This is an optimization exercise on Yosys and OpenROAD, whose aim is small area, a short achievable clock period and few clock cycles per item, not a production implementation. RTL that was checked went through simulation tests only; none was proved equivalent to the original. Some runs may be left out. An edit can pass the tests and still lose a function that they never use. Function not checked in runs 6 and 7: the RTL went through the layout flow alone.

## design/flow/run.sh

```bash
#!/bin/bash
# synth_recipe.tcl (not shown) runs the flow's synth.tcl, then flattens the netlist and writes it again
# the make line also repeats each setting of config.mk as NAME=value (left out here)
make -C /OpenROAD-flow-scripts/flow DESIGN_CONFIG=/design/flow/config.mk WORK_HOME=/design/flow/orfs CLKGATE_MAP_FILE= SYNTH_SCRIPT=/design/flow/synth_recipe.tcl finish
```

## design/flow/config.mk

```make
export PLATFORM = sky130hd
export DESIGN_NAME = ascon_p_serial_multiround
export DESIGN_NICKNAME = ascon_p_serial_multiround
export VERILOG_FILES = /design/flow/design.v
export SDC_FILE = /design/flow/constraint.sdc
export NUM_CORES = 4
export LEC_CHECK = 0
export CAP_MARGIN = 20
export CORE_MARGIN = 2
export CORE_UTILIZATION = 40
export SLEW_MARGIN = 20
```

## design/flow/constraint.sdc

```tcl
create_clock -name core_clock -period 4.2 [get_ports {clk}]
set_input_delay 0.8400 -clock core_clock [delete_from_list [all_inputs] [get_ports {clk}]]
set_output_delay 0.8400 -clock core_clock [all_outputs]
set_load 0.01 [all_outputs]
```

## design/flow/design.v

```verilog
`timescale 1ns / 1ps
module rotr
    #(parameter BW = 64)
    (
        input [BW - 1:0] val,     
        input [5:0] n_1,          
        input [5:0] n_2,          
        output [BW - 1:0] out
    );
    assign out = ((val >> n_1) | (val << (BW - n_1))) ^ ((val >> n_2) | (val << (BW - n_2)));
endmodule
`timescale 1ns / 1ps
module round_counter (
    input clk,               
    input load,              
    input inc,               
    output reg [3:0] dout,   
    output reg done          
);
    always @(posedge clk) begin
        if (load) begin
            dout <= 0;        
            done <= 0;
        end
        else if (inc && !done) begin
            dout <= dout + 1;        
            if (dout == 4'd11)       
                done <= 1;
        end
    end
endmodule
`timescale 1ns / 1ps
module ascon_p_serial_multiround     
     #(parameter BW = 64) (
         input clk,
         input rstn,
         input en,                        
         input en_inc,                    
         input [2:0] slice_idx,           
         input [BW-1:0] slice_in,         
         output reg [BW-1:0] slice_out,   
         output done                      
     );
    reg [BW-1:0] state [0:4];
    wire [3:0] round;
    wire [BW*5 - 1:0] next_state_w;
    always @(posedge clk or negedge rstn) begin
        if (!rstn) begin
            state[0] <= 0; state[1] <= 0; state[2] <= 0;
            state[3] <= 0; state[4] <= 0;
        end else if (en) begin
            state[slice_idx] <= slice_in;
        end 
        else if (en_inc && !done) begin
            {state[0], state[1], state[2], state[3], state[4]} <= next_state_w;
        end
    end
    wire [BW-1:0] s_rc0, s_rc1, s_rc2, s_rc3, s_rc4;
    wire [BW-1:0] s_p1_0, s_p1_1, s_p1_2, s_p1_3, s_p1_4;
    wire [BW-1:0] t0, t1, t2, t3, t4;
    wire [BW-1:0] s_p2_0, s_p2_1, s_p2_2, s_p2_3, s_p2_4;
    wire [BW-1:0] s_sub_0, s_sub_1, s_sub_2, s_sub_3, s_sub_4;
    wire [BW-1:0] s_q0, s_q1, s_q2, s_q3, s_q4;
    wire [BW-1:0] s_ld_0, s_ld_1, s_ld_2, s_ld_3, s_ld_4;
    assign s_rc0 = state[0];
    assign s_rc1 = state[1];
    assign s_rc2 = state[2] ^ {{56'd0}, (8'd240 - 8'd15 * round)};  
    assign s_rc3 = state[3];
    assign s_rc4 = state[4];
    assign s_p1_0 = s_rc0 ^ s_rc4;
    assign s_p1_4 = s_rc4 ^ s_rc3;
    assign s_p1_2 = s_rc2 ^ s_rc1;
    assign s_p1_1 = s_rc1;
    assign s_p1_3 = s_rc3;
    assign t0 = (~s_p1_0) & s_p1_1;
    assign t1 = (~s_p1_1) & s_p1_2;
    assign t2 = (~s_p1_2) & s_p1_3;
    assign t3 = (~s_p1_3) & s_p1_4;
    assign t4 = (~s_p1_4) & s_p1_0;
    assign s_p2_0 = s_p1_0 ^ t1;
    assign s_p2_1 = s_p1_1 ^ t2;
    assign s_p2_2 = s_p1_2 ^ t3;
    assign s_p2_3 = s_p1_3 ^ t4;
    assign s_p2_4 = s_p1_4 ^ t0;
    assign s_sub_1 = s_p2_1 ^ s_p2_0;
    assign s_sub_0 = s_p2_0 ^ s_p2_4;
    assign s_sub_3 = s_p2_3 ^ s_p2_2;
    assign s_sub_2 = s_p2_2 ^ {BW{1'b1}};
    assign s_sub_4 = s_p2_4;
    assign s_ld_0 = s_sub_0 ^ s_q0;
    assign s_ld_1 = s_sub_1 ^ s_q1;
    assign s_ld_2 = s_sub_2 ^ s_q2;
    assign s_ld_3 = s_sub_3 ^ s_q3;
    assign s_ld_4 = s_sub_4 ^ s_q4;
    assign next_state_w = {s_ld_0, s_ld_1, s_ld_2, s_ld_3, s_ld_4};
    reg [BW-1:0] tmp_out;
    always @(*) begin
        case (slice_idx)
            3'd0: tmp_out = state[0];
            3'd1: tmp_out = state[1];
            3'd2: tmp_out = state[2];
            3'd3: tmp_out = state[3];
            3'd4: tmp_out = state[4];
            default: tmp_out = 0;
        endcase
    end
    always @(posedge clk or negedge rstn) begin
        if (!rstn)
            slice_out <= 'd0;
        else 
            slice_out <= tmp_out;
    end
    round_counter round_ctr (
        .clk(clk),
        .load(!rstn || en),    
        .inc(en_inc),
        .dout(round),
        .done(done)
    );
    rotr ROT0(.val(s_sub_0), .n_1(19), .n_2(28), .out(s_q0));
    rotr ROT1(.val(s_sub_1), .n_1(61), .n_2(39), .out(s_q1));
    rotr ROT2(.val(s_sub_2), .n_1(1),  .n_2(6),  .out(s_q2));
    rotr ROT3(.val(s_sub_3), .n_1(10), .n_2(17), .out(s_q3));
    rotr ROT4(.val(s_sub_4), .n_1(7),  .n_2(41), .out(s_q4));
endmodule
```

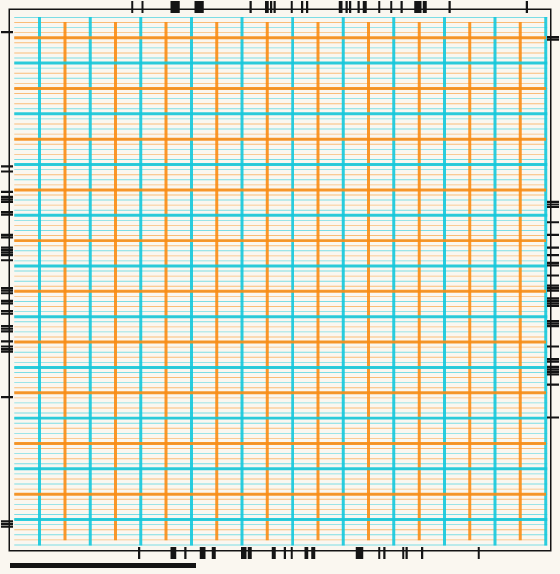
Run 1: PDN straps and rails
The bar under the picture is 100 um long. Pins as bars on the die edge.
Key: orange = VDD; cyan = VSS
20 straps on met5. The core has 104 rows. 136 signal pins sit on the boundary.
overall die height: 289.6 um
Die W: 289.6 um
core area: 80,680 um2

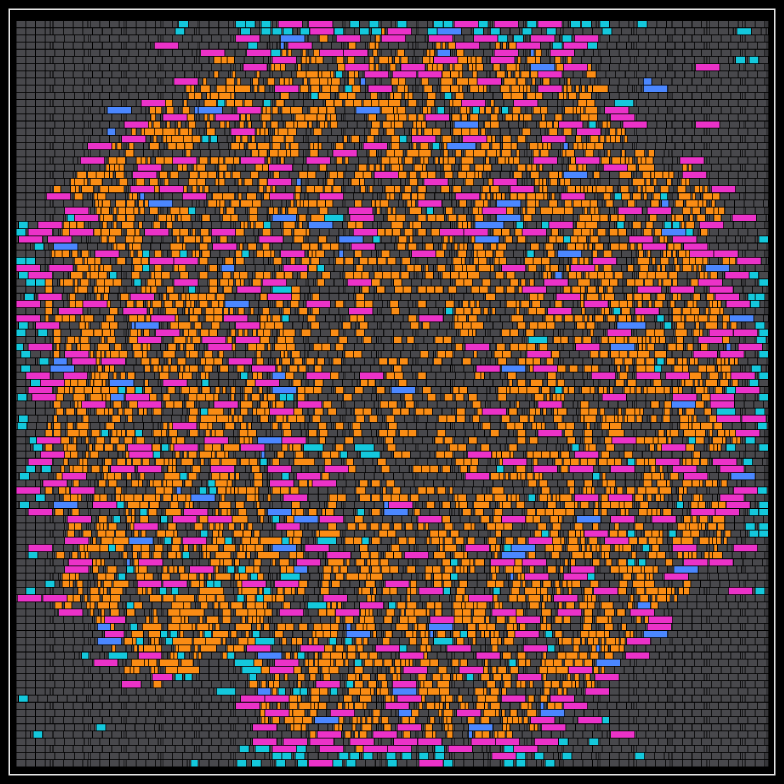
Run 1: cell classes on the final placement
Fill, decap, tap and diode cells in gray.
Key: magenta = flip-flops [cells 389, share of their area 27%]; cyan = other buffers and delay cells [cells 291, share of their area 7.5%]; orange = all other logic [cells 3,137, share of their area 61%]; blue = clock drivers and dummy loads [cells 90, share of their area 4.6%]
Finished Core Util: 46.97%
Rows: 104

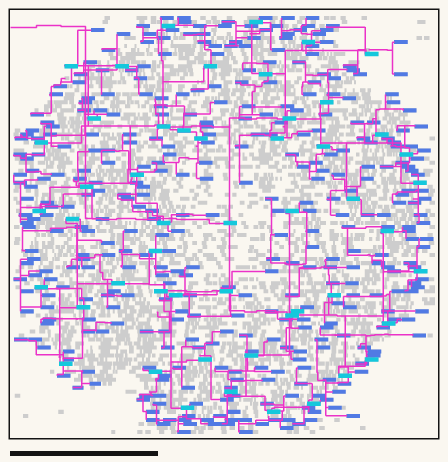
Run 1: clock network drawn from the DEF
The bar under the picture is 100 um long.
Key: magenta = clock wires [length 7,160 um]; cyan = cells driving clock nets [count 51]; blue = flip-flops [count 389]
Position of the flops: spread over the die.
Skew-Pair Late Insertion Delay: 630 ps

[run 1: flip-flops by register name (all words and copies together), names as in the netlist]
name and cells:
round_ctr.done 1, round_ctr.dout 4, slice_out 64, state 320
[run 1: placed cells by master, fill, tap and decap left out, types with 130 or more instances in the layout]
| cell | netlist | routed |
|---|---|---|
| o211ai_1 | 164 | 164 |
| clkdlybuf4s50_1 | 0 | 130 |
| dfrtp_1 | 384 | 384 |
| o21ai_0 | 293 | 287 |
| ha_1 | 144 | 142 |
| inv_1 | 157 | 154 |
| nand2_1 | 378 | 377 |
| xor2_1 | 301 | 298 |
| nor2_1 | 176 | 174 |
| buf_4 | 0 | 142 |
| xnor2_1 | 856 | 849 |
| a21oi_1 | 134 | 133 |
[run 1: layout make-up]
class                           count  area share (%)
Clock buffer                       74           3.972
Clock inverter                     16          0.4425
Inverter                          157           1.555
Multi-Input combinational cell   2980           57.66
Sequential cell                   389           25.64
Tap cell                         1060           3.500
Timing Repair Buffer              291           7.225
[run 1: critical path: cells and delay by family, from the launching register on]
family	cells	cell delay, ps
buffers and inverters	3	360
adder cells (fa/ha/maj)	5	1780
XOR/XNOR	5	840
AO/OA/AOI/OAI	4	620
flip-flops	1	320
[run 1: worst paths after layout]
kind | from | endpoint | slack (ps) | depth (start not counted)
worst max-delay path | round_ctr.dout[1]$_SDFFE_PP0P_ | state[3][53]$_DFFE_PN0P_ | 160 | 17
worst min-delay path | rstn | slice_out[38]$_DFF_PN0_ | 210 | 1
worst max register to register | round_ctr.dout[1]$_SDFFE_PP0P_ | state[3][53]$_DFFE_PN0P_ | 160 | 17
worst min register to register | state[2][4]$_DFFE_PN0P_ | state[2][4]$_DFFE_PN0P_ | 530 | 2
max in group asynchronous | rstn | state[1][0]$_DFFE_PN0P_ | 2920 | 2
min in group core_clock | state[2][4]$_DFFE_PN0P_ | state[2][4]$_DFFE_PN0P_ | 530 | 2
[run 1: stage by stage]
stage               util (%)  cell area [um2]
floorplan                  -            32630
global placement       44.72            36080
detailed placement     44.73            36090
CTS                    46.83            37780
global route           46.97            37890
finish                 46.97            37890
==> summary.txt, run 1 <==
STA
  • Final hold vios: 0
  • Pins Over Slew Limit: 0
  • Fin crit share: 96.08%
  • Slew at the pin with the worst max-slew slack: around 1300 ps
  • Fmax achieved: around 0.25 GHz
  • Final Setup Violations: 0
  • Worst Slack Setup Final: 164.7 ps
  • Clk_skew: 29.20 ps

Floorplan
  • Starting Density: 40.44%

Clock tree
  • Reg clk slew, reported paths: 60 ps
  • Cts hold-fix bufs: 0
  • Resized cells post-CTS: 2
  • Clk sink count: 389
  • CTS buffer count: 51
  • CTS tree: done

Worst setup path
  • Crit path cell chain: buf_4 -> ha_1 -> fa_1 -> inv_1 -> ha_1 -> fa_1 -> a21o_1 -> a21oi_1 -> xnor2_1 -> ha_1 -> xnor2_2 -> xnor2_2 -> buf_4 -> xor2_1 -> xnor2_1 -> o21ai_0 -> o21ai_0
  • Crit-path most repeated cell: ha_1
  • Crit path capture type: register
  • Critical path type: register to register
  • Worst path required time: 4690 ps

Route
  • Total number of vias: 28.75k
  • Wire length on met3: between 10,000 and 15,000 um
  • Vias per cell: roughly 5.8
  • WL final: 145,900 um
  • DR WL met2: 61,020 um
  • Routed len/inst: 29.38 um
  • Initial DRC Count: 3,613
  • Highest routed layer: met5
  • Met1 Routed Length: 59,840 um

Synthesis
  • Post-synth top area share: 29.45%
  • FFs w/ async S/R, synth: between 90% and 100%
  • Ranking of synthesized cells by area: dfrtp_1 (29%), xnor2_1 (23%), xor2_1 (8.1%)
  • Largest family of logic cells by synthesized area: XOR/XNOR gates
  • Mapped Nets: 3,919
  • EDFF count, synth: 0
  • Xor-xnor portion of the synthesized cell area: 31.58%
  • Simple-gate share of the synthesized area: 8.314%
  • Mapped Area: between 30,000 and 40,000 um2
  • Seq cells post-synth: 389
  • Register area share after synthesis: 29.76%

Flow run
  • Max Cap Viol: 0

Finish
  • Non-Filler Instances: 4,967
  • Final net count: between 4k and 5k
  • Fillers: 7,830
  • Antenna cells: 0
  • Sequential Area: 9716 um2
  • Share of cells above drive strength 1: 7.243%

GRT
  • Met2 Use GR: between 50% and 60%
  • Met3 Use GR: ~7.0%
  • Antenna violations before repair: 2
  • Total global routing overflow: 0
  • GR peak layer: met2

Run status
  • Status: timing/DRC/antenna clean
Testbench counts for the RTL of run 1, summed over its fixed seeds: cycles 6,576, items 384.
## Run 2: what changed since run 1
==> design/flow/design.v (replaced) <==
`timescale 1ns / 1ps
module rotr
    #(parameter BW = 64)
    (
        input [BW - 1:0] val,     
        input [5:0] n_1,          
        input [5:0] n_2,          
        output [BW - 1:0] out
    );
    assign out = ((val >> n_1) | (val << (BW - n_1))) ^ ((val >> n_2) | (val << (BW - n_2)));
endmodule
`timescale 1ns / 1ps
module round_counter (
    input            clk,
    input            rstn,
    input            en,       
    input            inc,      
    output reg [3:0] dout,     
    output reg       done,     
    output           adv       
);
    assign adv = rstn & ~en & inc & ~done;
    always @(posedge clk) begin
        if (!rstn || en) begin
            dout <= 4'd0;
            done <= 1'b0;
        end else if (inc && !done) begin
            dout <= dout + 4'd1;
            if (dout == 4'd11)
                done <= 1'b1;
        end
    end
endmodule
`timescale 1ns / 1ps
module ascon_p_serial_multiround     
     #(parameter BW = 64) (
         input clk,
         input rstn,
         input en,                        
         input en_inc,                    
         input [2:0] slice_idx,           
         input [BW-1:0] slice_in,         
         output reg [BW-1:0] slice_out,   
         output done                      
     );
    reg  [BW-1:0] x0, x1, x2, x3, x4;
    wire [3:0]    round;
    wire          adv;
    round_counter round_ctr (
        .clk(clk), .rstn(rstn), .en(en), .inc(en_inc),
        .dout(round), .done(done), .adv(adv)
    );
    wire [BW-1:0] a2 = x2 ^ {56'd0, ~round, round};    
    wire [BW-1:0] b0 = x0 ^ x4;
    wire [BW-1:0] b1 = x1;
    wire [BW-1:0] b2 = a2 ^ x1;
    wire [BW-1:0] b3 = x3;
    wire [BW-1:0] b4 = x4 ^ x3;
    wire [BW-1:0] c0 = b0 ^ (~b1 & b2);
    wire [BW-1:0] c1 = b1 ^ (~b2 & b3);
    wire [BW-1:0] c2 = b2 ^ (~b3 & b4);
    wire [BW-1:0] c3 = b3 ^ (~b4 & b0);
    wire [BW-1:0] c4 = b4 ^ (~b0 & b1);
    wire [BW-1:0] d0 = c0 ^ c4;
    wire [BW-1:0] d1 = c1 ^ c0;
    wire [BW-1:0] d2 = ~c2;
    wire [BW-1:0] d3 = c3 ^ c2;
    wire [BW-1:0] d4 = c4;
    wire [BW-1:0] q0, q1, q2, q3, q4;
    rotr ROT0(.val(d0), .n_1(6'd19), .n_2(6'd28), .out(q0));
    rotr ROT1(.val(d1), .n_1(6'd61), .n_2(6'd39), .out(q1));
    rotr ROT2(.val(d2), .n_1(6'd1),  .n_2(6'd6),  .out(q2));
    rotr ROT3(.val(d3), .n_1(6'd10), .n_2(6'd17), .out(q3));
    rotr ROT4(.val(d4), .n_1(6'd7),  .n_2(6'd41), .out(q4));
    wire [BW-1:0] r0 = d0 ^ q0;
    wire [BW-1:0] r1 = d1 ^ q1;
    wire [BW-1:0] r2 = d2 ^ q2;
    wire [BW-1:0] r3 = d3 ^ q3;
    wire [BW-1:0] r4 = d4 ^ q4;
    wire ld0 = rstn & en & (slice_idx == 3'd0);
    wire ld1 = rstn & en & (slice_idx == 3'd1);
    wire ld2 = rstn & en & (slice_idx == 3'd2);
    wire ld3 = rstn & en & (slice_idx == 3'd3);
    wire ld4 = rstn & en & (slice_idx == 3'd4);
    wire h0  = rstn & ~ld0 & ~adv;
    wire h1  = rstn & ~ld1 & ~adv;
    wire h2  = rstn & ~ld2 & ~adv;
    wire h3  = rstn & ~ld3 & ~adv;
    wire h4  = rstn & ~ld4 & ~adv;
    always @(posedge clk) begin
        x0 <= ({BW{ld0}} & slice_in) | ({BW{adv}} & r0) | ({BW{h0}} & x0);
        x1 <= ({BW{ld1}} & slice_in) | ({BW{adv}} & r1) | ({BW{h1}} & x1);
        x2 <= ({BW{ld2}} & slice_in) | ({BW{adv}} & r2) | ({BW{h2}} & x2);
        x3 <= ({BW{ld3}} & slice_in) | ({BW{adv}} & r3) | ({BW{h3}} & x3);
        x4 <= ({BW{ld4}} & slice_in) | ({BW{adv}} & r4) | ({BW{h4}} & x4);
    end
    wire s0 = (slice_idx == 3'd0);
    wire s1 = (slice_idx == 3'd1);
    wire s2 = (slice_idx == 3'd2);
    wire s3 = (slice_idx == 3'd3);
    wire s4 = (slice_idx == 3'd4);
    always @(posedge clk)
        slice_out <= ({BW{s0}} & x0) | ({BW{s1}} & x1) | ({BW{s2}} & x2)
                   | ({BW{s3}} & x3) | ({BW{s4}} & x4);
endmodule
--- a/design/flow/config.mk
+++ b/design/flow/config.mk
@@ -9,3 +9,4 @@
 export CORE_MARGIN = 2
 export CORE_UTILIZATION = 40
+export SETUP_SLACK_MARGIN = 1.5
 export SLEW_MARGIN = 20
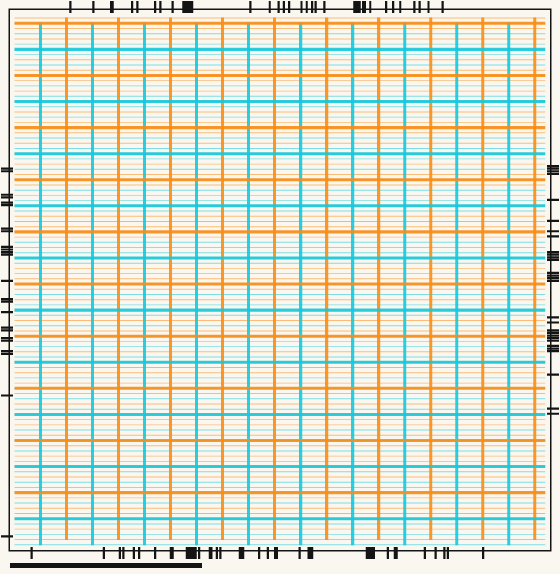
Run 2: PDN straps and rails
The bar under the picture is 100 um long. Pins as bars on the die edge.
Key: cyan = VSS; orange = VDD
102 met1 rails follow the rows. 136 signal pins sit on the boundary.
overall die height: 281.7 um
core area: 76,080 um2

==> summary.txt, run 2 <==
Worst setup path
  • Reg2reg setup slack: around 1400 ps
  • Worst endpoint data arrival time: 3320 ps
  • CP max FO: 4
  • Critical path type: register to register
  • Crit path capture type: register
  • Startpoint class of the critical path: register
  • Worst path required time: 4750 ps

Finish
  • Non-CTS buffers: 223
  • Inverter count: between 150 and 200
  • CLK BUF: 75
  • P&R area growth vs syn: 16.50%
  • Multi-input logic area: 22,270 um2
  • Sequential cells: 389
  • Register share of the cell area: 21.68%
  • Final net count: 3,315
  • Sequential Area: 7787 um2
  • Share of cells above drive strength 1: between 10 and 15%
  • Final clock-cell share: 4.531%
  • Multi-In Gates: 2,257
  • Layout non-clock buf frac: 6.164%
  • Biggest Area Class: multi-input combinational cells
  • Most frequent cells in the layout: xnor2_1 (405), dfxtp_1 (389), a22oi_1 (314)
  • Multi-input gate share of total cell area: between 60% and 70%
  • Antenna cells: 6
  • Fillers: 7,108
  • Commonest non-fill, non-tap cell in the layout: xnor2_1

Synthesis
  • FFs w/ async S/R, synth: 0%
  • Number of synthesis warnings: 2
  • Cell taking the most area after synthesis: dfxtp_1
  • EDFF count, synth: 0
  • Most common cell in the synthesized netlist: xnor2_1
  • Top_reg_cell synth: dfxtp_1
  • Seq cells post-synth: 389
  • Synth top cells by count: xnor2_1 (447), dfxtp_1 (389), a22oi_1 (314)
  • Distinct cells, synth: 40
  • Register area share after synthesis: 25.25%
  • Cells after Synth: roughly 3.0k
  • Post-synth top area share: 25.25%
  • Ranking of synthesized cells by area: dfxtp_1 (25%), xnor3_1 (18%), xnor2_1 (13%)
  • Mapped Area: 30,840 um2
  • Mapped Nets: 3,183
  • Mean Syn Cell Area: around 10 um2

STA
  • Pins Over Slew Limit: 0
  • Final hold vios: 0
  • Min Tclk post-route: 2770 ps
  • RSZ-0062 raised after global routing: no
  • Clk_skew: 19.47 ps
  • Final Setup Violations: 0
  • Slew at the pin with the worst max-slew slack: 1288 ps
  • Fin crit share: 65.95%
  • Slew HR: 13.54%
  • Minimum hold slack: 536.3 ps
  • Fin Setup TNS: 0 ps
  • Fmax achieved: 0.3610 GHz

Placed design
  • Inst Count DP: 4,090
  • Placer congestion estimate: 1.039
  • Post-DP HPWL: 112,700 um
  • PortBufs: 135

Clock tree
  • Bufs on Longest Clock Path: 3
  • Cts hold-fix bufs: 0
  • CTS buffer count: 51
  • Skew-Pair Late Insertion Delay: 620 ps
  • CTS tree: done
  • CTS root buffer: clkbuf_16
  • Reg clk slew, reported paths: 60 ps
  • Clk sink count: 389
  • H-tree Lvls: 2

Route
  • Routed len/inst: roughly 36 um
  • Total number of vias: 26.08k
  • DRC violations left: 0
  • Vias per cell: 6.229
  • TritonRoute pass-1 iters: 6
  • WL final: 152,700 um
  • Post-route ant nets: 0
  • Initial DRC Count: 3,790

Floorplan
  • Die area: about 79,000 um2
  • Tap Count: roughly 1k
  • Io pins: ~140
  • Rows: 101
  • Starting Density: 40.53%

GRT
  • Total GRT Usage: 38.07%
  • Global-route wire length before repair: 206,700 um
  • Total global routing overflow: 0
  • Largest net degree at the start of global routing: 116
  • Vias in the first global route: about 25k
  • Antenna violations before repair: 14

Run status
  • Status: timing/DRC/antenna clean

Hold path
  • HP Class: register to register

Flow run
  • Max Cap Viol: 0
Testbench counts for the RTL of run 2, summed over its fixed seeds: cycles 6,576, items 384.
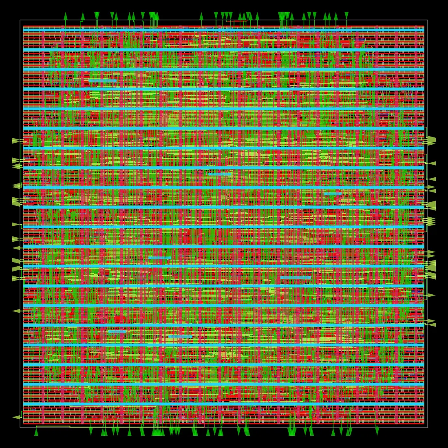
Run 2: final layout
Non-Filler Instances: 4,187
Final Instance Area: 35,930 um2
Finished Core Util: 47.22%
Die W: 281.7 um

run 2: cell types whose count changed after synthesis, moves of 91 or more:
cell,change
xnor2_1,-409
dfrtp_1,-384
dfxtp_1,+384
o21ai_1,+291
a22oi_1,+251
xnor3_1,+249
o21ai_0,-233
nand2_1,-208
xor2_1,-201
o211ai_1,-164
o21a_1,-128
nor2_1,-121
a21oi_1,-112
xnor2_2,+91
run 2: kinds of logic (layout without fill, tap and decap cells):
kind of cell,count (synthesis),in the layout,share of synthesized area [%]
XOR/XNOR,907,907,39.78
AO/OA/AOI/OAI,825,825,17.74
flip-flops,389,389,25.25
buffers and inverters,338,505,4.163
AND/OR/NAND/NOR,262,263,3.396
adder cells (fa/ha/maj),193,193,7.433
multiplexers,69,69,2.240
other,0,6,0
run 2: repair_timing:
| item | in CTS | in global routing |
|---|---|---|
| gates cloned | 1 | 0 |
| gates resized for setup | 22 | 26 |
| setup buffers | 0 | 1 |
| endpoints found under the setup margin | 97 | 162 |
| pin swaps | 1 | 1 |
run 2: through the flow:
stage                     instance area [um2]  worst slack [ps]
after floorplan                         30840              1906
after global placement                  33890             708.6
after detailed placement                33920             638.8
after CTS                               35700              1471
after global routing                    35910              1509
final                                   35930              1430
run 2: per-layer routing:
metal / up-vias / part of all wire, % / GRT usage (%)
met5: - / 0.065 / 0
met4: 14 / 7.2 / 24.20
met3: 373 / 10 / 7.516
met2: 1668 / 42 / 55.80
met1: 13100 / 40 / 51.26
li1: 10930 / - / -
run 2: path summary, 6_finish.rpt:
path	to	startpoint	cells after the start
worst min register to register	round_ctr.done$_SDFFE_PP0P_	round_ctr.done$_SDFFE_PP0P_	2
worst max-delay path	x3[54]$_DFF_P_	round_ctr.dout[3]$_SDFFE_PP0P_	6
worst max register to register	x3[54]$_DFF_P_	round_ctr.dout[3]$_SDFFE_PP0P_	6
worst min-delay path	round_ctr.done$_SDFFE_PP0P_	round_ctr.done$_SDFFE_PP0P_	2
run 2: critical path: stages (launching register included):
cell and delay, ps:
dfxtp_1 460, xnor2_1 190, ha_1 300, xnor2_2 240
xnor2_1 820, xnor3_1 560, o21ai_1 120
## Run 3: what changed since run 2
--- a/design/flow/config.mk
+++ b/design/flow/config.mk
@@ -9,4 +9,4 @@
 export CORE_MARGIN = 2
 export CORE_UTILIZATION = 40
-export SETUP_SLACK_MARGIN = 1.5
+export SETUP_SLACK_MARGIN = 2.2
 export SLEW_MARGIN = 20
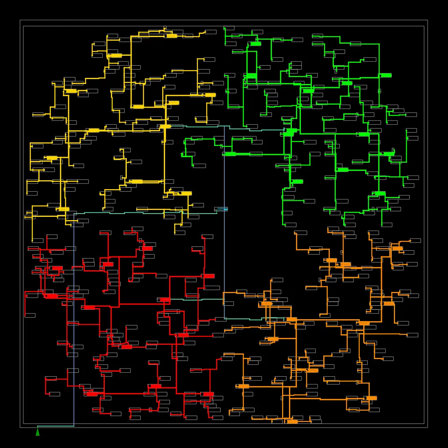
Run 3: clock tree after CTS
CTS root buffer: clkbuf_16
H-tree Lvls: 2
CTS buffer count: 50
sequential cells: 389
clk sink count: 389

==> summary.txt, run 3 <==
Route
  • Post-route ant nets: 0
  • Vias per cell: between 6 and 7
  • DRC violations left: 0
  • TritonRoute pass-1 iters: 8
  • WL final: 163,000 um
  • Routed len/inst: 35.74 um
  • Initial DRC Count: 3,728

Floorplan
  • Io pins: ~140
  • Starting Density: between 40% and 50%
  • Core area: 76,080 um2
  • Die W: 281.7 um
  • Die area: around 79,000 um2
  • Rows: roughly 100

STA
  • RSZ-0062 raised after global routing: yes
  • Fmax achieved: 0.4712 GHz
  • Min Tclk post-route: 2122 ps
  • Clk_skew: between 10 and 15 ps
  • Fin Setup TNS: 0 ps
  • Final Setup Violations: 0

Synthesis
  • Distinct cells, synth: 40
  • Xor-xnor portion of the synthesized cell area: 39.78%
  • Synth top cells by count: xnor2_1 (447), dfxtp_1 (389), a22oi_1 (314)
  • Register area share after synthesis: 25.25%
  • Seq cells post-synth: 389
  • Ranking of synthesized cells by area: dfxtp_1 (25%), xnor3_1 (18%), xnor2_1 (13%)
  • Cell taking the most area after synthesis: dfxtp_1
  • Mapped Nets: 3,183
  • Synth Area in Adders: ~7.4%
  • Cells after Synth: 2,983
  • Post-synthesis compound-gate area fraction: 17.74%
  • EDFF count, synth: 0
  • Post-synth top area share: 25.25%
  • Number of synthesis warnings: 2
  • Simple-gate share of the synthesized area: 3.396%
  • Mapped Area: 30,840 um2
  • Most common cell in the synthesized netlist: xnor2_1
  • Largest family of logic cells by synthesized area: XOR/XNOR gates
  • FFs w/ async S/R, synth: 0%

Finish
  • Finished Core Util: 60.29%
  • Commonest non-fill, non-tap cell in the layout: buf_4
  • Share of cells above drive strength 1: between 40 and 50%

Worst setup path
  • R2R depth: 6
  • Max stage delay on crit path: 540 ps
  • Critical path's top delay family: XOR/XNOR gates
  • R2R Path End: x0[8]$_DFF_P_
  • Crit path capture type: register
  • CP max FO: 5
  • Reg-to-Reg Start: x4[8]$_DFF_P_
  • Startpoint class of the critical path: register
  • Slowest-stage cell, CP: xnor3_2

Run status
  • Status: timing/DRC/antenna clean

GRT
  • Total global routing overflow: 0
  • Largest net degree at the start of global routing: 83
  • Vias in the first global route: between 20k and 30k
  • Antenna violations before repair: 9
  • Global-route wire length before repair: 219,300 um

Clock tree
  • Reg clk slew, reported paths: 60 ps
  • CTS tree: done
  • Bufs on Longest Clock Path: 3
  • Cts hold-fix bufs: 0
  • Skew-Pair Late Insertion Delay: 630 ps

Hold path
  • Hold_sp: x3[6]$_DFF_P_
  • HP Class: register to register

Flow run
  • Max Cap Viol: 0

Placed design
  • Post-DP HPWL: 111,900 um
  • PortBufs: 135
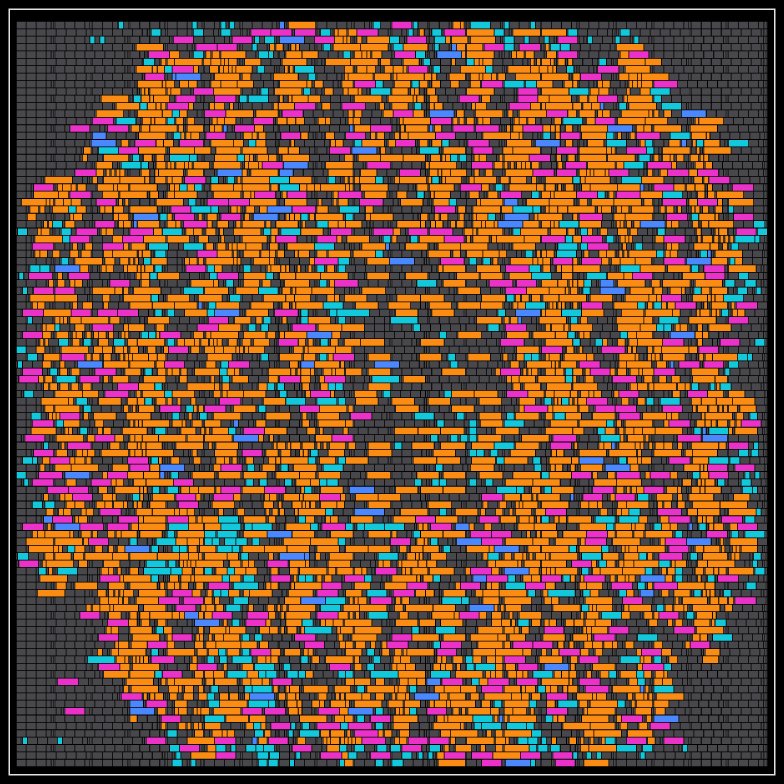
Run 3: cell classes on the final placement
Fill, decap, tap and diode cells in gray.
Key: cyan = other buffers and delay cells [cells 601, share of their area 14%]; magenta = flip-flops [cells 389, share of their area 18%]; orange = all other logic [cells 2,450, share of their area 64%]; blue = clock drivers and dummy loads [cells 91, share of their area 3.6%]

[run 3: kinds of logic (layout without fill, tap and decap cells)]
kind of cell / Yosys count / after routing
xor+xnor: 907 / 907
mux: 69 / 69
other cells: 0 / 1
buf+inv: 338 / 885
fa+ha+maj: 193 / 193
flops: 389 / 389
simple gates: 262 / 263
compound gates: 825 / 825
[run 3: worst max path at each step]
stage,cells past startpoint,from,slack [ps],end
floorplan,6,slice_idx[2],2100,x3[33]$_DFF_P_
global placement,5,slice_idx[1],1070,slice_out[59]$_DFF_P_
detailed placement,7,slice_idx[1],1020,x0[35]$_DFF_P_
CTS,5,x3[11]$_DFF_P_,2120,x4[11]$_DFF_P_
global route,7,x3[8]$_DFF_P_,2010,x0[8]$_DFF_P_
finish,6,x4[8]$_DFF_P_,2080,x0[8]$_DFF_P_
[run 3: repair_timing]
item	4_1_cts	5_1_grt
gates resized for setup	917	376
cloned	5	1
setup endpoints to repair	449	273
buffers inserted	281	106
pin swaps	272	195
endpoints found under the hold margin	0	0
[run 3: final cells by class]
class,count,area (um2)
fill,6045,30210
multi-input combinational,2257,27940
sequential,389,8169
timing repair buffer,601,6118
clock buffer,82,1545
tap,1030,1289
inverter,193,729.5
clock inverter,9,73.82
antenna,1,2.502
[run 3: stage by stage]
stage | hold WS, ps | area (um2) | std cells | setup WS (ps)
after floorplan | 490.4 | 31120 | 2983 | 2096
after global placement | 500.2 | 33980 | 4076 | 1065
after detailed placement | 517.3 | 34010 | 4077 | 1017
after CTS | 519.7 | 43330 | 4454 | 2121
after global routing | 535.9 | 45870 | 4562 | 2012
final | 508.9 | 45870 | 4562 | 2078
[run 3: layer usage]
metal | up-vias | share of wire [%] | global-route usage, %
li1 | 11650 | - | -
met1 | 14180 | 37 | 52.27
met2 | 2022 | 43 | 60.56
met3 | 561 | 12 | 8.775
met4 | 12 | 8.6 | 25.42
met5 | - | 0.045 | 0
## Run 4: what changed since run 3
--- a/design/flow/config.mk
+++ b/design/flow/config.mk
@@ -9,4 +9,3 @@
 export CORE_MARGIN = 2
 export CORE_UTILIZATION = 40
-export SETUP_SLACK_MARGIN = 2.2
 export SLEW_MARGIN = 20
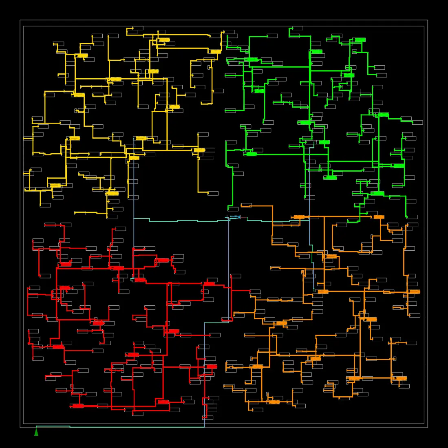
Run 4: clock tree after CTS
CTS buffer count: 51

==> summary.txt, run 4 <==
Run status
  • Status: timing/DRC/antenna clean

Worst setup path
  • Crit path cell chain: inv_1 -> ha_1 -> xnor2_1 -> xnor2_1 -> xnor3_1 -> o21ai_1
  • Reg-to-Reg Start: x1[13]$_DFF_P_
  • Critical path type: register to register
  • Startpoint class of the critical path: register
  • Worst path required time: 4740 ps
  • R2R Path End: x3[13]$_DFF_P_
  • Buf/Inv on CP: 1
  • Reg2reg setup slack: 1170 ps
  • CP max FO: 5
  • Crit path capture type: register
  • Crit-path most repeated cell: xnor2_1
  • Max stage delay on crit path: 1070 ps
  • Critical path's top delay family: XOR/XNOR gates
  • Worst endpoint data arrival time: 3580 ps
  • Slowest-stage cell, CP: xnor2_1
  • R2R depth: 6

Clock tree
  • Cts hold-fix bufs: 0
  • Reg clk slew, reported paths: 60 ps
  • Bufs on Longest Clock Path: 3
  • CTS tree: done
  • Skew-Pair Late Insertion Delay: 620 ps
  • CTS root buffer: clkbuf_16
  • H-tree Lvls: 2
  • Clk sink count: 389
  • Postcts setup bufs: 0
  • Resized cells post-CTS: 0

Route
  • Wire length on met3: 15,440 um
  • Met1 Routed Length: ~60,000 um
  • DR WL met2: 64,060 um
  • Vias per cell: 6.218
  • Highest routed layer: met5
  • DRC violations left: 0
  • Initial DRC Count: around 3.7k
  • Post-route ant nets: 0
  • TritonRoute pass-1 iters: 5

Finish
  • Final net count: 3,313
  • Commonest non-fill, non-tap cell in the layout: xnor2_1
  • Most frequent cells in the layout: xnor2_1 (440), dfxtp_1 (389), a22oi_1 (314)
  • Share of cells above drive strength 1: 11.37%
  • P&R area growth vs syn: 15.35%

Flow run
  • Max Cap Viol: 0

Placed design
  • PortBufs: roughly 140
  • Post-DP HPWL: 112,700 um
  • Placer congestion estimate: 1.039

GRT
  • Met2 Use GR: a little under three fifths
  • Antenna violations before repair: 11
  • Global-route wire length before repair: roughly 200,000 um
  • GRT met1 Usage: 50.71%
  • Vias in the first global route: 24.69k
  • GR peak layer: met2
  • Met3 Use GR: under 10%
  • Total global routing overflow: 0
  • Largest net degree at the start of global routing: 116

Synthesis
  • Mapped Area: 30,840 um2
  • Top_reg_cell synth: dfxtp_1
  • Mean Syn Cell Area: 10.34 um2
  • Number of synthesis warnings: 2
  • Cell taking the most area after synthesis: dfxtp_1
  • FFs w/ async S/R, synth: 0%
  • Seq cells post-synth: 389
  • Post-synth top area share: ~25%
  • Synth top cells by count: xnor2_1 (447), dfxtp_1 (389), a22oi_1 (314)
  • Cells after Synth: ~3.0k
  • Distinct cells, synth: 40
  • EDFF count, synth: 0
  • Ranking of synthesized cells by area: dfxtp_1 (25%), xnor3_1 (18%), xnor2_1 (13%)
  • Mapped Nets: 3,183
  • Register area share after synthesis: 25.25%
  • Most common cell in the synthesized netlist: xnor2_1

Floorplan
  • Core area: 76,080 um2
  • Die area: about 80,000 um2
  • Io pins: 136
  • Starting Density: between 40% and 50%
  • Overall die height: around 280 um
  • Rows: 101
  • Die W: between 200 and 300 um

STA
  • Final Setup Violations: 0
  • Pins Over Slew Limit: 0
  • RSZ-0062 raised after global routing: no
  • Fin crit share: ~72%
  • Fin Setup TNS: 0 ps
  • Final hold vios: 0
  • Minimum hold slack: 536.6 ps
  • Fmax achieved: 0.3295 GHz
  • Clk_skew: about 15 ps
  • Slew at the pin with the worst max-slew slack: 1335 ps
  • Slew HR: 10.36%
  • Min Tclk post-route: between 3000 and 4000 ps

Hold path
  • Hold Path End: round_ctr.done$_SDFFE_PP0P_
  • Hold_sp: round_ctr.done$_SDFFE_PP0P_
  • Hold path depth: 2
  • HP Class: register to register
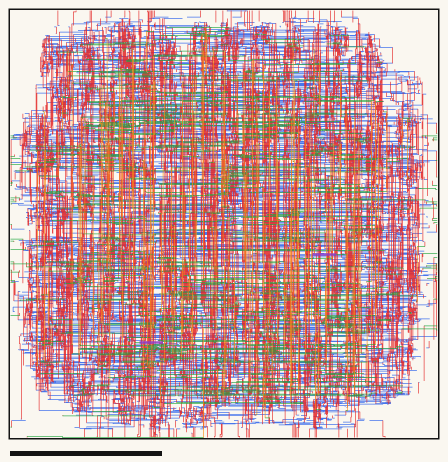
Run 4: wiring by layer
The bar under the picture is 100 um long.
Key: green = met3 [wire length 15,400 um]; purple = met5 [wire length 27.6 um]; orange = met4 [wire length 11,100 um]; red = met2 [wire length 64.1 mm]; blue = met1 [wire length 61.3 mm]
WL final: 151,900 um
routed len/inst: 36.31 um
Total GRT Usage: 37.88%
total number of vias: 26.01k

-- run 4: cell counts after synthesis --
No cell type changed its count.
-- run 4: logic make-up (layout without fill, tap and decap cells) --
logic type	count (synthesis)	in the layout	share of synthesized area (%)
and+or+nand+nor	262	262	3.396
buffers and inverters	338	504	4.163
AOI/OAI and AO/OA	825	825	17.74
DFF	389	389	25.25
muxes	69	69	2.240
xor gates and xnor gates	907	907	39.78
other	0	4	0
adders and majority gates	193	193	7.433
-- run 4: area by class of cell --
| type | count | area, um2 |
|---|---|---|
| clock inverter | 14 | 128.9 |
| tap | 1030 | 1289 |
| multi-input combinational | 2256 | 21950 |
| timing repair buffer | 222 | 2185 |
| clock buffer | 75 | 1499 |
| fill | 7134 | 40510 |
| antenna | 4 | 10.01 |
| sequential | 389 | 7787 |
| inverter | 193 | 724.4 |
-- run 4: worst reg2reg max path: stages, from the launching register on --
cell and delay [ps]:
dfxtp_1 400, inv_1 80, ha_1 290, xnor2_1 330, xnor2_1 1070, xnor3_1 630
o21ai_1 150
-- run 4: worst max path at each step --
| stage | slack (ps) | cells after the start | startpoint | end |
|---|---|---|---|---|
| 2_1_floorplan | 1910 | 6 | slice_idx[2] | slice_out[57]$_DFF_P_ |
| 3_3_place_gp | 710 | 7 | rstn | x0[63]$_DFF_P_ |
| 3_5_place_dp | 640 | 7 | en | x0[50]$_DFF_P_ |
| 4_1_cts | 1280 | 7 | rstn | x0[50]$_DFF_P_ |
| 5_1_grt | 1140 | 7 | rstn | x0[62]$_DFF_P_ |
| 6_report | 1170 | 6 | x1[13]$_DFF_P_ | x3[13]$_DFF_P_ |
-- run 4: through the flow --
stage / worst slack (ps) / instance area, um2 / instances / utilization, %
global placement: 708.6 / 33890 / 4089 / 44.55
finish: 1165 / 35570 / 4183 / 46.76
global route: 1142 / 35560 / 4179 / 46.74
CTS: 1284 / 35540 / 4179 / 46.72
detailed placement: 638.8 / 33920 / 4090 / 44.58
floorplan: 1906 / 30840 / 2983 / -
## Run 5: what changed since run 4
--- a/design/flow/config.mk
+++ b/design/flow/config.mk
@@ -8,4 +8,5 @@
 export CAP_MARGIN = 20
 export CORE_MARGIN = 2
-export CORE_UTILIZATION = 40
+export CORE_UTILIZATION = 70
+export SETUP_SLACK_MARGIN = 2.3
 export SLEW_MARGIN = 20
==> summary.txt, run 5 <==
Floorplan
  • Die W: 213.9 um
  • Overall die height: 213.9 um
  • Starting Density: 71.27%
  • Io pins: 136
  • Rows: 76

Clock tree
  • Clk sink count: 389
  • CTS buffer count: between 40 and 50
  • Resized cells post-CTS: ~1.2k
  • H-tree Lvls: 2
  • Postcts setup bufs: roughly 350
  • Cts hold-fix bufs: 0
  • CTS root buffer: clkbuf_16
  • Bufs on Longest Clock Path: 3

Synthesis
  • Most common cell in the synthesized netlist: xnor2_1
  • Seq cells post-synth: 389
  • Distinct cells, synth: 40
  • Post-synth top area share: 25.25%
  • Synth top cells by count: xnor2_1 (447), dfxtp_1 (389), a22oi_1 (314)
  • Cell taking the most area after synthesis: dfxtp_1
  • Cells after Synth: slightly below 3k
  • Register area share after synthesis: 25.25%
  • Top_reg_cell synth: dfxtp_1
  • Number of synthesis warnings: 2
  • Mean Syn Cell Area: 10.34 um2
  • EDFF count, synth: 0
  • Mapped Nets: about 3.2k
  • Mapped Area: around 31,000 um2
  • FFs w/ async S/R, synth: 0%
  • Ranking of synthesized cells by area: dfxtp_1 (25%), xnor3_1 (18%), xnor2_1 (13%)

Run status
  • Failing step: 4_1_cts
  • Status: stopped before the end
  • Run Error: [ERROR DPL-0038] Utilization greater than 100%, impossible to legalize

Placed design
  • Post-DP HPWL: around 96,000 um
  • Placer congestion estimate: 1.253
  • PortBufs: 135
  • Post-DP Area: between 30,000 and 40,000 um2
[run 5: cell families after synthesis]
kind of cell	after synthesis	synth area share, %
compound gates	825	17.74
xor+xnor	907	39.78
fa+ha+maj	193	7.433
buf+inv	338	4.163
flops	389	25.25
mux	69	2.240
simple gates	262	3.396
[run 5: how the worst min path moves through the flow]
stage	startpoint	depth (start not counted)	slack, ps	to
floorplan	x2[1]$_DFF_P_	2	490	x2[1]$_DFF_P_
global placement	round_ctr.done$_SDFFE_PP0P_	2	500	round_ctr.done$_SDFFE_PP0P_
detailed placement	round_ctr.done$_SDFFE_PP0P_	2	520	round_ctr.done$_SDFFE_PP0P_
[run 5: per-stage QoR]
| step | hold slack (ps) | setup slack [ps] | instances | util (%) |
|---|---|---|---|---|
| floorplan | 490.4 | 2179 | 2983 | - |
| global placement | 499.4 | 927.2 | 3608 | 78.09 |
| detailed placement | 522.1 | 921.5 | 3608 | 78.10 |
==> run 6: a larger rewrite; changed files in full <==
==> design/flow/design.v <==
`timescale 1ns / 1ps
module rotr
    #(parameter BW = 64)
    (
        input [BW - 1:0] val,     
        input [5:0] n_1,          
        input [5:0] n_2,          
        output [BW - 1:0] out
    );
    assign out = ((val >> n_1) | (val << (BW - n_1))) ^ ((val >> n_2) | (val << (BW - n_2)));
endmodule
module ascon_xor (input a, input b, output y);
    assign y = a ^ b;
endmodule
module ascon_xnor (input a, input b, output y);
    assign y = ~(a ^ b);
endmodule
module ascon_orn (input a, input b, output y);
    assign y = a | ~b;
endmodule
module ascon_nxt (input ld, input d, input h, input q, input advn, input rn, output n);
    assign n = ~((advn | rn) & ~((ld & d) | (h & q)));
endmodule
module ascon_rd (input [4:0] s, input [4:0] x, output y);
    assign y = |(s & x);
endmodule
`timescale 1ns / 1ps
module round_counter (
    input            clk,
    input            rstn,
    input            en,       
    input            inc,      
    output reg [3:0] dout,     
    output reg       done,     
    output           adv       
);
    assign adv = rstn & ~en & inc & ~done;
    always @(posedge clk) begin
        if (!rstn || en) begin
            dout <= 4'd0;
            done <= 1'b0;
        end else if (inc && !done) begin
            dout <= dout + 4'd1;
            if (dout == 4'd11)
                done <= 1'b1;
        end
    end
endmodule
`timescale 1ns / 1ps
module ascon_p_serial_multiround     
     #(parameter BW = 64) (
         input clk,
         input rstn,
         input en,                        
         input en_inc,                    
         input [2:0] slice_idx,           
         input [BW-1:0] slice_in,         
         output reg [BW-1:0] slice_out,   
         output done                      
     );
    reg  [BW-1:0] x0, x1, x2, x3, x4;
    wire [3:0]    round;
    wire          adv;
    round_counter round_ctr (
        .clk(clk), .rstn(rstn), .en(en), .inc(en_inc),
        .dout(round), .done(done), .adv(adv)
    );
    wire [7:0] rc = {~round, round};
    wire [BW-1:0] b0, b2, b4;             
    wire [BW-1:0] t0, t1, t2, t3, t4;     
    wire [BW-1:0] c0, c1, c3, c4;         
    wire [BW-1:0] d0, d1, d2, d3;         
    wire [BW-1:0] d4 = c4;
    genvar i;
    generate
        for (i = 0; i < BW; i = i + 1) begin : g_sbox
            ascon_xor XB0(.a(x0[i]), .b(x4[i]), .y(b0[i]));
            ascon_xor XB4(.a(x4[i]), .b(x3[i]), .y(b4[i]));
            if (i < 8) begin : g_rc
                wire x2c;
                ascon_xor XRC(.a(x2[i]), .b(rc[i]), .y(x2c));
                ascon_xor XB2(.a(x2c), .b(x1[i]), .y(b2[i]));
            end else begin : g_norc
                ascon_xor XB2(.a(x2[i]), .b(x1[i]), .y(b2[i]));
            end
            ascon_orn A0(.a(x1[i]), .b(b2[i]), .y(t0[i]));
            ascon_orn A1(.a(b2[i]), .b(x3[i]), .y(t1[i]));
            ascon_orn A2(.a(x3[i]), .b(b4[i]), .y(t2[i]));
            ascon_orn A3(.a(b4[i]), .b(b0[i]), .y(t3[i]));
            ascon_orn A4(.a(b0[i]), .b(x1[i]), .y(t4[i]));
            ascon_xnor XC0(.a(b0[i]), .b(t0[i]), .y(c0[i]));
            ascon_xnor XC1(.a(x1[i]), .b(t1[i]), .y(c1[i]));
            ascon_xor  XC2(.a(b2[i]), .b(t2[i]), .y(d2[i]));
            ascon_xnor XC3(.a(x3[i]), .b(t3[i]), .y(c3[i]));
            ascon_xnor XC4(.a(b4[i]), .b(t4[i]), .y(c4[i]));
            ascon_xor  XD0(.a(c0[i]), .b(c4[i]), .y(d0[i]));
            ascon_xor  XD1(.a(c1[i]), .b(c0[i]), .y(d1[i]));
            ascon_xnor XD3(.a(c3[i]), .b(d2[i]), .y(d3[i]));    
        end
    endgenerate
    wire ld0 = rstn & en & (slice_idx == 3'd0);
    wire ld1 = rstn & en & (slice_idx == 3'd1);
    wire ld2 = rstn & en & (slice_idx == 3'd2);
    wire ld3 = rstn & en & (slice_idx == 3'd3);
    wire ld4 = rstn & en & (slice_idx == 3'd4);
    wire h0  = rstn & ~ld0 & ~adv;
    wire h1  = rstn & ~ld1 & ~adv;
    wire h2  = rstn & ~ld2 & ~adv;
    wire h3  = rstn & ~ld3 & ~adv;
    wire h4  = rstn & ~ld4 & ~adv;
    wire advn = ~adv;
    wire [BW-1:0] n0, n1, n2, n3, n4;
    generate
        for (i = 0; i < BW; i = i + 1) begin : g_lin
            wire p0, p1, p2, p3, p4;      
            wire r0, r1, r2, r3, r4;      
            ascon_xor  P0(.a(d0[(i+19)%64]), .b(d0[(i+28)%64]), .y(p0));
            ascon_xor  P1(.a(d1[(i+61)%64]), .b(d1[(i+39)%64]), .y(p1));
            ascon_xor  P2(.a(d2[(i+1)%64]),  .b(d2[(i+6)%64]),  .y(p2));
            ascon_xor  P3(.a(d3[(i+10)%64]), .b(d3[(i+17)%64]), .y(p3));
            ascon_xor  P4(.a(d4[(i+7)%64]),  .b(d4[(i+41)%64]), .y(p4));
            ascon_xnor R0(.a(p0), .b(d0[i]), .y(r0));
            ascon_xnor R1(.a(p1), .b(d1[i]), .y(r1));
            ascon_xnor R2(.a(p2), .b(d2[i]), .y(r2));
            ascon_xnor R3(.a(p3), .b(d3[i]), .y(r3));
            ascon_xnor R4(.a(p4), .b(d4[i]), .y(r4));
            ascon_nxt  N0(.ld(ld0), .d(slice_in[i]), .h(h0), .q(x0[i]), .advn(advn), .rn(r0), .n(n0[i]));
            ascon_nxt  N1(.ld(ld1), .d(slice_in[i]), .h(h1), .q(x1[i]), .advn(advn), .rn(r1), .n(n1[i]));
            ascon_nxt  N2(.ld(ld2), .d(slice_in[i]), .h(h2), .q(x2[i]), .advn(advn), .rn(r2), .n(n2[i]));
            ascon_nxt  N3(.ld(ld3), .d(slice_in[i]), .h(h3), .q(x3[i]), .advn(advn), .rn(r3), .n(n3[i]));
            ascon_nxt  N4(.ld(ld4), .d(slice_in[i]), .h(h4), .q(x4[i]), .advn(advn), .rn(r4), .n(n4[i]));
        end
    endgenerate
    always @(posedge clk) begin
        x0 <= n0; x1 <= n1; x2 <= n2; x3 <= n3; x4 <= n4;
    end
    wire [4:0] sel;
    assign sel[0] = (slice_idx == 3'd0);
    assign sel[1] = (slice_idx == 3'd1);
    assign sel[2] = (slice_idx == 3'd2);
    assign sel[3] = (slice_idx == 3'd3);
    assign sel[4] = (slice_idx == 3'd4);
    wire [BW-1:0] rd;
    generate
        for (i = 0; i < BW; i = i + 1) begin : g_rd
            ascon_rd RD(.s(sel), .x({x4[i], x3[i], x2[i], x1[i], x0[i]}), .y(rd[i]));
        end
    endgenerate
    always @(posedge clk)
        slice_out <= rd;
endmodule
==> design/flow/config.mk <==
export PLATFORM = sky130hd
export DESIGN_NAME = ascon_p_serial_multiround
export DESIGN_NICKNAME = ascon_p_serial_multiround
export VERILOG_FILES = /design/flow/design.v
export SDC_FILE = /design/flow/constraint.sdc
export NUM_CORES = 4
export LEC_CHECK = 0
export CAP_MARGIN = 20
export CORE_MARGIN = 2
export CORE_UTILIZATION = 50
export SETUP_SLACK_MARGIN = 1.8
export SLEW_MARGIN = 20
export SYNTH_HIERARCHICAL = 1
export SYNTH_MINIMUM_KEEP_SIZE = 0
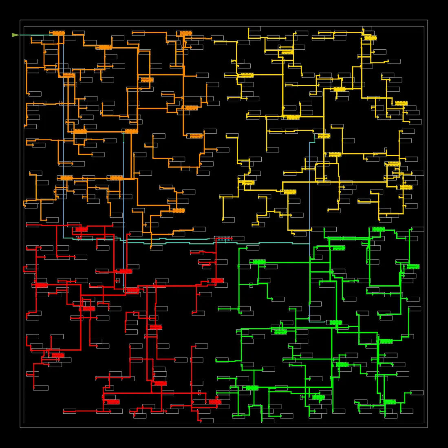
Run 6: clock tree after CTS
CTS buffer count: 47

==> summary.txt, run 6 <==
GRT
  • Antenna violations before repair: 3
  • Total global routing overflow: 0
  • Vias in the first global route: approximately 24k
  • Largest net degree at the start of global routing: 147
  • Global-route wire length before repair: 174,700 um

Floorplan
  • Die area: 56,450 um2
  • Core area: 53,920 um2
  • Io pins: around 140
  • Rows: 85
  • Overall die height: between 200 and 250 um
  • Die W: 237.6 um
  • Starting Density: 50.60%

Clock tree
  • Cts hold-fix bufs: 0
  • Bufs on Longest Clock Path: 3
  • CTS root buffer: clkbuf_16
  • Reg clk slew, reported paths: 60 ps
  • Skew-Pair Late Insertion Delay: approximately 610 ps
  • H-tree Lvls: 2
  • CTS tree: done
  • Clk sink count: 389

Synthesis
  • Synth Area in Adders: 0.04586%
  • Register area share after synthesis: 28.55%
  • EDFF count, synth: 0
  • Simple-gate share of the synthesized area: under 10%
  • Distinct cells, synth: 26
  • Most common cell in the synthesized netlist: xor2_1
  • Post-synthesis compound-gate area fraction: between 10% and 20%
  • Cells after Synth: 2,941
  • Mapped Area: 27,280 um2
  • Ranking of synthesized cells by area: dfxtp_1 (29%), xor2_1 (23%), xnor2_1 (21%)
  • Mux share of post-synthesis cell area: less than 1%
  • Number of synthesis warnings: 8
  • Seq cells post-synth: 389
  • Mapped Nets: about 3k
  • FFs w/ async S/R, synth: 0%
  • Synth top cells by count: xor2_1 (713), xnor2_1 (641), dfxtp_1 (389)
  • Largest family of logic cells by synthesized area: XOR/XNOR gates
  • Post-synth top area share: 28.55%
  • Xor-xnor portion of the synthesized cell area: a little over two fifths
  • Top_reg_cell synth: dfxtp_1
  • Mean Syn Cell Area: 9.276 um2
  • Cell taking the most area after synthesis: dfxtp_1

STA
  • Fmax achieved: 0.3911 GHz
  • Pins Over Slew Limit: 0
  • Fin crit share: 60.88%
  • Slew at the pin with the worst max-slew slack: approximately 830 ps
  • Slew HR: 44.65%
  • Final hold vios: 0
  • RSZ-0062 raised after global routing: yes
  • Min Tclk post-route: 2557 ps
  • Fin Setup TNS: 0 ps
  • Clk_skew: 20.32 ps
  • Final Setup Violations: 0

Worst setup path
  • R2R depth: 7
  • Reg-to-Reg Start: x1[13]$_DFF_P_
  • Worst setup path start: x1[13]$_DFF_P_
  • Crit path capture type: register
  • Worst endpoint data arrival time: around 3000 ps
  • Critical path type: register to register
  • Instance count on the critical path: 7
  • Worst path required time: 4660 ps
  • Crit path cell chain: xor2_2 -> nand2b_1 -> xnor2_4 -> xor2_4 -> xor2_1 -> xnor2_2 -> o21ai_1
  • Max stage delay on crit path: 470 ps
  • R2R Path End: x0[58]$_DFF_P_
  • Startpoint class of the critical path: register
  • Buf/Inv on CP: 0
  • Reg2reg setup slack: 1640 ps
  • CP max FO: 6
  • Worst Setup EP: x0[58]$_DFF_P_
  • Slowest-stage cell, CP: dfxtp_1
  • Critical path's top delay family: XOR/XNOR gates

Route
  • Post-route ant nets: 0
  • TritonRoute pass-1 iters: 10
  • Initial DRC Count: 3,796
  • Vias per cell: 6.328
  • DRC violations left: 0

Finish
  • Commonest non-fill, non-tap cell in the layout: xnor2_1
  • Final Instance Area: approximately 38,000 um2
  • Fillers: 4,215
  • P&R area growth vs syn: 37.63%
  • Final net count: 3,378
  • Most frequent cells in the layout: xnor2_1 (488), xor2_1 (448), a22oi_1 (384)
  • Share of cells above drive strength 1: 21.01%

Placed design
  • Post-DP Area: 30,700 um2
  • PortBufs: between 100 and 150
  • Placer congestion estimate: 1.035
  • Post-DP HPWL: between 80,000 and 90,000 um

Flow run
  • Max Cap Viol: 0

Run status
  • Status: timing/DRC/antenna clean

Hold path
  • HP Class: register to register
  • Hold_sp: round_ctr.done$_SDFFE_PP0P_
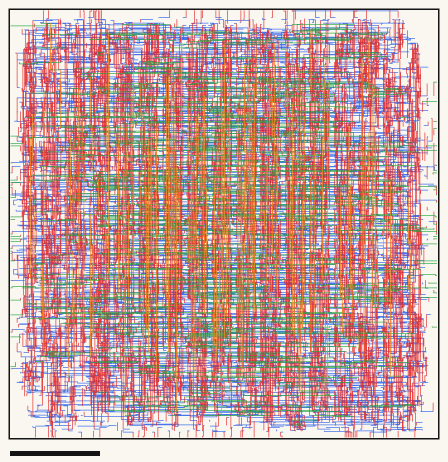
Run 6: wiring by layer
The bar under the picture is 50 um long.
Key: blue = met1 [wire length 46.8 mm]; green = met3 [wire length 17,200 um]; orange = met4 [wire length 10,700 um]; red = met2 [wire length 52.5 mm]
total number of vias: 25.55k
Total GRT Usage: 43.24%
routed len/inst: 31.50 um
WL final: 127,200 um

## run 6: worst min-delay path by stage
stage / end / cells past startpoint
after floorplan: round_ctr.dout[3]$_SDFFE_PP0P_ / 2
final: round_ctr.done$_SDFFE_PP0P_ / 2
after detailed placement: round_ctr.done$_SDFFE_PP0P_ / 2
after CTS: round_ctr.done$_SDFFE_PP0P_ / 2
after global routing: slice_out[2]$_DFF_P_ / 2
after global placement: round_ctr.done$_SDFFE_PP0P_ / 2
## run 6: cells by family (layout without fill, tap and decap cells)
family / Yosys count / count (layout)
xor gates and xnor gates: 1354 / 1354
muxes: 1 / 1
DFF: 389 / 389
adders and majority gates: 1 / 1
and+or+nand+nor: 412 / 412
other: 0 / 1
buffers and inverters: 8 / 408
AOI/OAI and AO/OA: 776 / 776
## run 6: timing repair
action | in CTS | in global routing
setup buffers | 43 | 32
pin swaps | 27 | 45
endpoints found under the setup margin | 356 | 242
cloned | 1 | 0
resized for setup | 258 | 302
## run 6: per-layer routing
metal / wire, um / vias up / track usage [%]
met5: 0 / - / 0
met4: 10690 / 0 / 29.60
met3: 17230 / 412 / 9.755
met2: 52530 / 1804 / 62.13
met1: 46770 / 12530 / 57.68
li1: - / 10800 / -
## run 6: area by class of cell
type	count	area (um2)	area share [%]
multi-input combinational	2544	24070	64.11
sequential	389	7806	20.79
timing repair buffer	317	3212	8.554
clock buffer	78	1475	3.929
tap	696	870.8	2.319
clock inverter	6	80.08	0.2133
inverter	7	30.03	0.07998
antenna	1	2.502	0.006665
## run 6: stage by stage
stage	utilization, %	cells	hold WS, ps	setup slack (ps)
CTS	64.36	4005	533.2	1656
floorplan	-	2941	494.0	-249.4
detailed placement	56.94	3877	520.5	898.6
finish	69.63	4038	527.8	1643
global placement	56.94	3877	516.5	981.3
global route	69.63	4038	570.1	1562
## run 6: Yosys stat by module (local to each module, per instance)
module,times used,cell area [um2],flip-flops and latches,cells
ascon_nxt,320,12.51,0,2
ascon_orn,320,6.256,0,1
ascon_p_serial_multiround,1,7853,384,414
ascon_rd,64,21.27,0,3
ascon_xnor,640,8.758,0,1
ascon_xor,712,8.758,0,1
round_counter,1,220.2,5,23
## Run 7: what changed since run 6
--- a/design/flow/config.mk
+++ b/design/flow/config.mk
@@ -8,6 +8,5 @@
 export CAP_MARGIN = 20
 export CORE_MARGIN = 2
-export CORE_UTILIZATION = 50
-export SETUP_SLACK_MARGIN = 1.8
+export CORE_UTILIZATION = 60
 export SLEW_MARGIN = 20
 export SYNTH_HIERARCHICAL = 1
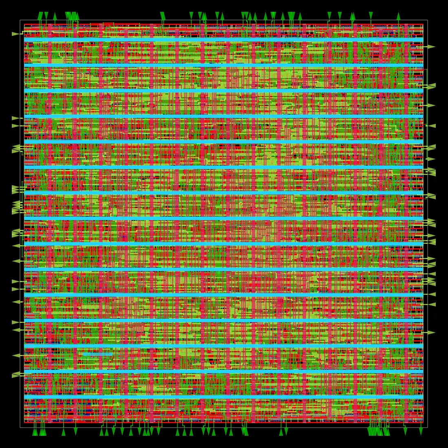
Run 7: final layout
Final Instance Area: 32,200 um2
WL final: 119,500 um

==> summary.txt, run 7 <==
Clock tree
  • Skew-Pair Late Insertion Delay: 610 ps
  • Bufs on Longest Clock Path: 3
  • CTS root buffer: clkbuf_16
  • CTS buffer count: 47
  • Reg clk slew, reported paths: 60 ps

Finish
  • Multi-input gate share of total cell area: 60.98%
  • Final clock-cell share: around 5.2%
  • Biggest Area Class: multi-input combinational cells
  • Commonest non-fill, non-tap cell in the layout: xor2_1
  • Inverter count: 7
  • CLK BUF: 63
  • Finished Core Util: 71.41%

Worst setup path
  • Reg-to-Reg Start: x4[3]$_DFF_P_
  • Critical path type: register to register
  • Crit path capture type: register
  • Worst path required time: 4670 ps
  • CP max FO: 4

STA
  • Min Tclk post-route: 3214 ps
  • Slew at the pin with the worst max-slew slack: 1250 ps
  • Fin Setup TNS: 0 ps
  • Fmax achieved: 0.3111 GHz
  • Fin crit share: 76.53%

GRT
  • Largest net degree at the start of global routing: 86
  • Global-route wire length before repair: 169,200 um

Floorplan
  • Starting Density: 60.51%
  • Overall die height: 217.2 um
  • Tap Count: 600

Synthesis
  • Top_reg_cell synth: dfxtp_1
  • Most common cell in the synthesized netlist: xor2_1
  • Synth top cells by count: xor2_1 (713), xnor2_1 (641), dfxtp_1 (389)
  • Ranking of synthesized cells by area: dfxtp_1 (29%), xor2_1 (23%), xnor2_1 (21%)
  • Mapped Area: 27,280 um2
  • Mean Syn Cell Area: 9.276 um2

Route
  • Routed len/inst: 30.95 um
  • Initial DRC Count: 4,357
  • Total number of vias: 25.68k

Placed design
  • Post-DP HPWL: around 86,000 um
  • PortBufs: 135
  • Placer congestion estimate: 1.103
  • Pre-CTS setup slack: 764.1 ps

Hold path
  • HP Class: register to register

Flow run
  • Max Cap Viol: 0

Run status
  • Status: timing/DRC/antenna clean
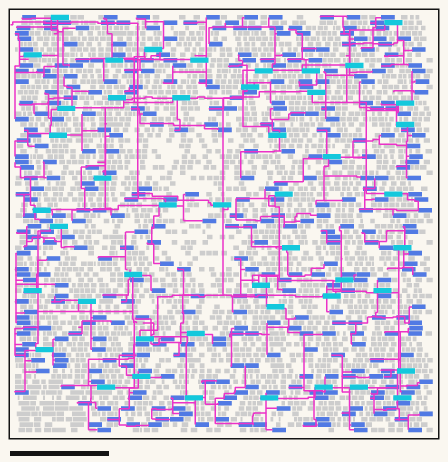
Run 7: clock network drawn from the DEF
The bar under the picture is 50 um long.
Key: blue = flip-flops [count 389]; magenta = clock wires [length 5,610 um]; cyan = cells driving clock nets [count 47]
Position of the flops: spread over the die.
clk_skew: 23.64 ps

## run 7: cell counts after synthesis
No cell type changed its count.
## run 7: layer usage
metal / up-vias / global-route usage, % / routed length (um)
met4: 2 / 34.41 / 10690
met1: 12220 / 62.82 / 43340
met5: - / 0 / 13
met3: 522 / 15.09 / 17220
li1: 10850 / - / -
met2: 2080 / 70.67 / 48190
## run 7: how the worst max path moves through the flow
stage | slack [ps] | endpoint | startpoint | cells after the start
2_1_floorplan | -250 | x0[0]$_DFF_P_ | en | 4
3_3_place_gp | 830 | x4[56]$_DFF_P_ | en | 8
3_5_place_dp | 760 | x4[39]$_DFF_P_ | en | 8
4_1_cts | 1170 | x0[39]$_DFF_P_ | x4[3]$_DFF_P_ | 7
5_1_grt | 980 | x1[10]$_DFF_P_ | round_ctr.dout[3]$_SDFFE_PP0P_ | 9
6_report | 990 | x0[39]$_DFF_P_ | x4[3]$_DFF_P_ | 7
## run 7: Yosys stat by module (local to each module, per instance)
module,cells,flip-flops and latches,area (um2),copies in the design
ascon_rd,3,0,21.27,64
ascon_nxt,2,0,12.51,320
ascon_xor,1,0,8.758,712
ascon_xnor,1,0,8.758,640
ascon_p_serial_multiround,414,384,7853,1
ascon_orn,1,0,6.256,320
round_counter,23,5,220.2,1
## run 7: kinds of logic (layout without fill, tap and decap cells)
logic type / after synthesis / in the layout / share of synthesized area, %
multiplexers: 1 / 1 / 0.03669
AND/OR/NAND/NOR: 412 / 412 / 8.829
buffers and inverters: 8 / 324 / 0.1147
XOR/XNOR: 1354 / 1354 / 43.47
other: 0 / 2 / 0
adder cells (fa/ha/maj): 1 / 1 / 0.04586
flip-flops: 389 / 389 / 28.55
AO/OA/AOI/OAI: 776 / 776 / 18.96
## run 7: critical path, stage by stage (launching register included)
cell	delay (ps)
dfxtp_1	430
xor2_1	150
nand2b_1	180
xnor2_1	690
xor2_1	770
xor2_1	210
xnor2_1	530
o21ai_1	120
--- run 8 (changed files replaced; the others as in run 7) ---
==> design/flow/design.v <==
`timescale 1ns / 1ps
module rotr
    #(parameter BW = 64)
    (
        input [BW - 1:0] val,     
        input [5:0] n_1,          
        input [5:0] n_2,          
        output [BW - 1:0] out
    );
    assign out = ((val >> n_1) | (val << (BW - n_1))) ^ ((val >> n_2) | (val << (BW - n_2)));
endmodule
module ascon_xor (input a, input b, output y);
    assign y = a ^ b;
endmodule
module ascon_xnor (input a, input b, output y);
    assign y = ~(a ^ b);
endmodule
module ascon_orn (input a, input b, output y);
    assign y = a | ~b;
endmodule
module ascon_or (input a, input b, output y);
    assign y = a | b;
endmodule
module ascon_muxi (input s, input a, input b, output y);
    assign y = ~(s ? a : b);
endmodule
module ascon_c1 (input x1, input x2, input x3, output y);
    assign y = x1 ? ~(x3 & x2) : (x3 & ~x2);
endmodule
module ascon_c1i (input x1, input x2n, input x3, output y);
    assign y = x1 ? ~(x3 & ~x2n) : (x3 & x2n);
endmodule
module ascon_c3 (input x0, input x3, input x4, output y);
    assign y = (x3 & x0) | (x3 & ~x4) | (x0 & ~x4);
endmodule
module ascon_nxt (input ld, input d, input h, input q, input advn, input rn, output n);
    assign n = ~((advn | rn) & ~((ld & d) | (h & q)));
endmodule
module ascon_rd (input [4:0] s, input [4:0] x, output y);
    assign y = |(s & x);
endmodule
`timescale 1ns / 1ps
module round_counter (
    input            clk,
    input            rstn,
    input            en,       
    input            inc,      
    output reg [3:0] dout,     
    output reg       done,     
    output           adv,      
    output     [3:0] knext     
);
    assign adv   = rstn & ~en & inc & ~done;
    assign knext = (dout == 4'd11) ? 4'd0 : dout + 4'd1;
    always @(posedge clk) begin
        if (!rstn || en) begin
            dout <= 4'd0;
            done <= 1'b0;
        end else if (inc && !done) begin
            dout <= dout + 4'd1;
            if (dout == 4'd11)
                done <= 1'b1;
        end
    end
endmodule
`timescale 1ns / 1ps
module ascon_p_serial_multiround     
     #(parameter BW = 64) (
         input clk,
         input rstn,
         input en,                        
         input en_inc,                    
         input [2:0] slice_idx,           
         input [BW-1:0] slice_in,         
         output reg [BW-1:0] slice_out,   
         output done                      
     );
    reg  [BW-1:0] x0, x1, x2, x3, x4;
    wire [3:0]    round;
    wire [3:0]    knext;
    wire          adv;
    round_counter round_ctr (
        .clk(clk), .rstn(rstn), .en(en), .inc(en_inc),
        .dout(round), .done(done), .adv(adv), .knext(knext)
    );
    wire [7:0] kadd = {knext, knext};     
    wire [BW-1:0] d0, d1, d2, d3, d4n;    
    genvar i;
    generate
        for (i = 0; i < BW; i = i + 1) begin : g_sbox
            wire b0, b2, t0n, t2n, c0, c1, c2n, c3, e4, b4;
            ascon_xor  XB0(.a(x0[i]), .b(x4[i]), .y(b0));
            ascon_orn  T2 (.a(x3[i]), .b(x4[i]), .y(t2n));           
            if (i >= 4 && i < 8) begin : g_inv
                ascon_xnor XB2(.a(x2[i]), .b(x1[i]), .y(b2));
                ascon_or   T0 (.a(x1[i]), .b(x2[i]), .y(t0n));       
                ascon_c1i  C1 (.x1(x1[i]), .x2n(x2[i]), .x3(x3[i]), .y(c1));
            end else begin : g_pos
                ascon_xor  XB2(.a(x2[i]), .b(x1[i]), .y(b2));
                ascon_orn  T0 (.a(x1[i]), .b(x2[i]), .y(t0n));       
                ascon_c1   C1 (.x1(x1[i]), .x2(x2[i]), .x3(x3[i]), .y(c1));
            end
            ascon_xnor XC0(.a(b0), .b(t0n), .y(c0));                 
            ascon_xor  XC2(.a(b2), .b(t2n), .y(c2n));                
            ascon_c3   C3 (.x0(x0[i]), .x3(x3[i]), .x4(x4[i]), .y(c3));
            ascon_xnor XE4(.a(x3[i]), .b(x0[i]), .y(e4));
            ascon_xor  XB4(.a(x4[i]), .b(x3[i]), .y(b4));
            ascon_muxi C4 (.s(x1[i]), .a(e4), .b(b4), .y(d4n[i]));   
            ascon_xnor XD0(.a(c0), .b(d4n[i]), .y(d0[i]));           
            ascon_xor  XD1(.a(c1), .b(c0), .y(d1[i]));               
            ascon_xnor XD3(.a(c3), .b(c2n), .y(d3[i]));              
            assign d2[i] = c2n;                                      
        end
    endgenerate
    wire ld0 = rstn & en & (slice_idx == 3'd0);
    wire ld1 = rstn & en & (slice_idx == 3'd1);
    wire ld2 = rstn & en & (slice_idx == 3'd2);
    wire ld3 = rstn & en & (slice_idx == 3'd3);
    wire ld4 = rstn & en & (slice_idx == 3'd4);
    wire h0  = rstn & ~ld0 & ~adv;
    wire h1  = rstn & ~ld1 & ~adv;
    wire h2  = rstn & ~ld2 & ~adv;
    wire h3  = rstn & ~ld3 & ~adv;
    wire h4  = rstn & ~ld4 & ~adv;
    wire advn = ~adv;
    wire [BW-1:0] n0, n1, n2, n3, n4;
    generate
        for (i = 0; i < BW; i = i + 1) begin : g_lin
            wire p0, p1, p2, p3, p4;      
            wire r0, r1, r2, r3, r4;      
            wire e2;
            ascon_xor  P0(.a(d0[(i+19)%64]),  .b(d0[(i+28)%64]),  .y(p0));
            ascon_xor  P1(.a(d1[(i+61)%64]),  .b(d1[(i+39)%64]),  .y(p1));
            ascon_xor  P2(.a(d2[(i+1)%64]),   .b(d2[(i+6)%64]),   .y(p2));
            ascon_xor  P3(.a(d3[(i+10)%64]),  .b(d3[(i+17)%64]),  .y(p3));
            ascon_xor  P4(.a(d4n[(i+7)%64]),  .b(d4n[(i+41)%64]), .y(p4));
            ascon_xnor R0(.a(p0), .b(d0[i]),  .y(r0));
            ascon_xnor R1(.a(p1), .b(d1[i]),  .y(r1));
            if (i < 8) begin : g_rc
                ascon_xor  K2(.a(d2[i]), .b(kadd[i]), .y(e2));
            end else begin : g_norc
                assign e2 = d2[i];
            end
            ascon_xnor R2(.a(p2), .b(e2),     .y(r2));
            ascon_xnor R3(.a(p3), .b(d3[i]),  .y(r3));
            ascon_xor  R4(.a(p4), .b(d4n[i]), .y(r4));              
            ascon_nxt  N0(.ld(ld0), .d(slice_in[i]), .h(h0), .q(x0[i]), .advn(advn), .rn(r0), .n(n0[i]));
            ascon_nxt  N1(.ld(ld1), .d(slice_in[i]), .h(h1), .q(x1[i]), .advn(advn), .rn(r1), .n(n1[i]));
            ascon_nxt  N2(.ld(ld2), .d(slice_in[i]), .h(h2), .q(x2[i]), .advn(advn), .rn(r2), .n(n2[i]));
            ascon_nxt  N3(.ld(ld3), .d(slice_in[i]), .h(h3), .q(x3[i]), .advn(advn), .rn(r3), .n(n3[i]));
            ascon_nxt  N4(.ld(ld4), .d(slice_in[i]), .h(h4), .q(x4[i]), .advn(advn), .rn(r4), .n(n4[i]));
        end
    endgenerate
    always @(posedge clk) begin
        x0 <= n0; x1 <= n1; x2 <= n2; x3 <= n3; x4 <= n4;
    end
    wire [4:0] sel;
    assign sel[0] = (slice_idx == 3'd0);
    assign sel[1] = (slice_idx == 3'd1);
    assign sel[2] = (slice_idx == 3'd2);
    assign sel[3] = (slice_idx == 3'd3);
    assign sel[4] = (slice_idx == 3'd4);
    wire [BW-1:0] rd;
    generate
        for (i = 0; i < BW; i = i + 1) begin : g_rd
            ascon_rd RD(.s(sel), .x({x4[i], x3[i], x2[i], x1[i], x0[i]}), .y(rd[i]));
        end
    endgenerate
    always @(posedge clk)
        slice_out <= rd;
endmodule
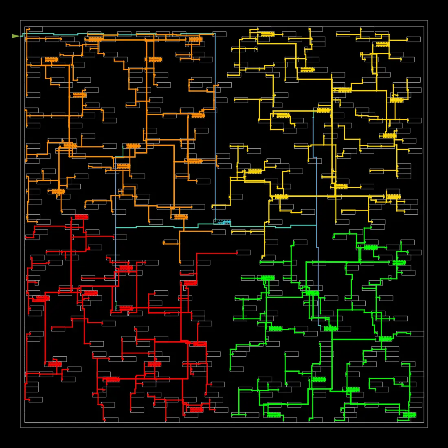
Run 8: clock tree after CTS

==> summary.txt, run 8 <==
Run status
  • Status: timing/DRC/antenna clean

STA
  • Clk_skew: around 20 ps
  • Slew HR: 15.45%
  • Fin crit share: 74.73%
  • Final Setup Violations: 0
  • Fin Setup TNS: 0 ps
  • Slew at the pin with the worst max-slew slack: ~1300 ps
  • Min Tclk post-route: 3139 ps
  • Fmax achieved: 0.3186 GHz
  • Pins Over Slew Limit: 0

Finish
  • Most frequent cells in the layout: xor2_1 (709), xnor2_1 (516), dfxtp_1 (389)
  • Antenna cells: 0
  • Commonest non-fill, non-tap cell in the layout: xor2_1
  • Fillers: 3,655
  • Non-Filler Instances: 3,830
  • P&R area growth vs syn: 16.89%

Hold path
  • Hold_sp: round_ctr.done$_SDFFE_PP0P_
  • Hold Path End: round_ctr.done$_SDFFE_PP0P_
  • Hold path depth: 2
  • HP Class: register to register

Worst setup path
  • Worst path required time: 4650 ps
  • Reg-to-Reg Start: x3[60]$_DFF_P_
  • Worst endpoint data arrival time: approximately 3600 ps
  • Crit-path most repeated cell: xnor2_1
  • Crit path cell chain: xnor2_1 -> mux2i_1 -> xnor2_1 -> xor2_1 -> xnor2_1 -> o21ai_1
  • Worst setup path start: x3[60]$_DFF_P_
  • Reg2reg setup slack: 1060 ps
  • Crit path capture type: register
  • CP max FO: 7
  • Max stage delay on crit path: 880 ps
  • R2R depth: 6
  • Critical path type: register to register
  • R2R Path End: x0[32]$_DFF_P_
  • Startpoint class of the critical path: register
  • Slowest-stage cell, CP: mux2i_1

Route
  • DRC violations left: 0
  • Vias per cell: 6.623
  • Initial DRC Count: around 4.7k
  • Total number of vias: 25.37k
  • WL final: 118,900 um
  • Routed len/inst: around 31 um
  • TritonRoute pass-1 iters: 9

Synthesis
  • Register area share after synthesis: 28.28%
  • Distinct cells, synth: 37
  • FFs w/ async S/R, synth: 0%
  • Number of synthesis warnings: 8
  • Post-synth top area share: 28.28%
  • Seq cells post-synth: roughly 390
  • Top_reg_cell synth: dfxtp_1
  • Cell taking the most area after synthesis: dfxtp_1
  • Cells after Synth: roughly 2.9k
  • EDFF count, synth: 0
  • Mapped Nets: 3,015
  • Ranking of synthesized cells by area: dfxtp_1 (28%), xor2_1 (23%), xnor2_1 (16%)
  • Synth top cells by count: xor2_1 (710), xnor2_1 (517), dfxtp_1 (389)
  • Mapped Area: around 28,000 um2
  • Most common cell in the synthesized netlist: xor2_1

Placed design
  • PortBufs: 135
  • Placer congestion estimate: 1.079
  • Inst Count DP: 3,746
  • Pre-CTS setup slack: roughly 840 ps

Clock tree
  • CTS root buffer: clkbuf_16
  • Postcts setup bufs: 0
  • Clk sink count: 389
  • CTS tree: done
  • Resized cells post-CTS: 0
  • Reg clk slew, reported paths: 60 ps
  • Bufs on Longest Clock Path: 3
  • H-tree Lvls: 2
  • Cts hold-fix bufs: 0

Flow run
  • Max Cap Viol: 0

Floorplan
  • Starting Density: 60.67%
  • Core area: 45,380 um2
  • Io pins: 136
  • Die area: 47,620 um2
  • Die W: 218.2 um
  • Overall die height: 218.2 um

GRT
  • GRT met1 Usage: 63.42%
  • Largest net degree at the start of global routing: 65
  • Antenna violations before repair: 0
  • Global-route wire length before repair: 168,600 um
  • Met3 Use GR: 13.08%
  • GR peak layer: met2
  • Total GRT Usage: 48.87%
  • Met2 Use GR: 70.03%
  • Total global routing overflow: 0
Testbench counts for the RTL of run 8, summed over its fixed seeds: cycles 6,576, items 384.
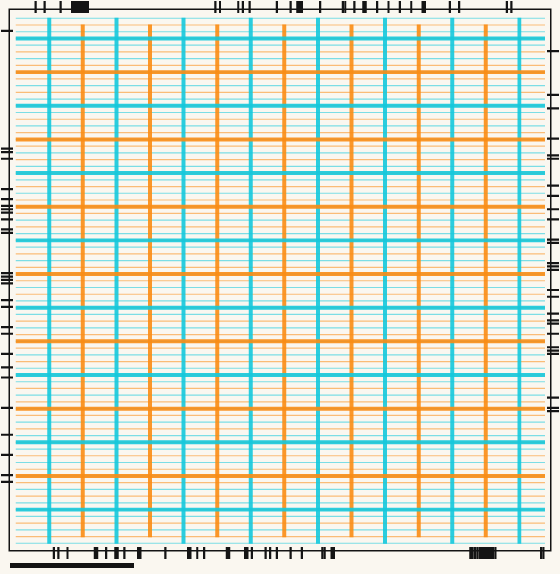
Run 8: PDN straps and rails
The bar under the picture is 50 um long. Pins as bars on the die edge.
Key: cyan = VSS; orange = VDD
136 signal pins sit on the boundary. The core has 78 rows. 79 met1 rails follow the rows.

[run 8: changes by cell type in the layout (fill, tap and decap cells not counted), sizes merged, moves of 5 or more]
cell,change
buf,-24
xnor2,-124
inv,+119
mux2i,+124
mux2,+5
clkbuf,+8
maj3,+64
nand2b,-196
[run 8: cells by family after synthesis]
family,Yosys count,synth area share (%)
buffers and inverters,130,1.840
flip-flops,389,28.28
multiplexers,130,4.803
AO/OA/AOI/OAI,777,18.81
XOR/XNOR,1227,39.03
adder cells (fa/ha/maj),65,2.663
AND/OR/NAND/NOR,225,4.572
[run 8: layout make-up]
| class | count | area [um2] | share of cell area [%] |
|---|---|---|---|
| clock inverter | 13 | 140.1 | 0.4354 |
| timing repair buffer | 206 | 2210 | 6.866 |
| inverter | 127 | 480.5 | 1.493 |
| clock buffer | 71 | 1409 | 4.378 |
| multi-input combinational | 2424 | 19410 | 60.30 |
| tap | 600 | 750.7 | 2.333 |
| sequential | 389 | 7787 | 24.20 |
[run 8: worst max path at each step]
stage,to,cells past startpoint
floorplan,x0[0]$_DFF_P_,4
global placement,x2[7]$_DFF_P_,8
detailed placement,x2[33]$_DFF_P_,8
CTS,x0[32]$_DFF_P_,6
global route,x0[32]$_DFF_P_,6
finish,x0[32]$_DFF_P_,6
[run 8: worst max-delay path: cells and delay by family, from the launching register on]
family         cells  cell delay (ps)
multiplexers       1              880
flip-flops         1              480
XOR/XNOR           4             1520
AO/OA/AOI/OAI      1              110
[run 8: stage by stage]
stage	instance area (um2)	utilization [%]	hold WS (ps)
global placement	30620	67.47	513.0
finish	32180	70.92	549.6
global route	32180	70.92	603.9
floorplan	27560	-	498.2
CTS	32170	70.88	553.0
detailed placement	30620	67.47	519.7
[run 8: per-layer routing]
metal  wire [um]  vias to the layer above
met5           0                        -
met4       10470                        0
met3       16560                      477
met2       48340                     1898
met1       43500                    12120
li1            -                    10870
[run 8: Yosys stat by module, one instance, submodules excluded, a selection]
module	cells	cell area, um2	copies in the design
ascon_orn	1	6.256	124
ascon_p_serial_multiround	412	7879	1
ascon_xnor	1	8.758	516
ascon_c1	2	13.76	60
ascon_or	1	6.256	4
ascon_xor	1	8.758	708
round_counter	31	281.5	1
ascon_c1i	1	15.01	4
## Run 9: what changed since run 8
--- a/design/flow/config.mk
+++ b/design/flow/config.mk
@@ -8,5 +8,6 @@
 export CAP_MARGIN = 20
 export CORE_MARGIN = 2
-export CORE_UTILIZATION = 60
+export CORE_UTILIZATION = 55
+export SETUP_SLACK_MARGIN = 2.2
 export SLEW_MARGIN = 20
 export SYNTH_HIERARCHICAL = 1
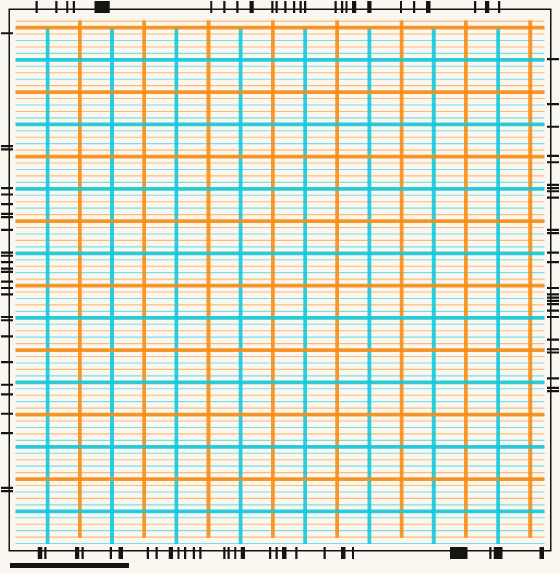
Run 9: PDN straps and rails
The bar under the picture is 50 um long. Pins as bars on the die edge.
Key: cyan = VSS; orange = VDD
16 straps on met4. 82 met1 rails follow the rows.
core area: 49,150 um2
Die W: 227.7 um

==> summary.txt, run 9 <==
Flow run
  • Max Cap Viol: 0

Route
  • Highest routed layer: met4
  • Post-route ant nets: 0
  • TritonRoute pass-1 iters: 10
  • Initial DRC Count: roughly 5k
  • DR WL met2: ~56,000 um
  • Vias per cell: ~6.7
  • Met1 Routed Length: 46,060 um
  • DRC violations left: 0
  • WL final: about 140,000 um

Floorplan
  • Io pins: 136
  • Rows: 81
  • Starting Density: ~56%
  • Die area: 51,870 um2

Finish
  • Most frequent cells in the layout: xor2_1 (441), a22oi_1 (382), o21ai_1 (320)
  • Fillers: 2,698
  • Share of cells above drive strength 1: 35.68%
  • P&R area growth vs syn: 49.19%
  • Non-Filler Instances: roughly 4.1k
  • Finished Core Util: 83.57%

Synthesis
  • Ranking of synthesized cells by area: dfxtp_1 (28%), xor2_1 (23%), xnor2_1 (16%)
  • EDFF count, synth: 0
  • Synth top cells by count: xor2_1 (710), xnor2_1 (517), dfxtp_1 (389)
  • Distinct cells, synth: 37
  • FFs w/ async S/R, synth: 0%
  • Register area share after synthesis: 28.28%
  • Cells after Synth: approximately 2.9k
  • Mapped Area: between 20,000 and 30,000 um2
  • Mean Syn Cell Area: about 9.4 um2
  • Post-synth top area share: 28.28%
  • Cell taking the most area after synthesis: dfxtp_1
  • Top_reg_cell synth: dfxtp_1
  • Seq cells post-synth: 389
  • Number of synthesis warnings: 8

GRT
  • Total GRT Usage: between 40% and 50%
  • Antenna violations before repair: 2
  • GRT met1 Usage: 60.66%
  • Largest net degree at the start of global routing: 98
  • Total global routing overflow: 0
  • Met2 Use GR: 69.20%
  • Vias in the first global route: ~26k
  • Global-route wire length before repair: 186,100 um

Clock tree
  • Reg clk slew, reported paths: 60 ps
  • CTS tree: done
  • CTS buffer count: 46
  • Clk sink count: just under 400
  • Skew-Pair Late Insertion Delay: approximately 650 ps
  • H-tree Lvls: 2

Placed design
  • Placer congestion estimate: about 1.0
  • Inst Count DP: 3,827
  • Pre-CTS setup slack: 935.6 ps
  • PortBufs: 135
  • Post-DP Area: 30,830 um2

STA
  • Fin Setup TNS: 0 ps
  • Clk_skew: 26.71 ps
  • Fin crit share: 50.90%
  • RSZ-0062 raised after global routing: yes
  • Final hold vios: 0
  • Fmax achieved: between 0.4 and 0.5 GHz
  • Minimum hold slack: 493.7 ps
  • Min Tclk post-route: about 2100 ps

Hold path
  • Hold Path End: round_ctr.done$_SDFFE_PP0P_
  • HP Class: register to register

Worst setup path
  • Critical path's top delay family: XOR/XNOR gates
  • Crit path cell chain: xor2_1 -> mux2i_1 -> buf_4 -> xnor2_4 -> xor2_4 -> xnor2_2 -> o21ai_1
  • R2R Path End: x0[17]$_DFF_P_
  • Slowest-stage cell, CP: xor2_4
  • CP max FO: 6
  • Worst path required time: 4710 ps
  • Critical path type: register to register

Run status
  • Status: timing/DRC/antenna clean
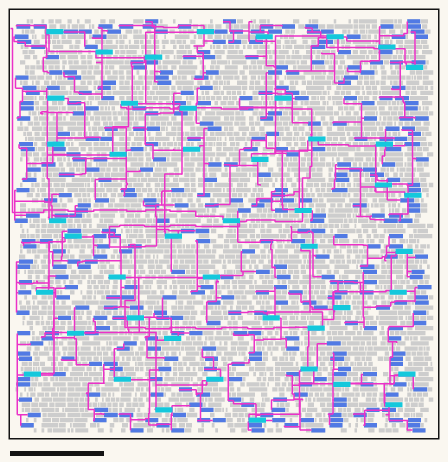
Run 9: clock network drawn from the DEF
The bar under the picture is 50 um long.
Key: cyan = cells driving clock nets [count 46]; blue = flip-flops [count 389]; magenta = clock wires [length 6,070 um]
There are 47 routed clock nets. Position of the flops: spread over the die.

==> run 9: changes by cell type in the layout (fill, tap and decap cells not counted), moves of 31 or more <==
cell / previous run / this run
xnor2_1: 516 / 315
dfxtp_2: 0 / 161
clkbuf_2: 0 / 31
buf_12: 26 / 70
dfxtp_1: 389 / 224
xor2_4: 0 / 66
xor2_1: 709 / 441
xnor2_2: 1 / 67
mux2i_4: 0 / 34
mux2i_1: 125 / 78
clkdlybuf4s50_1: 135 / 64
buf_4: 45 / 244
xor2_2: 1 / 203
xnor2_4: 0 / 135
==> run 9: area by class of cell <==
type / count / area (um2) / share of cell area, %
Multi-Input combinational cell: 2424 / 25700 / 62.58
Clock buffer: 77 / 1481 / 3.606
Tap cell: 664 / 830.8 / 2.023
Inverter: 127 / 480.5 / 1.170
Timing Repair Buffer: 460 / 4553 / 11.08
Sequential cell: 389 / 8004 / 19.49
Timing Repair inverter: 1 / 5.005 / 0.01218
Antenna cell: 1 / 2.502 / 0.006092
Clock inverter: 3 / 15.01 / 0.03655
==> run 9: worst max path at each step <==
stage	end	from	depth (start not counted)
after floorplan	x0[0]$_DFF_P_	en	4
after global placement	x2[34]$_DFF_P_	slice_idx[2]	6
after detailed placement	x4[28]$_DFF_P_	en	8
after CTS	x0[38]$_DFF_P_	x3[2]$_DFF_P_	6
after global routing	x0[17]$_DFF_P_	x4[45]$_DFF_P_	7
final	x0[17]$_DFF_P_	x4[45]$_DFF_P_	7
==> run 9: kinds of logic after synthesis <==
kind of cell               Yosys count  share of synthesized area, %
AOI/OAI and AO/OA                  777                         18.81
xor gates and xnor gates          1227                         39.03
adders and majority gates           65                         2.663
buffers and inverters              130                         1.840
DFF                                389                         28.28
muxes                              130                         4.803
and+or+nand+nor                    225                         4.572
==> run 9: worst min-delay path, cell delays in order (launching register included) <==
cell and delay [ps]:
dfxtp_2 340, a21oi_1 50, nor2_1 70
==> run 9: what timing repair did <==
item	CTS	global route
gates resized for setup	716	466
hold buffers	0	0
endpoints found under the setup margin	449	260
setup buffers	132	101
pin swaps	120	131
hold endpoints to repair	0	0
cloned	5	0
## Run 10: what changed since run 9
--- a/design/flow/config.mk
+++ b/design/flow/config.mk
@@ -8,5 +8,5 @@
 export CAP_MARGIN = 20
 export CORE_MARGIN = 2
-export CORE_UTILIZATION = 55
+export CORE_UTILIZATION = 65
 export SETUP_SLACK_MARGIN = 2.2
 export SLEW_MARGIN = 20
==> summary.txt, run 10 <==
Run status
  • Status: stopped before the end
  • Failing step: 5_1_grt
  • Run Error: [ERROR DPL-0038] Utilization greater than 100%, impossible to legalize

GRT
  • Largest net degree at the start of global routing: 152

Synthesis
  • Number of synthesis warnings: 8
  • Top_reg_cell synth: dfxtp_1
  • Ranking of synthesized cells by area: dfxtp_1 (28%), xor2_1 (23%), xnor2_1 (16%)
  • Cell taking the most area after synthesis: dfxtp_1
  • Register area share after synthesis: 28.28%
  • Mean Syn Cell Area: approximately 9.4 um2
  • Synth top cells by count: xor2_1 (710), xnor2_1 (517), dfxtp_1 (389)
  • FFs w/ async S/R, synth: 0%
  • Post-synth top area share: between 20 and 30%
  • Distinct cells, synth: 37
  • EDFF count, synth: 0
  • Cells after Synth: roughly 3k
  • Seq cells post-synth: 389
  • Mapped Nets: about 3k
  • Mapped Area: 27,530 um2
  • Most common cell in the synthesized netlist: xor2_1

Floorplan
  • Io pins: 136
  • Rows: 75
  • Overall die height: 209.8 um
  • Die W: 209.8 um
  • Starting Density: 65.79%

STA
  • Worst EP Category: register input
  • Worst_ep grt: x1[34]$_DFF_P_/D

Clock tree
  • Clk sink count: around 390
  • CTS buffer count: 44
  • CTS root buffer: clkbuf_16
  • H-tree Lvls: 2
  • Cts hold-fix bufs: 0
  • Bufs on Longest Clock Path: 3

Placed design
  • PortBufs: 135
  • Placer congestion estimate: 1.080
  • Post-DP HPWL: 81,050 um
## run 10: cell counts after synthesis
No cell type changed its count.
## run 10: metrics by stage
stage	area [um2]	utilization [%]	setup slack, ps	cells
3_3_place_gp	30340	72.49	1087	3671
4_1_cts	36710	87.72	2031	3864
2_1_floorplan	27600	-	-249.4	2943
3_5_place_dp	30340	72.49	975.4	3671
## run 10: per-module statistics from Yosys, one instance, submodules excluded, excerpt
module | cells inside | times used | flip-flops and latches | area, um2
ascon_muxi | 1 | 64 | 0 | 10.01
ascon_c1 | 2 | 60 | 0 | 13.76
ascon_orn | 1 | 124 | 0 | 6.256
ascon_p_serial_multiround | 412 | 1 | 384 | 7879
ascon_c3 | 2 | 64 | 0 | 15.01
ascon_or | 1 | 4 | 0 | 6.256
## run 10: logic make-up after synthesis
group | Yosys count | share of synthesized area (%)
AO/OA/AOI/OAI | 777 | 18.81
buffers and inverters | 130 | 1.840
AND/OR/NAND/NOR | 225 | 4.572
flip-flops | 389 | 28.28
XOR/XNOR | 1227 | 39.03
multiplexers | 130 | 4.803
adder cells (fa/ha/maj) | 65 | 2.663
## run 10: worst min-delay path by stage
| stage | slack, ps | cells past startpoint | to |
|---|---|---|---|
| 4_1_cts | 500 | 2 | round_ctr.done$_SDFFE_PP0P_ |
| 3_5_place_dp | 510 | 2 | round_ctr.done$_SDFFE_PP0P_ |
| 3_3_place_gp | 500 | 2 | round_ctr.done$_SDFFE_PP0P_ |
| 2_1_floorplan | 500 | 2 | round_ctr.dout[3]$_SDFFE_PP0P_ |
## run 10: repair_timing
action | 4_1_cts
resized for setup | 675
cloned | 4
setup endpoints to repair | 449
pin swaps | 99
buffers inserted | 112
## Run 11: what changed since run 10
--- a/design/flow/config.mk
+++ b/design/flow/config.mk
@@ -8,6 +8,6 @@
 export CAP_MARGIN = 20
 export CORE_MARGIN = 2
-export CORE_UTILIZATION = 65
-export SETUP_SLACK_MARGIN = 2.2
+export CORE_UTILIZATION = 55
+export SETUP_SLACK_MARGIN = 1.9
 export SLEW_MARGIN = 20
 export SYNTH_HIERARCHICAL = 1
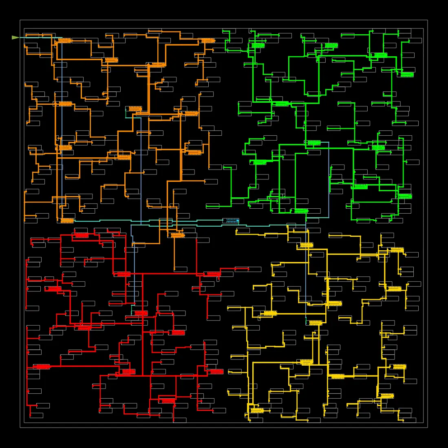
Run 11: clock tree after CTS
CTS buffer count: 46

==> summary.txt, run 11 <==
Run status
  • Status: timing/DRC/antenna clean

Finish
  • Commonest non-fill, non-tap cell in the layout: xor2_1
  • P&R area growth vs syn: 26.54%
  • Non-Filler Instances: about 4.0k
  • Final Instance Area: 34,840 um2
  • Final net count: around 3.3k
  • Most frequent cells in the layout: xor2_1 (599), xnor2_1 (434), dfxtp_1 (389)
  • Share of cells above drive strength 1: 16.13%
  • Antenna cells: 0
  • Finished Core Util: between 70% and 80%

Floorplan
  • Die W: 227.7 um
  • Starting Density: 56.02%
  • Die area: 51,870 um2
  • Io pins: 136
  • Overall die height: about 230 um
  • Rows: 81
  • Core area: 49,150 um2

Synthesis
  • Number of synthesis warnings: 8
  • Mean Syn Cell Area: 9.356 um2
  • Mapped Nets: about 3.0k
  • Cell taking the most area after synthesis: dfxtp_1
  • Most common cell in the synthesized netlist: xor2_1
  • Post-synth top area share: roughly 28%
  • Ranking of synthesized cells by area: dfxtp_1 (28%), xor2_1 (23%), xnor2_1 (16%)
  • Register area share after synthesis: 28.28%
  • EDFF count, synth: 0
  • FFs w/ async S/R, synth: 0%
  • Mapped Area: 27,530 um2
  • Top_reg_cell synth: dfxtp_1
  • Cells after Synth: 2,943
  • Distinct cells, synth: 37
  • Synth top cells by count: xor2_1 (710), xnor2_1 (517), dfxtp_1 (389)
  • Seq cells post-synth: 389

GRT
  • Vias in the first global route: 24.20k
  • Total global routing overflow: 0
  • Antenna violations before repair: 1
  • Total GRT Usage: 45.69%
  • Global-route wire length before repair: 173,400 um
  • Largest net degree at the start of global routing: 98

STA
  • Worst Slack Setup Final: roughly 1700 ps
  • Slew at the pin with the worst max-slew slack: approximately 1100 ps
  • Min Tclk post-route: 2466 ps
  • Pins Over Slew Limit: 0
  • Minimum hold slack: 524.3 ps
  • RSZ-0062 raised after global routing: yes
  • Slew HR: 26.83%
  • Fmax achieved: 0.4056 GHz
  • Clk_skew: approximately 19 ps
  • Final Setup Violations: 0
  • Fin crit share: 58.71%
  • Fin Setup TNS: 0 ps
  • Final hold vios: 0

Clock tree
  • Bufs on Longest Clock Path: 3
  • Clk sink count: 389
  • CTS tree: done
  • CTS root buffer: clkbuf_16
  • Reg clk slew, reported paths: 60 ps
  • H-tree Lvls: 2
  • Cts hold-fix bufs: 0
  • Skew-Pair Late Insertion Delay: 620 ps

Worst setup path
  • Worst path required time: 4690 ps
  • Slowest-stage cell, CP: xnor2_1
  • Startpoint class of the critical path: register
  • Crit path capture type: register
  • Max stage delay on crit path: 960 ps
  • CP max FO: 7
  • Crit path cell chain: xor2_1 -> mux2i_1 -> xnor2_1 -> xor2_1 -> xnor2_1 -> o21ai_1
  • Buf/Inv on CP: 0
  • Critical path's top delay family: XOR/XNOR gates
  • Critical path type: register to register
  • Worst endpoint data arrival time: 2950 ps

Route
  • Total number of vias: approximately 26k
  • Wire length on met3: 17,600 um
  • WL final: 126,400 um
  • Vias per cell: 6.524
  • Routed len/inst: roughly 32 um
  • Highest routed layer: met5
  • TritonRoute pass-1 iters: 9
  • Post-route ant nets: 0
  • Met1 Routed Length: around 46,000 um
  • DR WL met2: a little over 50,000 um
  • DRC violations left: 0
  • Initial DRC Count: 4,214

Placed design
  • Post-DP Area: a little over 30,000 um2
  • Placer congestion estimate: 1.032
  • Post-DP HPWL: slightly below 90,000 um
  • Pre-CTS setup slack: 935.6 ps
  • PortBufs: about 140
  • Inst Count DP: about 3.8k

Hold path
  • HP Class: register to register

Flow run
  • Max Cap Viol: 0
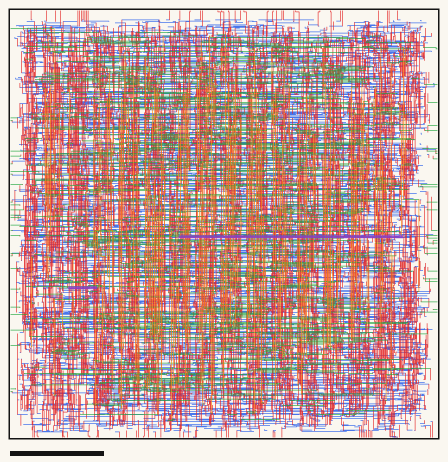
Run 11: wiring by layer
The bar under the picture is 50 um long.
Key: green = met3 [wire length 17,600 um]; purple = met5 [wire length 132 um]; orange = met4 [wire length 11,100 um]; red = met2 [wire length 51.5 mm]; blue = met1 [wire length 46.0 mm]

## run 11: worst register-to-register path: stages (launching register included)
cell and delay, ps:
dfxtp_1 470, xor2_1 190, mux2i_1 280, xnor2_1 960
xor2_1 230, xnor2_1 140, o21ai_1 70
## run 11: per-module statistics from Yosys (local to each module, per instance), excerpt
module,cell area (um2),flops+latches,cells inside,copies in the design
ascon_xnor,8.758,0,1,516
ascon_orn,6.256,0,1,124
ascon_xor,8.758,0,1,708
ascon_nxt,12.51,0,2,320
ascon_c3,15.01,0,2,64
ascon_p_serial_multiround,7879,384,412,1
ascon_rd,21.27,0,3,64
ascon_muxi,10.01,0,1,64
## run 11: per-layer routing
layer  vias to the layer above  GRT usage (%)
li1                      10910              -
met1                     12440          58.90
met2                      1962          65.64
met3                       535          13.01
met4                         4          31.95
met5                         -        0.09191
## run 11: final cells by class
type / count / area (um2)
Inverter: 127 / 480.5
Tap cell: 664 / 830.8
Fill cell: 3853 / 14310
Timing Repair Buffer: 278 / 3023
Clock buffer: 77 / 1481
Clock inverter: 3 / 15.01
Multi-Input combinational cell: 2424 / 21220
Timing Repair inverter: 1 / 5.005
Sequential cell: 389 / 7787
## run 11: worst paths after layout
kind / start / endpoint / slack [ps] / cells past startpoint
setup / recovery: x3[50]$_DFF_P_ / x0[22]$_DFF_P_ / 1730 / 6
hold / removal: round_ctr.done$_SDFFE_PP0P_ / round_ctr.done$_SDFFE_PP0P_ / 520 / 2
hold reg to reg: round_ctr.done$_SDFFE_PP0P_ / round_ctr.done$_SDFFE_PP0P_ / 520 / 2
setup reg to reg: x3[50]$_DFF_P_ / x0[22]$_DFF_P_ / 1730 / 6
## run 11: repair_timing
action | CTS | global route
setup endpoints to repair | 408 | 209
pin swaps | 7 | 13
gates cloned | 2 | 4
setup buffers | 21 | 29
gates resized for setup | 160 | 154
endpoints found under the hold margin | 0 | 0
## run 11: cells by family after synthesis
logic type	Yosys count	synth area share, %
XOR/XNOR	1227	39.03
buffers and inverters	130	1.840
AO/OA/AOI/OAI	777	18.81
multiplexers	130	4.803
AND/OR/NAND/NOR	225	4.572
flip-flops	389	28.28
adder cells (fa/ha/maj)	65	2.663
## Run 12: what changed since run 11
--- a/design/flow/config.mk
+++ b/design/flow/config.mk
@@ -9,4 +9,6 @@
 export CORE_MARGIN = 2
 export CORE_UTILIZATION = 55
+export CTS_BUF_LIST = sky130_fd_sc_hd__clkbuf_8
+export CTS_CLUSTER_SIZE = 24
 export SETUP_SLACK_MARGIN = 1.9
 export SLEW_MARGIN = 20
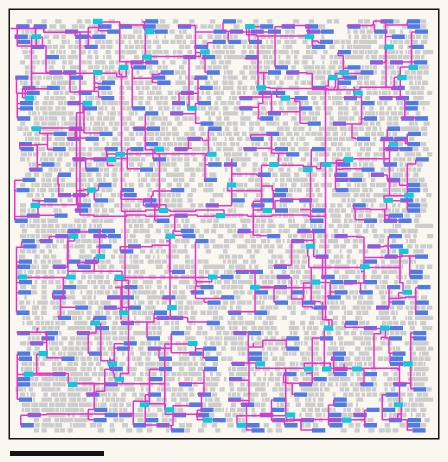
Run 12: clock network drawn from the DEF
The bar under the picture is 50 um long.
Key: magenta = clock wires [length 6,080 um]; cyan = cells driving clock nets [count 74]; blue = flip-flops [count 389]
There are 75 routed clock nets. Position of the flops: spread over the die.

==> summary.txt, run 12 <==
Synthesis
  • Mapped Nets: roughly 3k
  • Cell taking the most area after synthesis: dfxtp_1
  • Cells after Synth: 2,943
  • Top_reg_cell synth: dfxtp_1
  • Mean Syn Cell Area: 9.356 um2
  • Distinct cells, synth: 37
  • Mapped Area: 27,530 um2
  • Seq cells post-synth: 389
  • EDFF count, synth: 0
  • Ranking of synthesized cells by area: dfxtp_1 (28%), xor2_1 (23%), xnor2_1 (16%)

Worst setup path
  • Worst path required time: 4740 ps
  • Max stage delay on crit path: 610 ps
  • Slowest-stage cell, CP: xor2_1
  • Worst Setup EP: x1[37]$_DFF_P_
  • Worst endpoint data arrival time: approximately 3000 ps
  • Critical path's top delay family: XOR/XNOR gates
  • Crit path capture type: register
  • CP max FO: 6
  • Reg-to-Reg Start: x1[34]$_DFF_P_
  • Worst setup path start: x1[34]$_DFF_P_
  • Buf/Inv on CP: 0
  • Reg2reg setup slack: between 1500 and 2000 ps

Route
  • Routed len/inst: 31.28 um
  • TritonRoute pass-1 iters: 10
  • Total number of vias: around 26k
  • Initial DRC Count: 4,456
  • Post-route ant nets: 0
  • Highest routed layer: met5
  • Vias per cell: 6.465
  • Met1 Routed Length: 45,320 um
  • WL final: 124,600 um
  • Wire length on met3: 17,450 um

GRT
  • Met3 Use GR: 13.44%
  • Total GRT Usage: 45.95%
  • Antenna violations before repair: 2
  • Met2 Use GR: 65.47%
  • GRT met1 Usage: about 59%
  • Largest net degree at the start of global routing: between 90 and 100
  • GR peak layer: met2

Clock tree
  • CTS tree: done
  • Skew-Pair Late Insertion Delay: 680 ps
  • Resized cells post-CTS: 195
  • Clk sink count: 389
  • Cts hold-fix bufs: 0

Placed design
  • Post-DP Area: between 30,000 and 40,000 um2
  • Placer congestion estimate: between 1 and 1.5
  • PortBufs: 135
  • Post-DP HPWL: 86,920 um

STA
  • RSZ-0062 raised after global routing: yes
  • Clk_skew: 26.56 ps
  • Min Tclk post-route: between 2000 and 2500 ps
  • Final hold vios: 0
  • Slew at the pin with the worst max-slew slack: 801.4 ps
  • Fin Setup TNS: 0 ps

Finish
  • Final net count: ~3.3k
  • P&R area growth vs syn: 25.57%
  • Non-Filler Instances: 3,985

Floorplan
  • Io pins: 136
  • Core area: 49,150 um2
  • Die W: 227.7 um
  • Starting Density: 56.02%
  • Rows: 81

Run status
  • Status: timing/DRC/antenna clean

Flow run
  • Max Cap Viol: 0
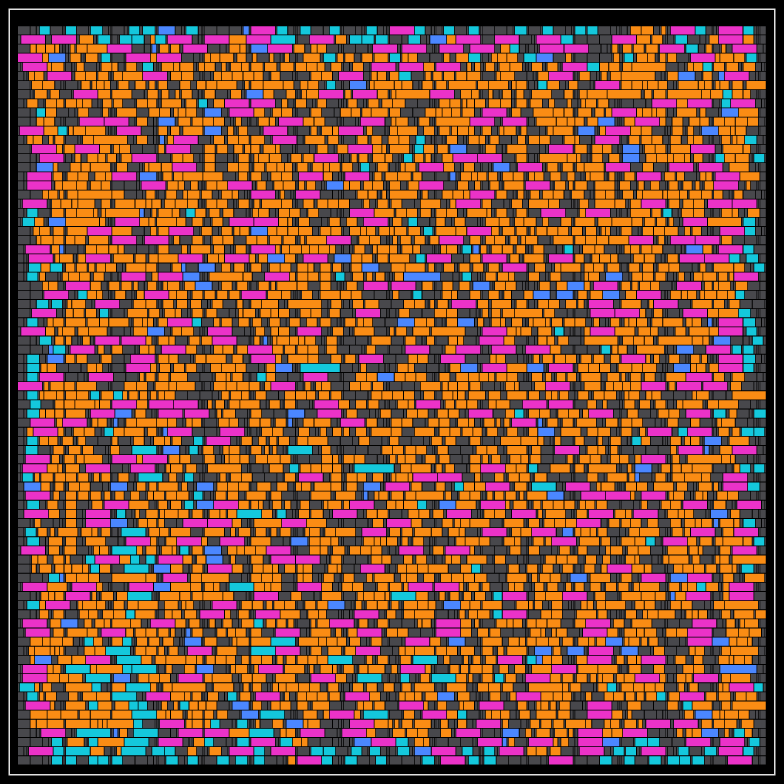
Run 12: cell classes on the final placement
Fill, decap, tap and diode cells in gray.
Key: blue = clock drivers and dummy loads [cells 122, share of their area 4.3%]; cyan = other buffers and delay cells [cells 256, share of their area 7.9%]; orange = all other logic [cells 2,552, share of their area 65%]; magenta = flip-flops [cells 389, share of their area 23%]
Final Instance Area: 34,570 um2
Finished Core Util: 70.34%
register share of the cell area: 22.53%

-- run 12: cell types whose count changed in the layout (fill, tap and decap cells not counted), sizes merged --
cell           change
dlymetal6s2s      -19
dlygate4sd2       +42
clkdlybuf4s50     -22
bufbuf             +1
bufinv             +2
clkinv             +2
clkbuf            +13
inv               +22
buf               -21
diode              +2
-- run 12: logic make-up after synthesis --
| family | after synthesis | share of synthesized area [%] |
|---|---|---|
| buffers and inverters | 130 | 1.840 |
| adders and majority gates | 65 | 2.663 |
| AOI/OAI and AO/OA | 777 | 18.81 |
| DFF | 389 | 28.28 |
| and+or+nand+nor | 225 | 4.572 |
| muxes | 130 | 4.803 |
| xor gates and xnor gates | 1227 | 39.03 |
-- run 12: worst min path at each step --
stage	from	end	slack [ps]	cells past startpoint
detailed placement	round_ctr.done$_SDFFE_PP0P_	round_ctr.done$_SDFFE_PP0P_	530	2
global placement	round_ctr.done$_SDFFE_PP0P_	round_ctr.done$_SDFFE_PP0P_	500	2
global route	round_ctr.done$_SDFFE_PP0P_	round_ctr.done$_SDFFE_PP0P_	610	2
floorplan	round_ctr.dout[3]$_SDFFE_PP0P_	round_ctr.dout[3]$_SDFFE_PP0P_	500	2
finish	round_ctr.done$_SDFFE_PP0P_	round_ctr.done$_SDFFE_PP0P_	520	2
CTS	round_ctr.done$_SDFFE_PP0P_	round_ctr.done$_SDFFE_PP0P_	540	2
-- run 12: through the flow --
step           hold slack (ps)  setup slack (ps)
4_1_cts                  536.5              1765
6_report                 523.5              1735
5_1_grt                  613.1              1703
3_5_place_dp             528.4             935.6
3_3_place_gp             496.8              1001
2_1_floorplan            498.2            -249.4
-- run 12: cell type report --
| class | count | area [um2] | area share (%) |
|---|---|---|---|
| clock buffer | 93 | 1280 | 3.702 |
| tap | 664 | 830.8 | 2.403 |
| timing repair buffer | 256 | 2658 | 7.686 |
| antenna | 2 | 5.005 | 0.01448 |
| sequential | 389 | 7789 | 22.53 |
| clock inverter | 29 | 172.7 | 0.4994 |
| timing repair inverter | 1 | 5.005 | 0.01448 |
| multi-input combinational | 2424 | 21350 | 61.76 |
| inverter | 127 | 480.5 | 1.390 |
## Run 13: what changed since run 12
--- a/design/flow/config.mk
+++ b/design/flow/config.mk
@@ -9,8 +9,6 @@
 export CORE_MARGIN = 2
 export CORE_UTILIZATION = 55
-export CTS_BUF_LIST = sky130_fd_sc_hd__clkbuf_8
-export CTS_CLUSTER_SIZE = 24
 export SETUP_SLACK_MARGIN = 1.9
-export SLEW_MARGIN = 20
+export SLEW_MARGIN = 60
 export SYNTH_HIERARCHICAL = 1
 export SYNTH_MINIMUM_KEEP_SIZE = 0
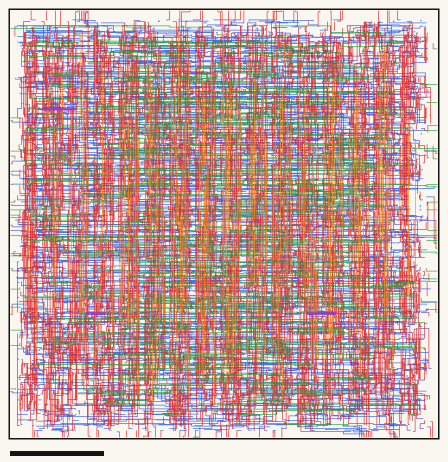
Run 13: wiring by layer
The bar under the picture is 50 um long.
Key: green = met3 [wire length 17,200 um]; orange = met4 [wire length 10,200 um]; blue = met1 [wire length 45.0 mm]; red = met2 [wire length 50.9 mm]; purple = met5 [wire length 39.6 um]
routed len/inst: 31.19 um
WL final: 123,400 um
total number of vias: 25.79k
Total GRT Usage: 45.76%

==> summary.txt, run 13 <==
GRT
  • Global-route wire length before repair: ~170,000 um
  • Largest net degree at the start of global routing: 98
  • Vias in the first global route: between 20k and 25k
  • Total global routing overflow: 0
  • Antenna violations before repair: 3

Synthesis
  • EDFF count, synth: 0
  • Mean Syn Cell Area: 9.356 um2
  • Mapped Nets: around 3k
  • Cell taking the most area after synthesis: dfxtp_1
  • Seq cells post-synth: 389
  • Most common cell in the synthesized netlist: xor2_1
  • FFs w/ async S/R, synth: 0%
  • Post-synth top area share: 28.28%
  • Register area share after synthesis: between 20% and 30%
  • Distinct cells, synth: 37
  • Number of synthesis warnings: 8
  • Mapped Area: 27,530 um2
  • Cells after Synth: 2,943
  • Ranking of synthesized cells by area: dfxtp_1 (28%), xor2_1 (23%), xnor2_1 (16%)
  • Top_reg_cell synth: dfxtp_1
  • Synth top cells by count: xor2_1 (710), xnor2_1 (517), dfxtp_1 (389)

STA
  • Fmax achieved: slightly above 0.4 GHz
  • Fin crit share: 57.39%
  • Worst Slack Setup Final: 1790 ps
  • RSZ-0062 raised after global routing: yes
  • Slew at the pin with the worst max-slew slack: around 680 ps
  • Clk_skew: 29.49 ps
  • Final Setup Violations: 0
  • Final hold vios: 0
  • Slew HR: 54.31%
  • Pins Over Slew Limit: 0
  • Min Tclk post-route: between 2000 and 2500 ps

Clock tree
  • CTS root buffer: clkbuf_16
  • Bufs on Longest Clock Path: 3
  • Reg clk slew, reported paths: 60 ps
  • CTS buffer count: 46
  • Skew-Pair Late Insertion Delay: roughly 600 ps
  • Clk sink count: 389
  • H-tree Lvls: 2
  • CTS tree: done
  • Cts hold-fix bufs: 0

Route
  • TritonRoute pass-1 iters: 9
  • Vias per cell: 6.516
  • Initial DRC Count: 4,149
  • Post-route ant nets: 0
  • DRC violations left: 0

Worst setup path
  • Critical path type: register to register
  • CP max FO: 7
  • Reg-to-Reg Start: x3[29]$_DFF_P_
  • Worst setup path start: x3[29]$_DFF_P_
  • Startpoint class of the critical path: register
  • Worst path required time: 4710 ps
  • Crit path capture type: register
  • Worst endpoint data arrival time: about 3000 ps
  • Worst Setup EP: x0[1]$_DFF_P_
  • R2R Path End: x0[1]$_DFF_P_
  • R2R depth: 6
  • Reg2reg setup slack: 1790 ps

Placed design
  • Placer congestion estimate: 1.032
  • Inst Count DP: 3,842
  • Post-DP Area: 32,580 um2
  • Post-DP HPWL: 88,130 um
  • PortBufs: around 140
  • Pre-CTS setup slack: 934.7 ps

Finish
  • Commonest non-fill, non-tap cell in the layout: xor2_1
  • Antenna cells: 0
  • Most frequent cells in the layout: xor2_1 (587), xnor2_1 (406), dfxtp_1 (389)
  • Share of cells above drive strength 1: 17.31%
  • Non-Filler Instances: 3,957
  • Final net count: 3,327
  • P&R area growth vs syn: 27.65%

Hold path
  • Hold path depth: 2
  • Hold_sp: round_ctr.done$_SDFFE_PP0P_
  • HP Class: register to register
  • Hold Path End: round_ctr.done$_SDFFE_PP0P_

Flow run
  • Max Cap Viol: 0

Floorplan
  • Io pins: approximately 140
  • Die W: 227.7 um
  • Starting Density: 56.02%
  • Core area: ~49,000 um2
  • Die area: 51,870 um2
  • Overall die height: between 200 and 250 um

Run status
  • Status: timing/DRC/antenna clean
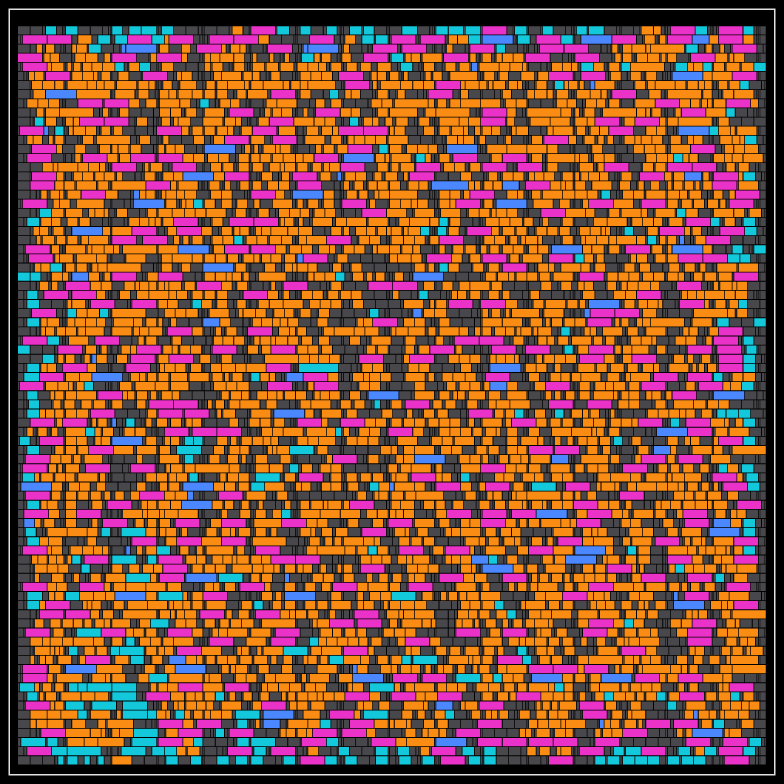
Run 13: cell classes on the final placement
Fill, decap, tap and diode cells in gray.
Key: magenta = flip-flops [cells 389, share of their area 23%]; blue = clock drivers and dummy loads [cells 86, share of their area 4.5%]; cyan = other buffers and delay cells [cells 267, share of their area 8.0%]; orange = all other logic [cells 2,551, share of their area 65%]
register share of the cell area: 22.16%
Rows: 81
Final Instance Area: 35,150 um2
Finished Core Util: 71.50%

-- run 13: layout make-up --
cell class	instances	area (um2)
Timing Repair Buffer	267	2760
Fill cell	3752	14010
Sequential cell	389	7787
Tap cell	664	830.8
Multi-Input combinational cell	2424	21740
Inverter	127	480.5
Clock buffer	78	1475
Clock inverter	8	71.32
-- run 13: cell families after synthesis --
family	synth area share [%]
buffers and inverters	1.840
adder cells (fa/ha/maj)	2.663
XOR/XNOR	39.03
AO/OA/AOI/OAI	18.81
AND/OR/NAND/NOR	4.572
flip-flops	28.28
multiplexers	4.803
-- run 13: per-module statistics from Yosys, one instance, submodules excluded --
module | area (um2) | flops+latches | times used
ascon_c1 | 13.76 | 0 | 60
ascon_c3 | 15.01 | 0 | 64
ascon_muxi | 10.01 | 0 | 64
ascon_nxt | 12.51 | 0 | 320
round_counter | 281.5 | 5 | 1
ascon_rd | 21.27 | 0 | 64
ascon_p_serial_multiround | 7879 | 384 | 1
ascon_or | 6.256 | 0 | 4
ascon_xnor | 8.758 | 0 | 516
ascon_xor | 8.758 | 0 | 708
ascon_c1i | 15.01 | 0 | 4
ascon_orn | 6.256 | 0 | 124
-- run 13: through the flow --
stage	setup TNS, ps	hold WS, ps
after floorplan	-79800	498.2
after global placement	0	496.8
after detailed placement	0	528.4
after CTS	0	538.2
after global routing	0	615.1
final	0	528.6
-- run 13: critical path: stages (launching register included) --
cell	delay [ps]
dfxtp_1	500
xor2_1	130
mux2i_2	510
xnor2_2	260
xor2_1	480
xnor2_2	280
o21ai_1	170
-- run 13: timing repair --
action	in CTS	in global routing
hold endpoints to repair	0	0
setup endpoints to repair	411	87
resized for setup	50	50
buffers inserted	9	18
pin swaps	4	14
gates cloned	1	0
-- run 13: routing by layer --
layer  up-vias  part of all wire (%)  GRT usage [%]
met4         6                   8.3          31.39
met1     12410                    36          59.51
met2      2004                    41          65.76
met5         -                 0.032              0
li1      10900                     -              -
met3       461                    14          12.67
## Run 14: what changed since run 13
--- a/design/flow/config.mk
+++ b/design/flow/config.mk
@@ -8,5 +8,6 @@
 export CAP_MARGIN = 20
 export CORE_MARGIN = 2
-export CORE_UTILIZATION = 55
+export CORE_UTILIZATION = 50
+export PLACE_DENSITY = 0.72
 export SETUP_SLACK_MARGIN = 1.9
 export SLEW_MARGIN = 60
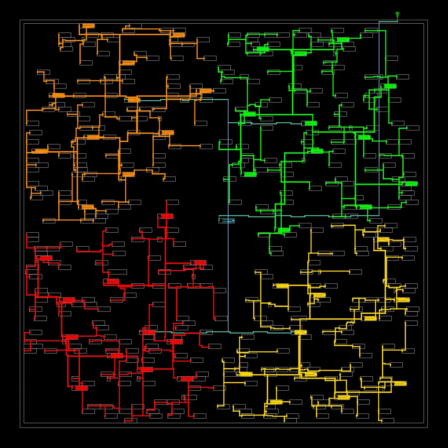
Run 14: clock tree after CTS
CTS buffer count: 47

==> summary.txt, run 14 <==
Run status
  • Status: timing/DRC/antenna clean

GRT
  • Antenna violations before repair: 1
  • Total GRT Usage: between 40% and 50%
  • Total global routing overflow: 0
  • Vias in the first global route: 24.52k
  • Global-route wire length before repair: 179,200 um
  • Largest net degree at the start of global routing: 84

STA
  • Final hold vios: 0
  • Minimum hold slack: between 500 and 600 ps
  • Slew at the pin with the worst max-slew slack: roughly 660 ps
  • Pins Over Slew Limit: 0
  • Worst Slack Setup Final: roughly 1800 ps
  • Slew HR: 55.73%
  • Fin crit share: between 50% and 60%
  • Clk_skew: between 20 and 30 ps
  • Final Setup Violations: 0
  • Fin Setup TNS: 0 ps
  • Fmax achieved: ~0.42 GHz
  • RSZ-0062 raised after global routing: yes
  • Min Tclk post-route: 2388 ps

Flow run
  • Max Cap Viol: 0

Synthesis
  • Mapped Nets: approximately 3.0k
  • EDFF count, synth: 0
  • Post-synth top area share: 28.28%
  • Largest family of logic cells by synthesized area: XOR/XNOR gates
  • Post-synthesis compound-gate area fraction: 18.81%
  • Number of synthesis warnings: 8
  • Top_reg_cell synth: dfxtp_1
  • FFs w/ async S/R, synth: 0%
  • Synth Area in Adders: 2.663%
  • Mux share of post-synthesis cell area: 4.803%
  • Distinct cells, synth: 37
  • Most common cell in the synthesized netlist: xor2_1
  • Synth top cells by count: xor2_1 (710), xnor2_1 (517), dfxtp_1 (389)
  • Xor-xnor portion of the synthesized cell area: 39.03%
  • Register area share after synthesis: 28.28%
  • Simple-gate share of the synthesized area: under 10%
  • Seq cells post-synth: around 390
  • Mapped Area: between 20,000 and 30,000 um2
  • Mean Syn Cell Area: between 9 and 10 um2
  • Cell taking the most area after synthesis: dfxtp_1
  • Cells after Synth: 2,943
  • Ranking of synthesized cells by area: dfxtp_1 (28%), xor2_1 (23%), xnor2_1 (16%)

Worst setup path
  • Startpoint class of the critical path: register
  • Critical path type: register to register
  • Worst endpoint data arrival time: 2880 ps
  • Crit path capture type: register
  • Crit path cell chain: xor2_1 -> xnor2_1 -> xor2_2 -> xor2_1 -> xnor2_1 -> o21ai_1
  • Slowest-stage cell, CP: xor2_1
  • CP max FO: 6
  • Buf/Inv on CP: 0
  • Worst path required time: 4690 ps
  • Max stage delay on crit path: 480 ps
  • Critical path's top delay family: XOR/XNOR gates

Placed design
  • Post-DP Area: approximately 33,000 um2
  • Post-DP HPWL: 91,630 um
  • Placer congestion estimate: 1.048
  • PortBufs: 135
  • Pre-CTS setup slack: 893.4 ps
  • Inst Count DP: 3,877

Route
  • Vias per cell: around 6.5
  • Post-route ant nets: 0
  • Wire length on met3: 16,910 um
  • Met1 Routed Length: ~47,000 um
  • WL final: ~130,000 um
  • TritonRoute pass-1 iters: 9
  • Routed len/inst: 31.83 um
  • Initial DRC Count: around 4.1k
  • DRC violations left: 0
  • Highest routed layer: met5
  • DR WL met2: ~53,000 um
  • Total number of vias: between 20k and 30k

Floorplan
  • Io pins: 136
  • Starting Density: 50.27%
  • Rows: 86
  • Die area: between 50,000 and 60,000 um2

Clock tree
  • Clk sink count: 389
  • Bufs on Longest Clock Path: 3
  • Skew-Pair Late Insertion Delay: between 600 and 700 ps
  • CTS tree: done
  • Reg clk slew, reported paths: approximately 60 ps
  • CTS root buffer: clkbuf_16
  • H-tree Lvls: 2

Finish
  • Non-Filler Instances: 3,997
  • Finished Core Util: 64.44%
  • P&R area growth vs syn: 28.18%
  • Share of cells above drive strength 1: between 15 and 20%
  • Fillers: 4,489
  • Antenna cells: 0
  • Most frequent cells in the layout: xor2_1 (588), xnor2_1 (397), dfxtp_1 (389)
  • Commonest non-fill, non-tap cell in the layout: xor2_1
  • Final net count: 3,329
  • Final Instance Area: between 30,000 and 40,000 um2

Hold path
  • HP Class: register to register
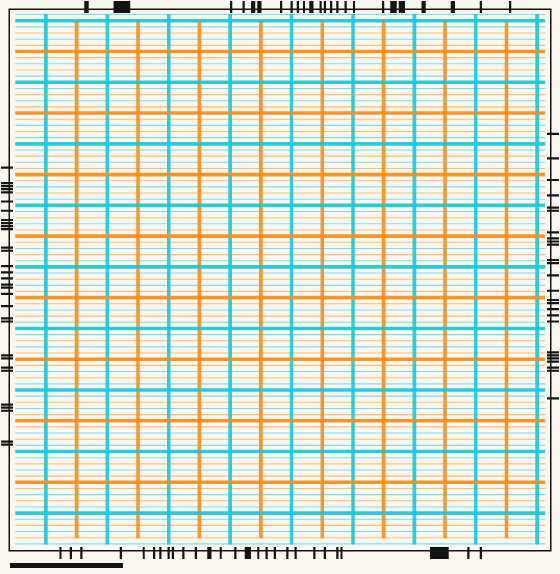
Run 14: PDN straps and rails
The bar under the picture is 50 um long. Pins as bars on the die edge.
Key: cyan = VSS; orange = VDD
87 met1 rails follow the rows. 17 straps on met5. 136 signal pins sit on the boundary.
overall die height: 238.7 um
Die W: 238.7 um
core area: 54,770 um2

-- run 14: cell types whose count changed in the layout (fill, tap and decap cells not counted), moves of 6 or more --
| cell | previous run | this run |
|---|---|---|
| clkdlybuf4s50_1 | 93 | 76 |
| xnor2_2 | 98 | 110 |
| dlymetal6s2s_1 | 10 | 21 |
| xnor2_1 | 406 | 397 |
| buf_4 | 91 | 98 |
| clkbuf_1 | 15 | 9 |
| dlygate4sd2_1 | 29 | 35 |
-- run 14: final cells by class --
cell class                 count  area (um2)  share of cell area, %
clock buffer                  73        1466                  4.155
clock inverter                12       93.84                 0.2659
inverter                     127       480.5                  1.361
multi-input combinational   2424       21780                  61.72
sequential                   389        7787                  22.06
tap                          704       880.8                  2.496
timing repair buffer         268        2801                  7.937
-- run 14: final timing paths --
path / cells past startpoint / start / slack (ps) / end
max reg2reg: 6 / x4[31]$_DFF_P_ / 1810 / x1[34]$_DFF_P_
min: 2 / round_ctr.done$_SDFFE_PP0P_ / 570 / round_ctr.done$_SDFFE_PP0P_
max: 6 / x4[31]$_DFF_P_ / 1810 / x1[34]$_DFF_P_
min reg2reg: 2 / round_ctr.done$_SDFFE_PP0P_ / 570 / round_ctr.done$_SDFFE_PP0P_
-- run 14: layer usage --
| layer | vias to the layer above | global-route usage [%] |
|---|---|---|
| met2 | 1920 | 63.17 |
| met1 | 12540 | 57.37 |
| met5 | - | 0 |
| met3 | 442 | 11.88 |
| met4 | 2 | 28.16 |
| li1 | 10890 | - |
-- run 14: repair_timing --
item                                    in CTS  in global routing
cloned                                       1                  0
endpoints found under the setup margin     409                100
resized for setup                           55                 57
hold buffers                                 0                  0
buffers inserted                             7                 27
pin swaps                                    4                 16
-- run 14: per-module statistics from Yosys (local to each module, per instance) --
module	times used	cells	area (um2)	flops+latches
ascon_muxi	64	1	10.01	0
ascon_c1i	4	1	15.01	0
ascon_xor	708	1	8.758	0
ascon_nxt	320	2	12.51	0
round_counter	1	31	281.5	5
ascon_rd	64	3	21.27	0
ascon_or	4	1	6.256	0
ascon_c3	64	2	15.01	0
ascon_c1	60	2	13.76	0
ascon_orn	124	1	6.256	0
ascon_xnor	516	1	8.758	0
ascon_p_serial_multiround	1	412	7879	384

[re-timing with driven ports]
The flow's constraints put no driver on any port. The routed layouts listed below were extracted and timed again, unchanged, in two steps. Step 1 (the two cells are an assumption about what drives the block):
set clk [get_ports {clk}]
set_driving_cell -lib_cell sky130_fd_sc_hd__clkbuf_16 $clk
set_driving_cell -lib_cell sky130_fd_sc_hd__buf_2 [delete_from_list [all_inputs] $clk]
Step 2 times the ports against the registers' clock, not the clock port: input delays grow and output delays shrink by t, the midpoint of the rising clock arrivals with the driver on. a / b / c = ideal ports / drivers / drivers and shift; a / b = the first two.
run	shift t [ns]	setup WS [ns]	clock arrival spread, ns
run 1	0.685	0.165 / 0.165 / 0.165	0.030 / 0.029
run 2	0.679	1.430 / 1.430 / 0.893	0.022 / 0.022
run 3	0.693	2.078 / 2.078 / 1.526	0.015 / 0.016
run 4	0.676	1.165 / 1.165 / 0.574	0.018 / 0.018
run 6	0.671	1.643 / 1.643 / 1.197	0.021 / 0.021
run 7	0.662	0.986 / 0.986 / 0.703	0.024 / 0.024
run 8	0.653	1.061 / 1.061 / 0.753	0.020 / 0.021
run 9	0.696	2.062 / 2.062 / 1.503	0.028 / 0.027
run 11	0.675	1.734 / 1.734 / 1.331	0.020 / 0.020
run 12	0.724	1.735 / 1.735 / 1.229	0.028 / 0.027
run 13	0.654	1.790 / 1.790 / 1.291	0.030 / 0.030
run 14	0.667	1.812 / 1.812 / 1.282	0.027 / 0.027
After both steps every run listed still meets setup and hold. For run 4, which loses most, drivers alone change the setup slack by 0.000 ns; drivers and shift together by -0.591 ns.
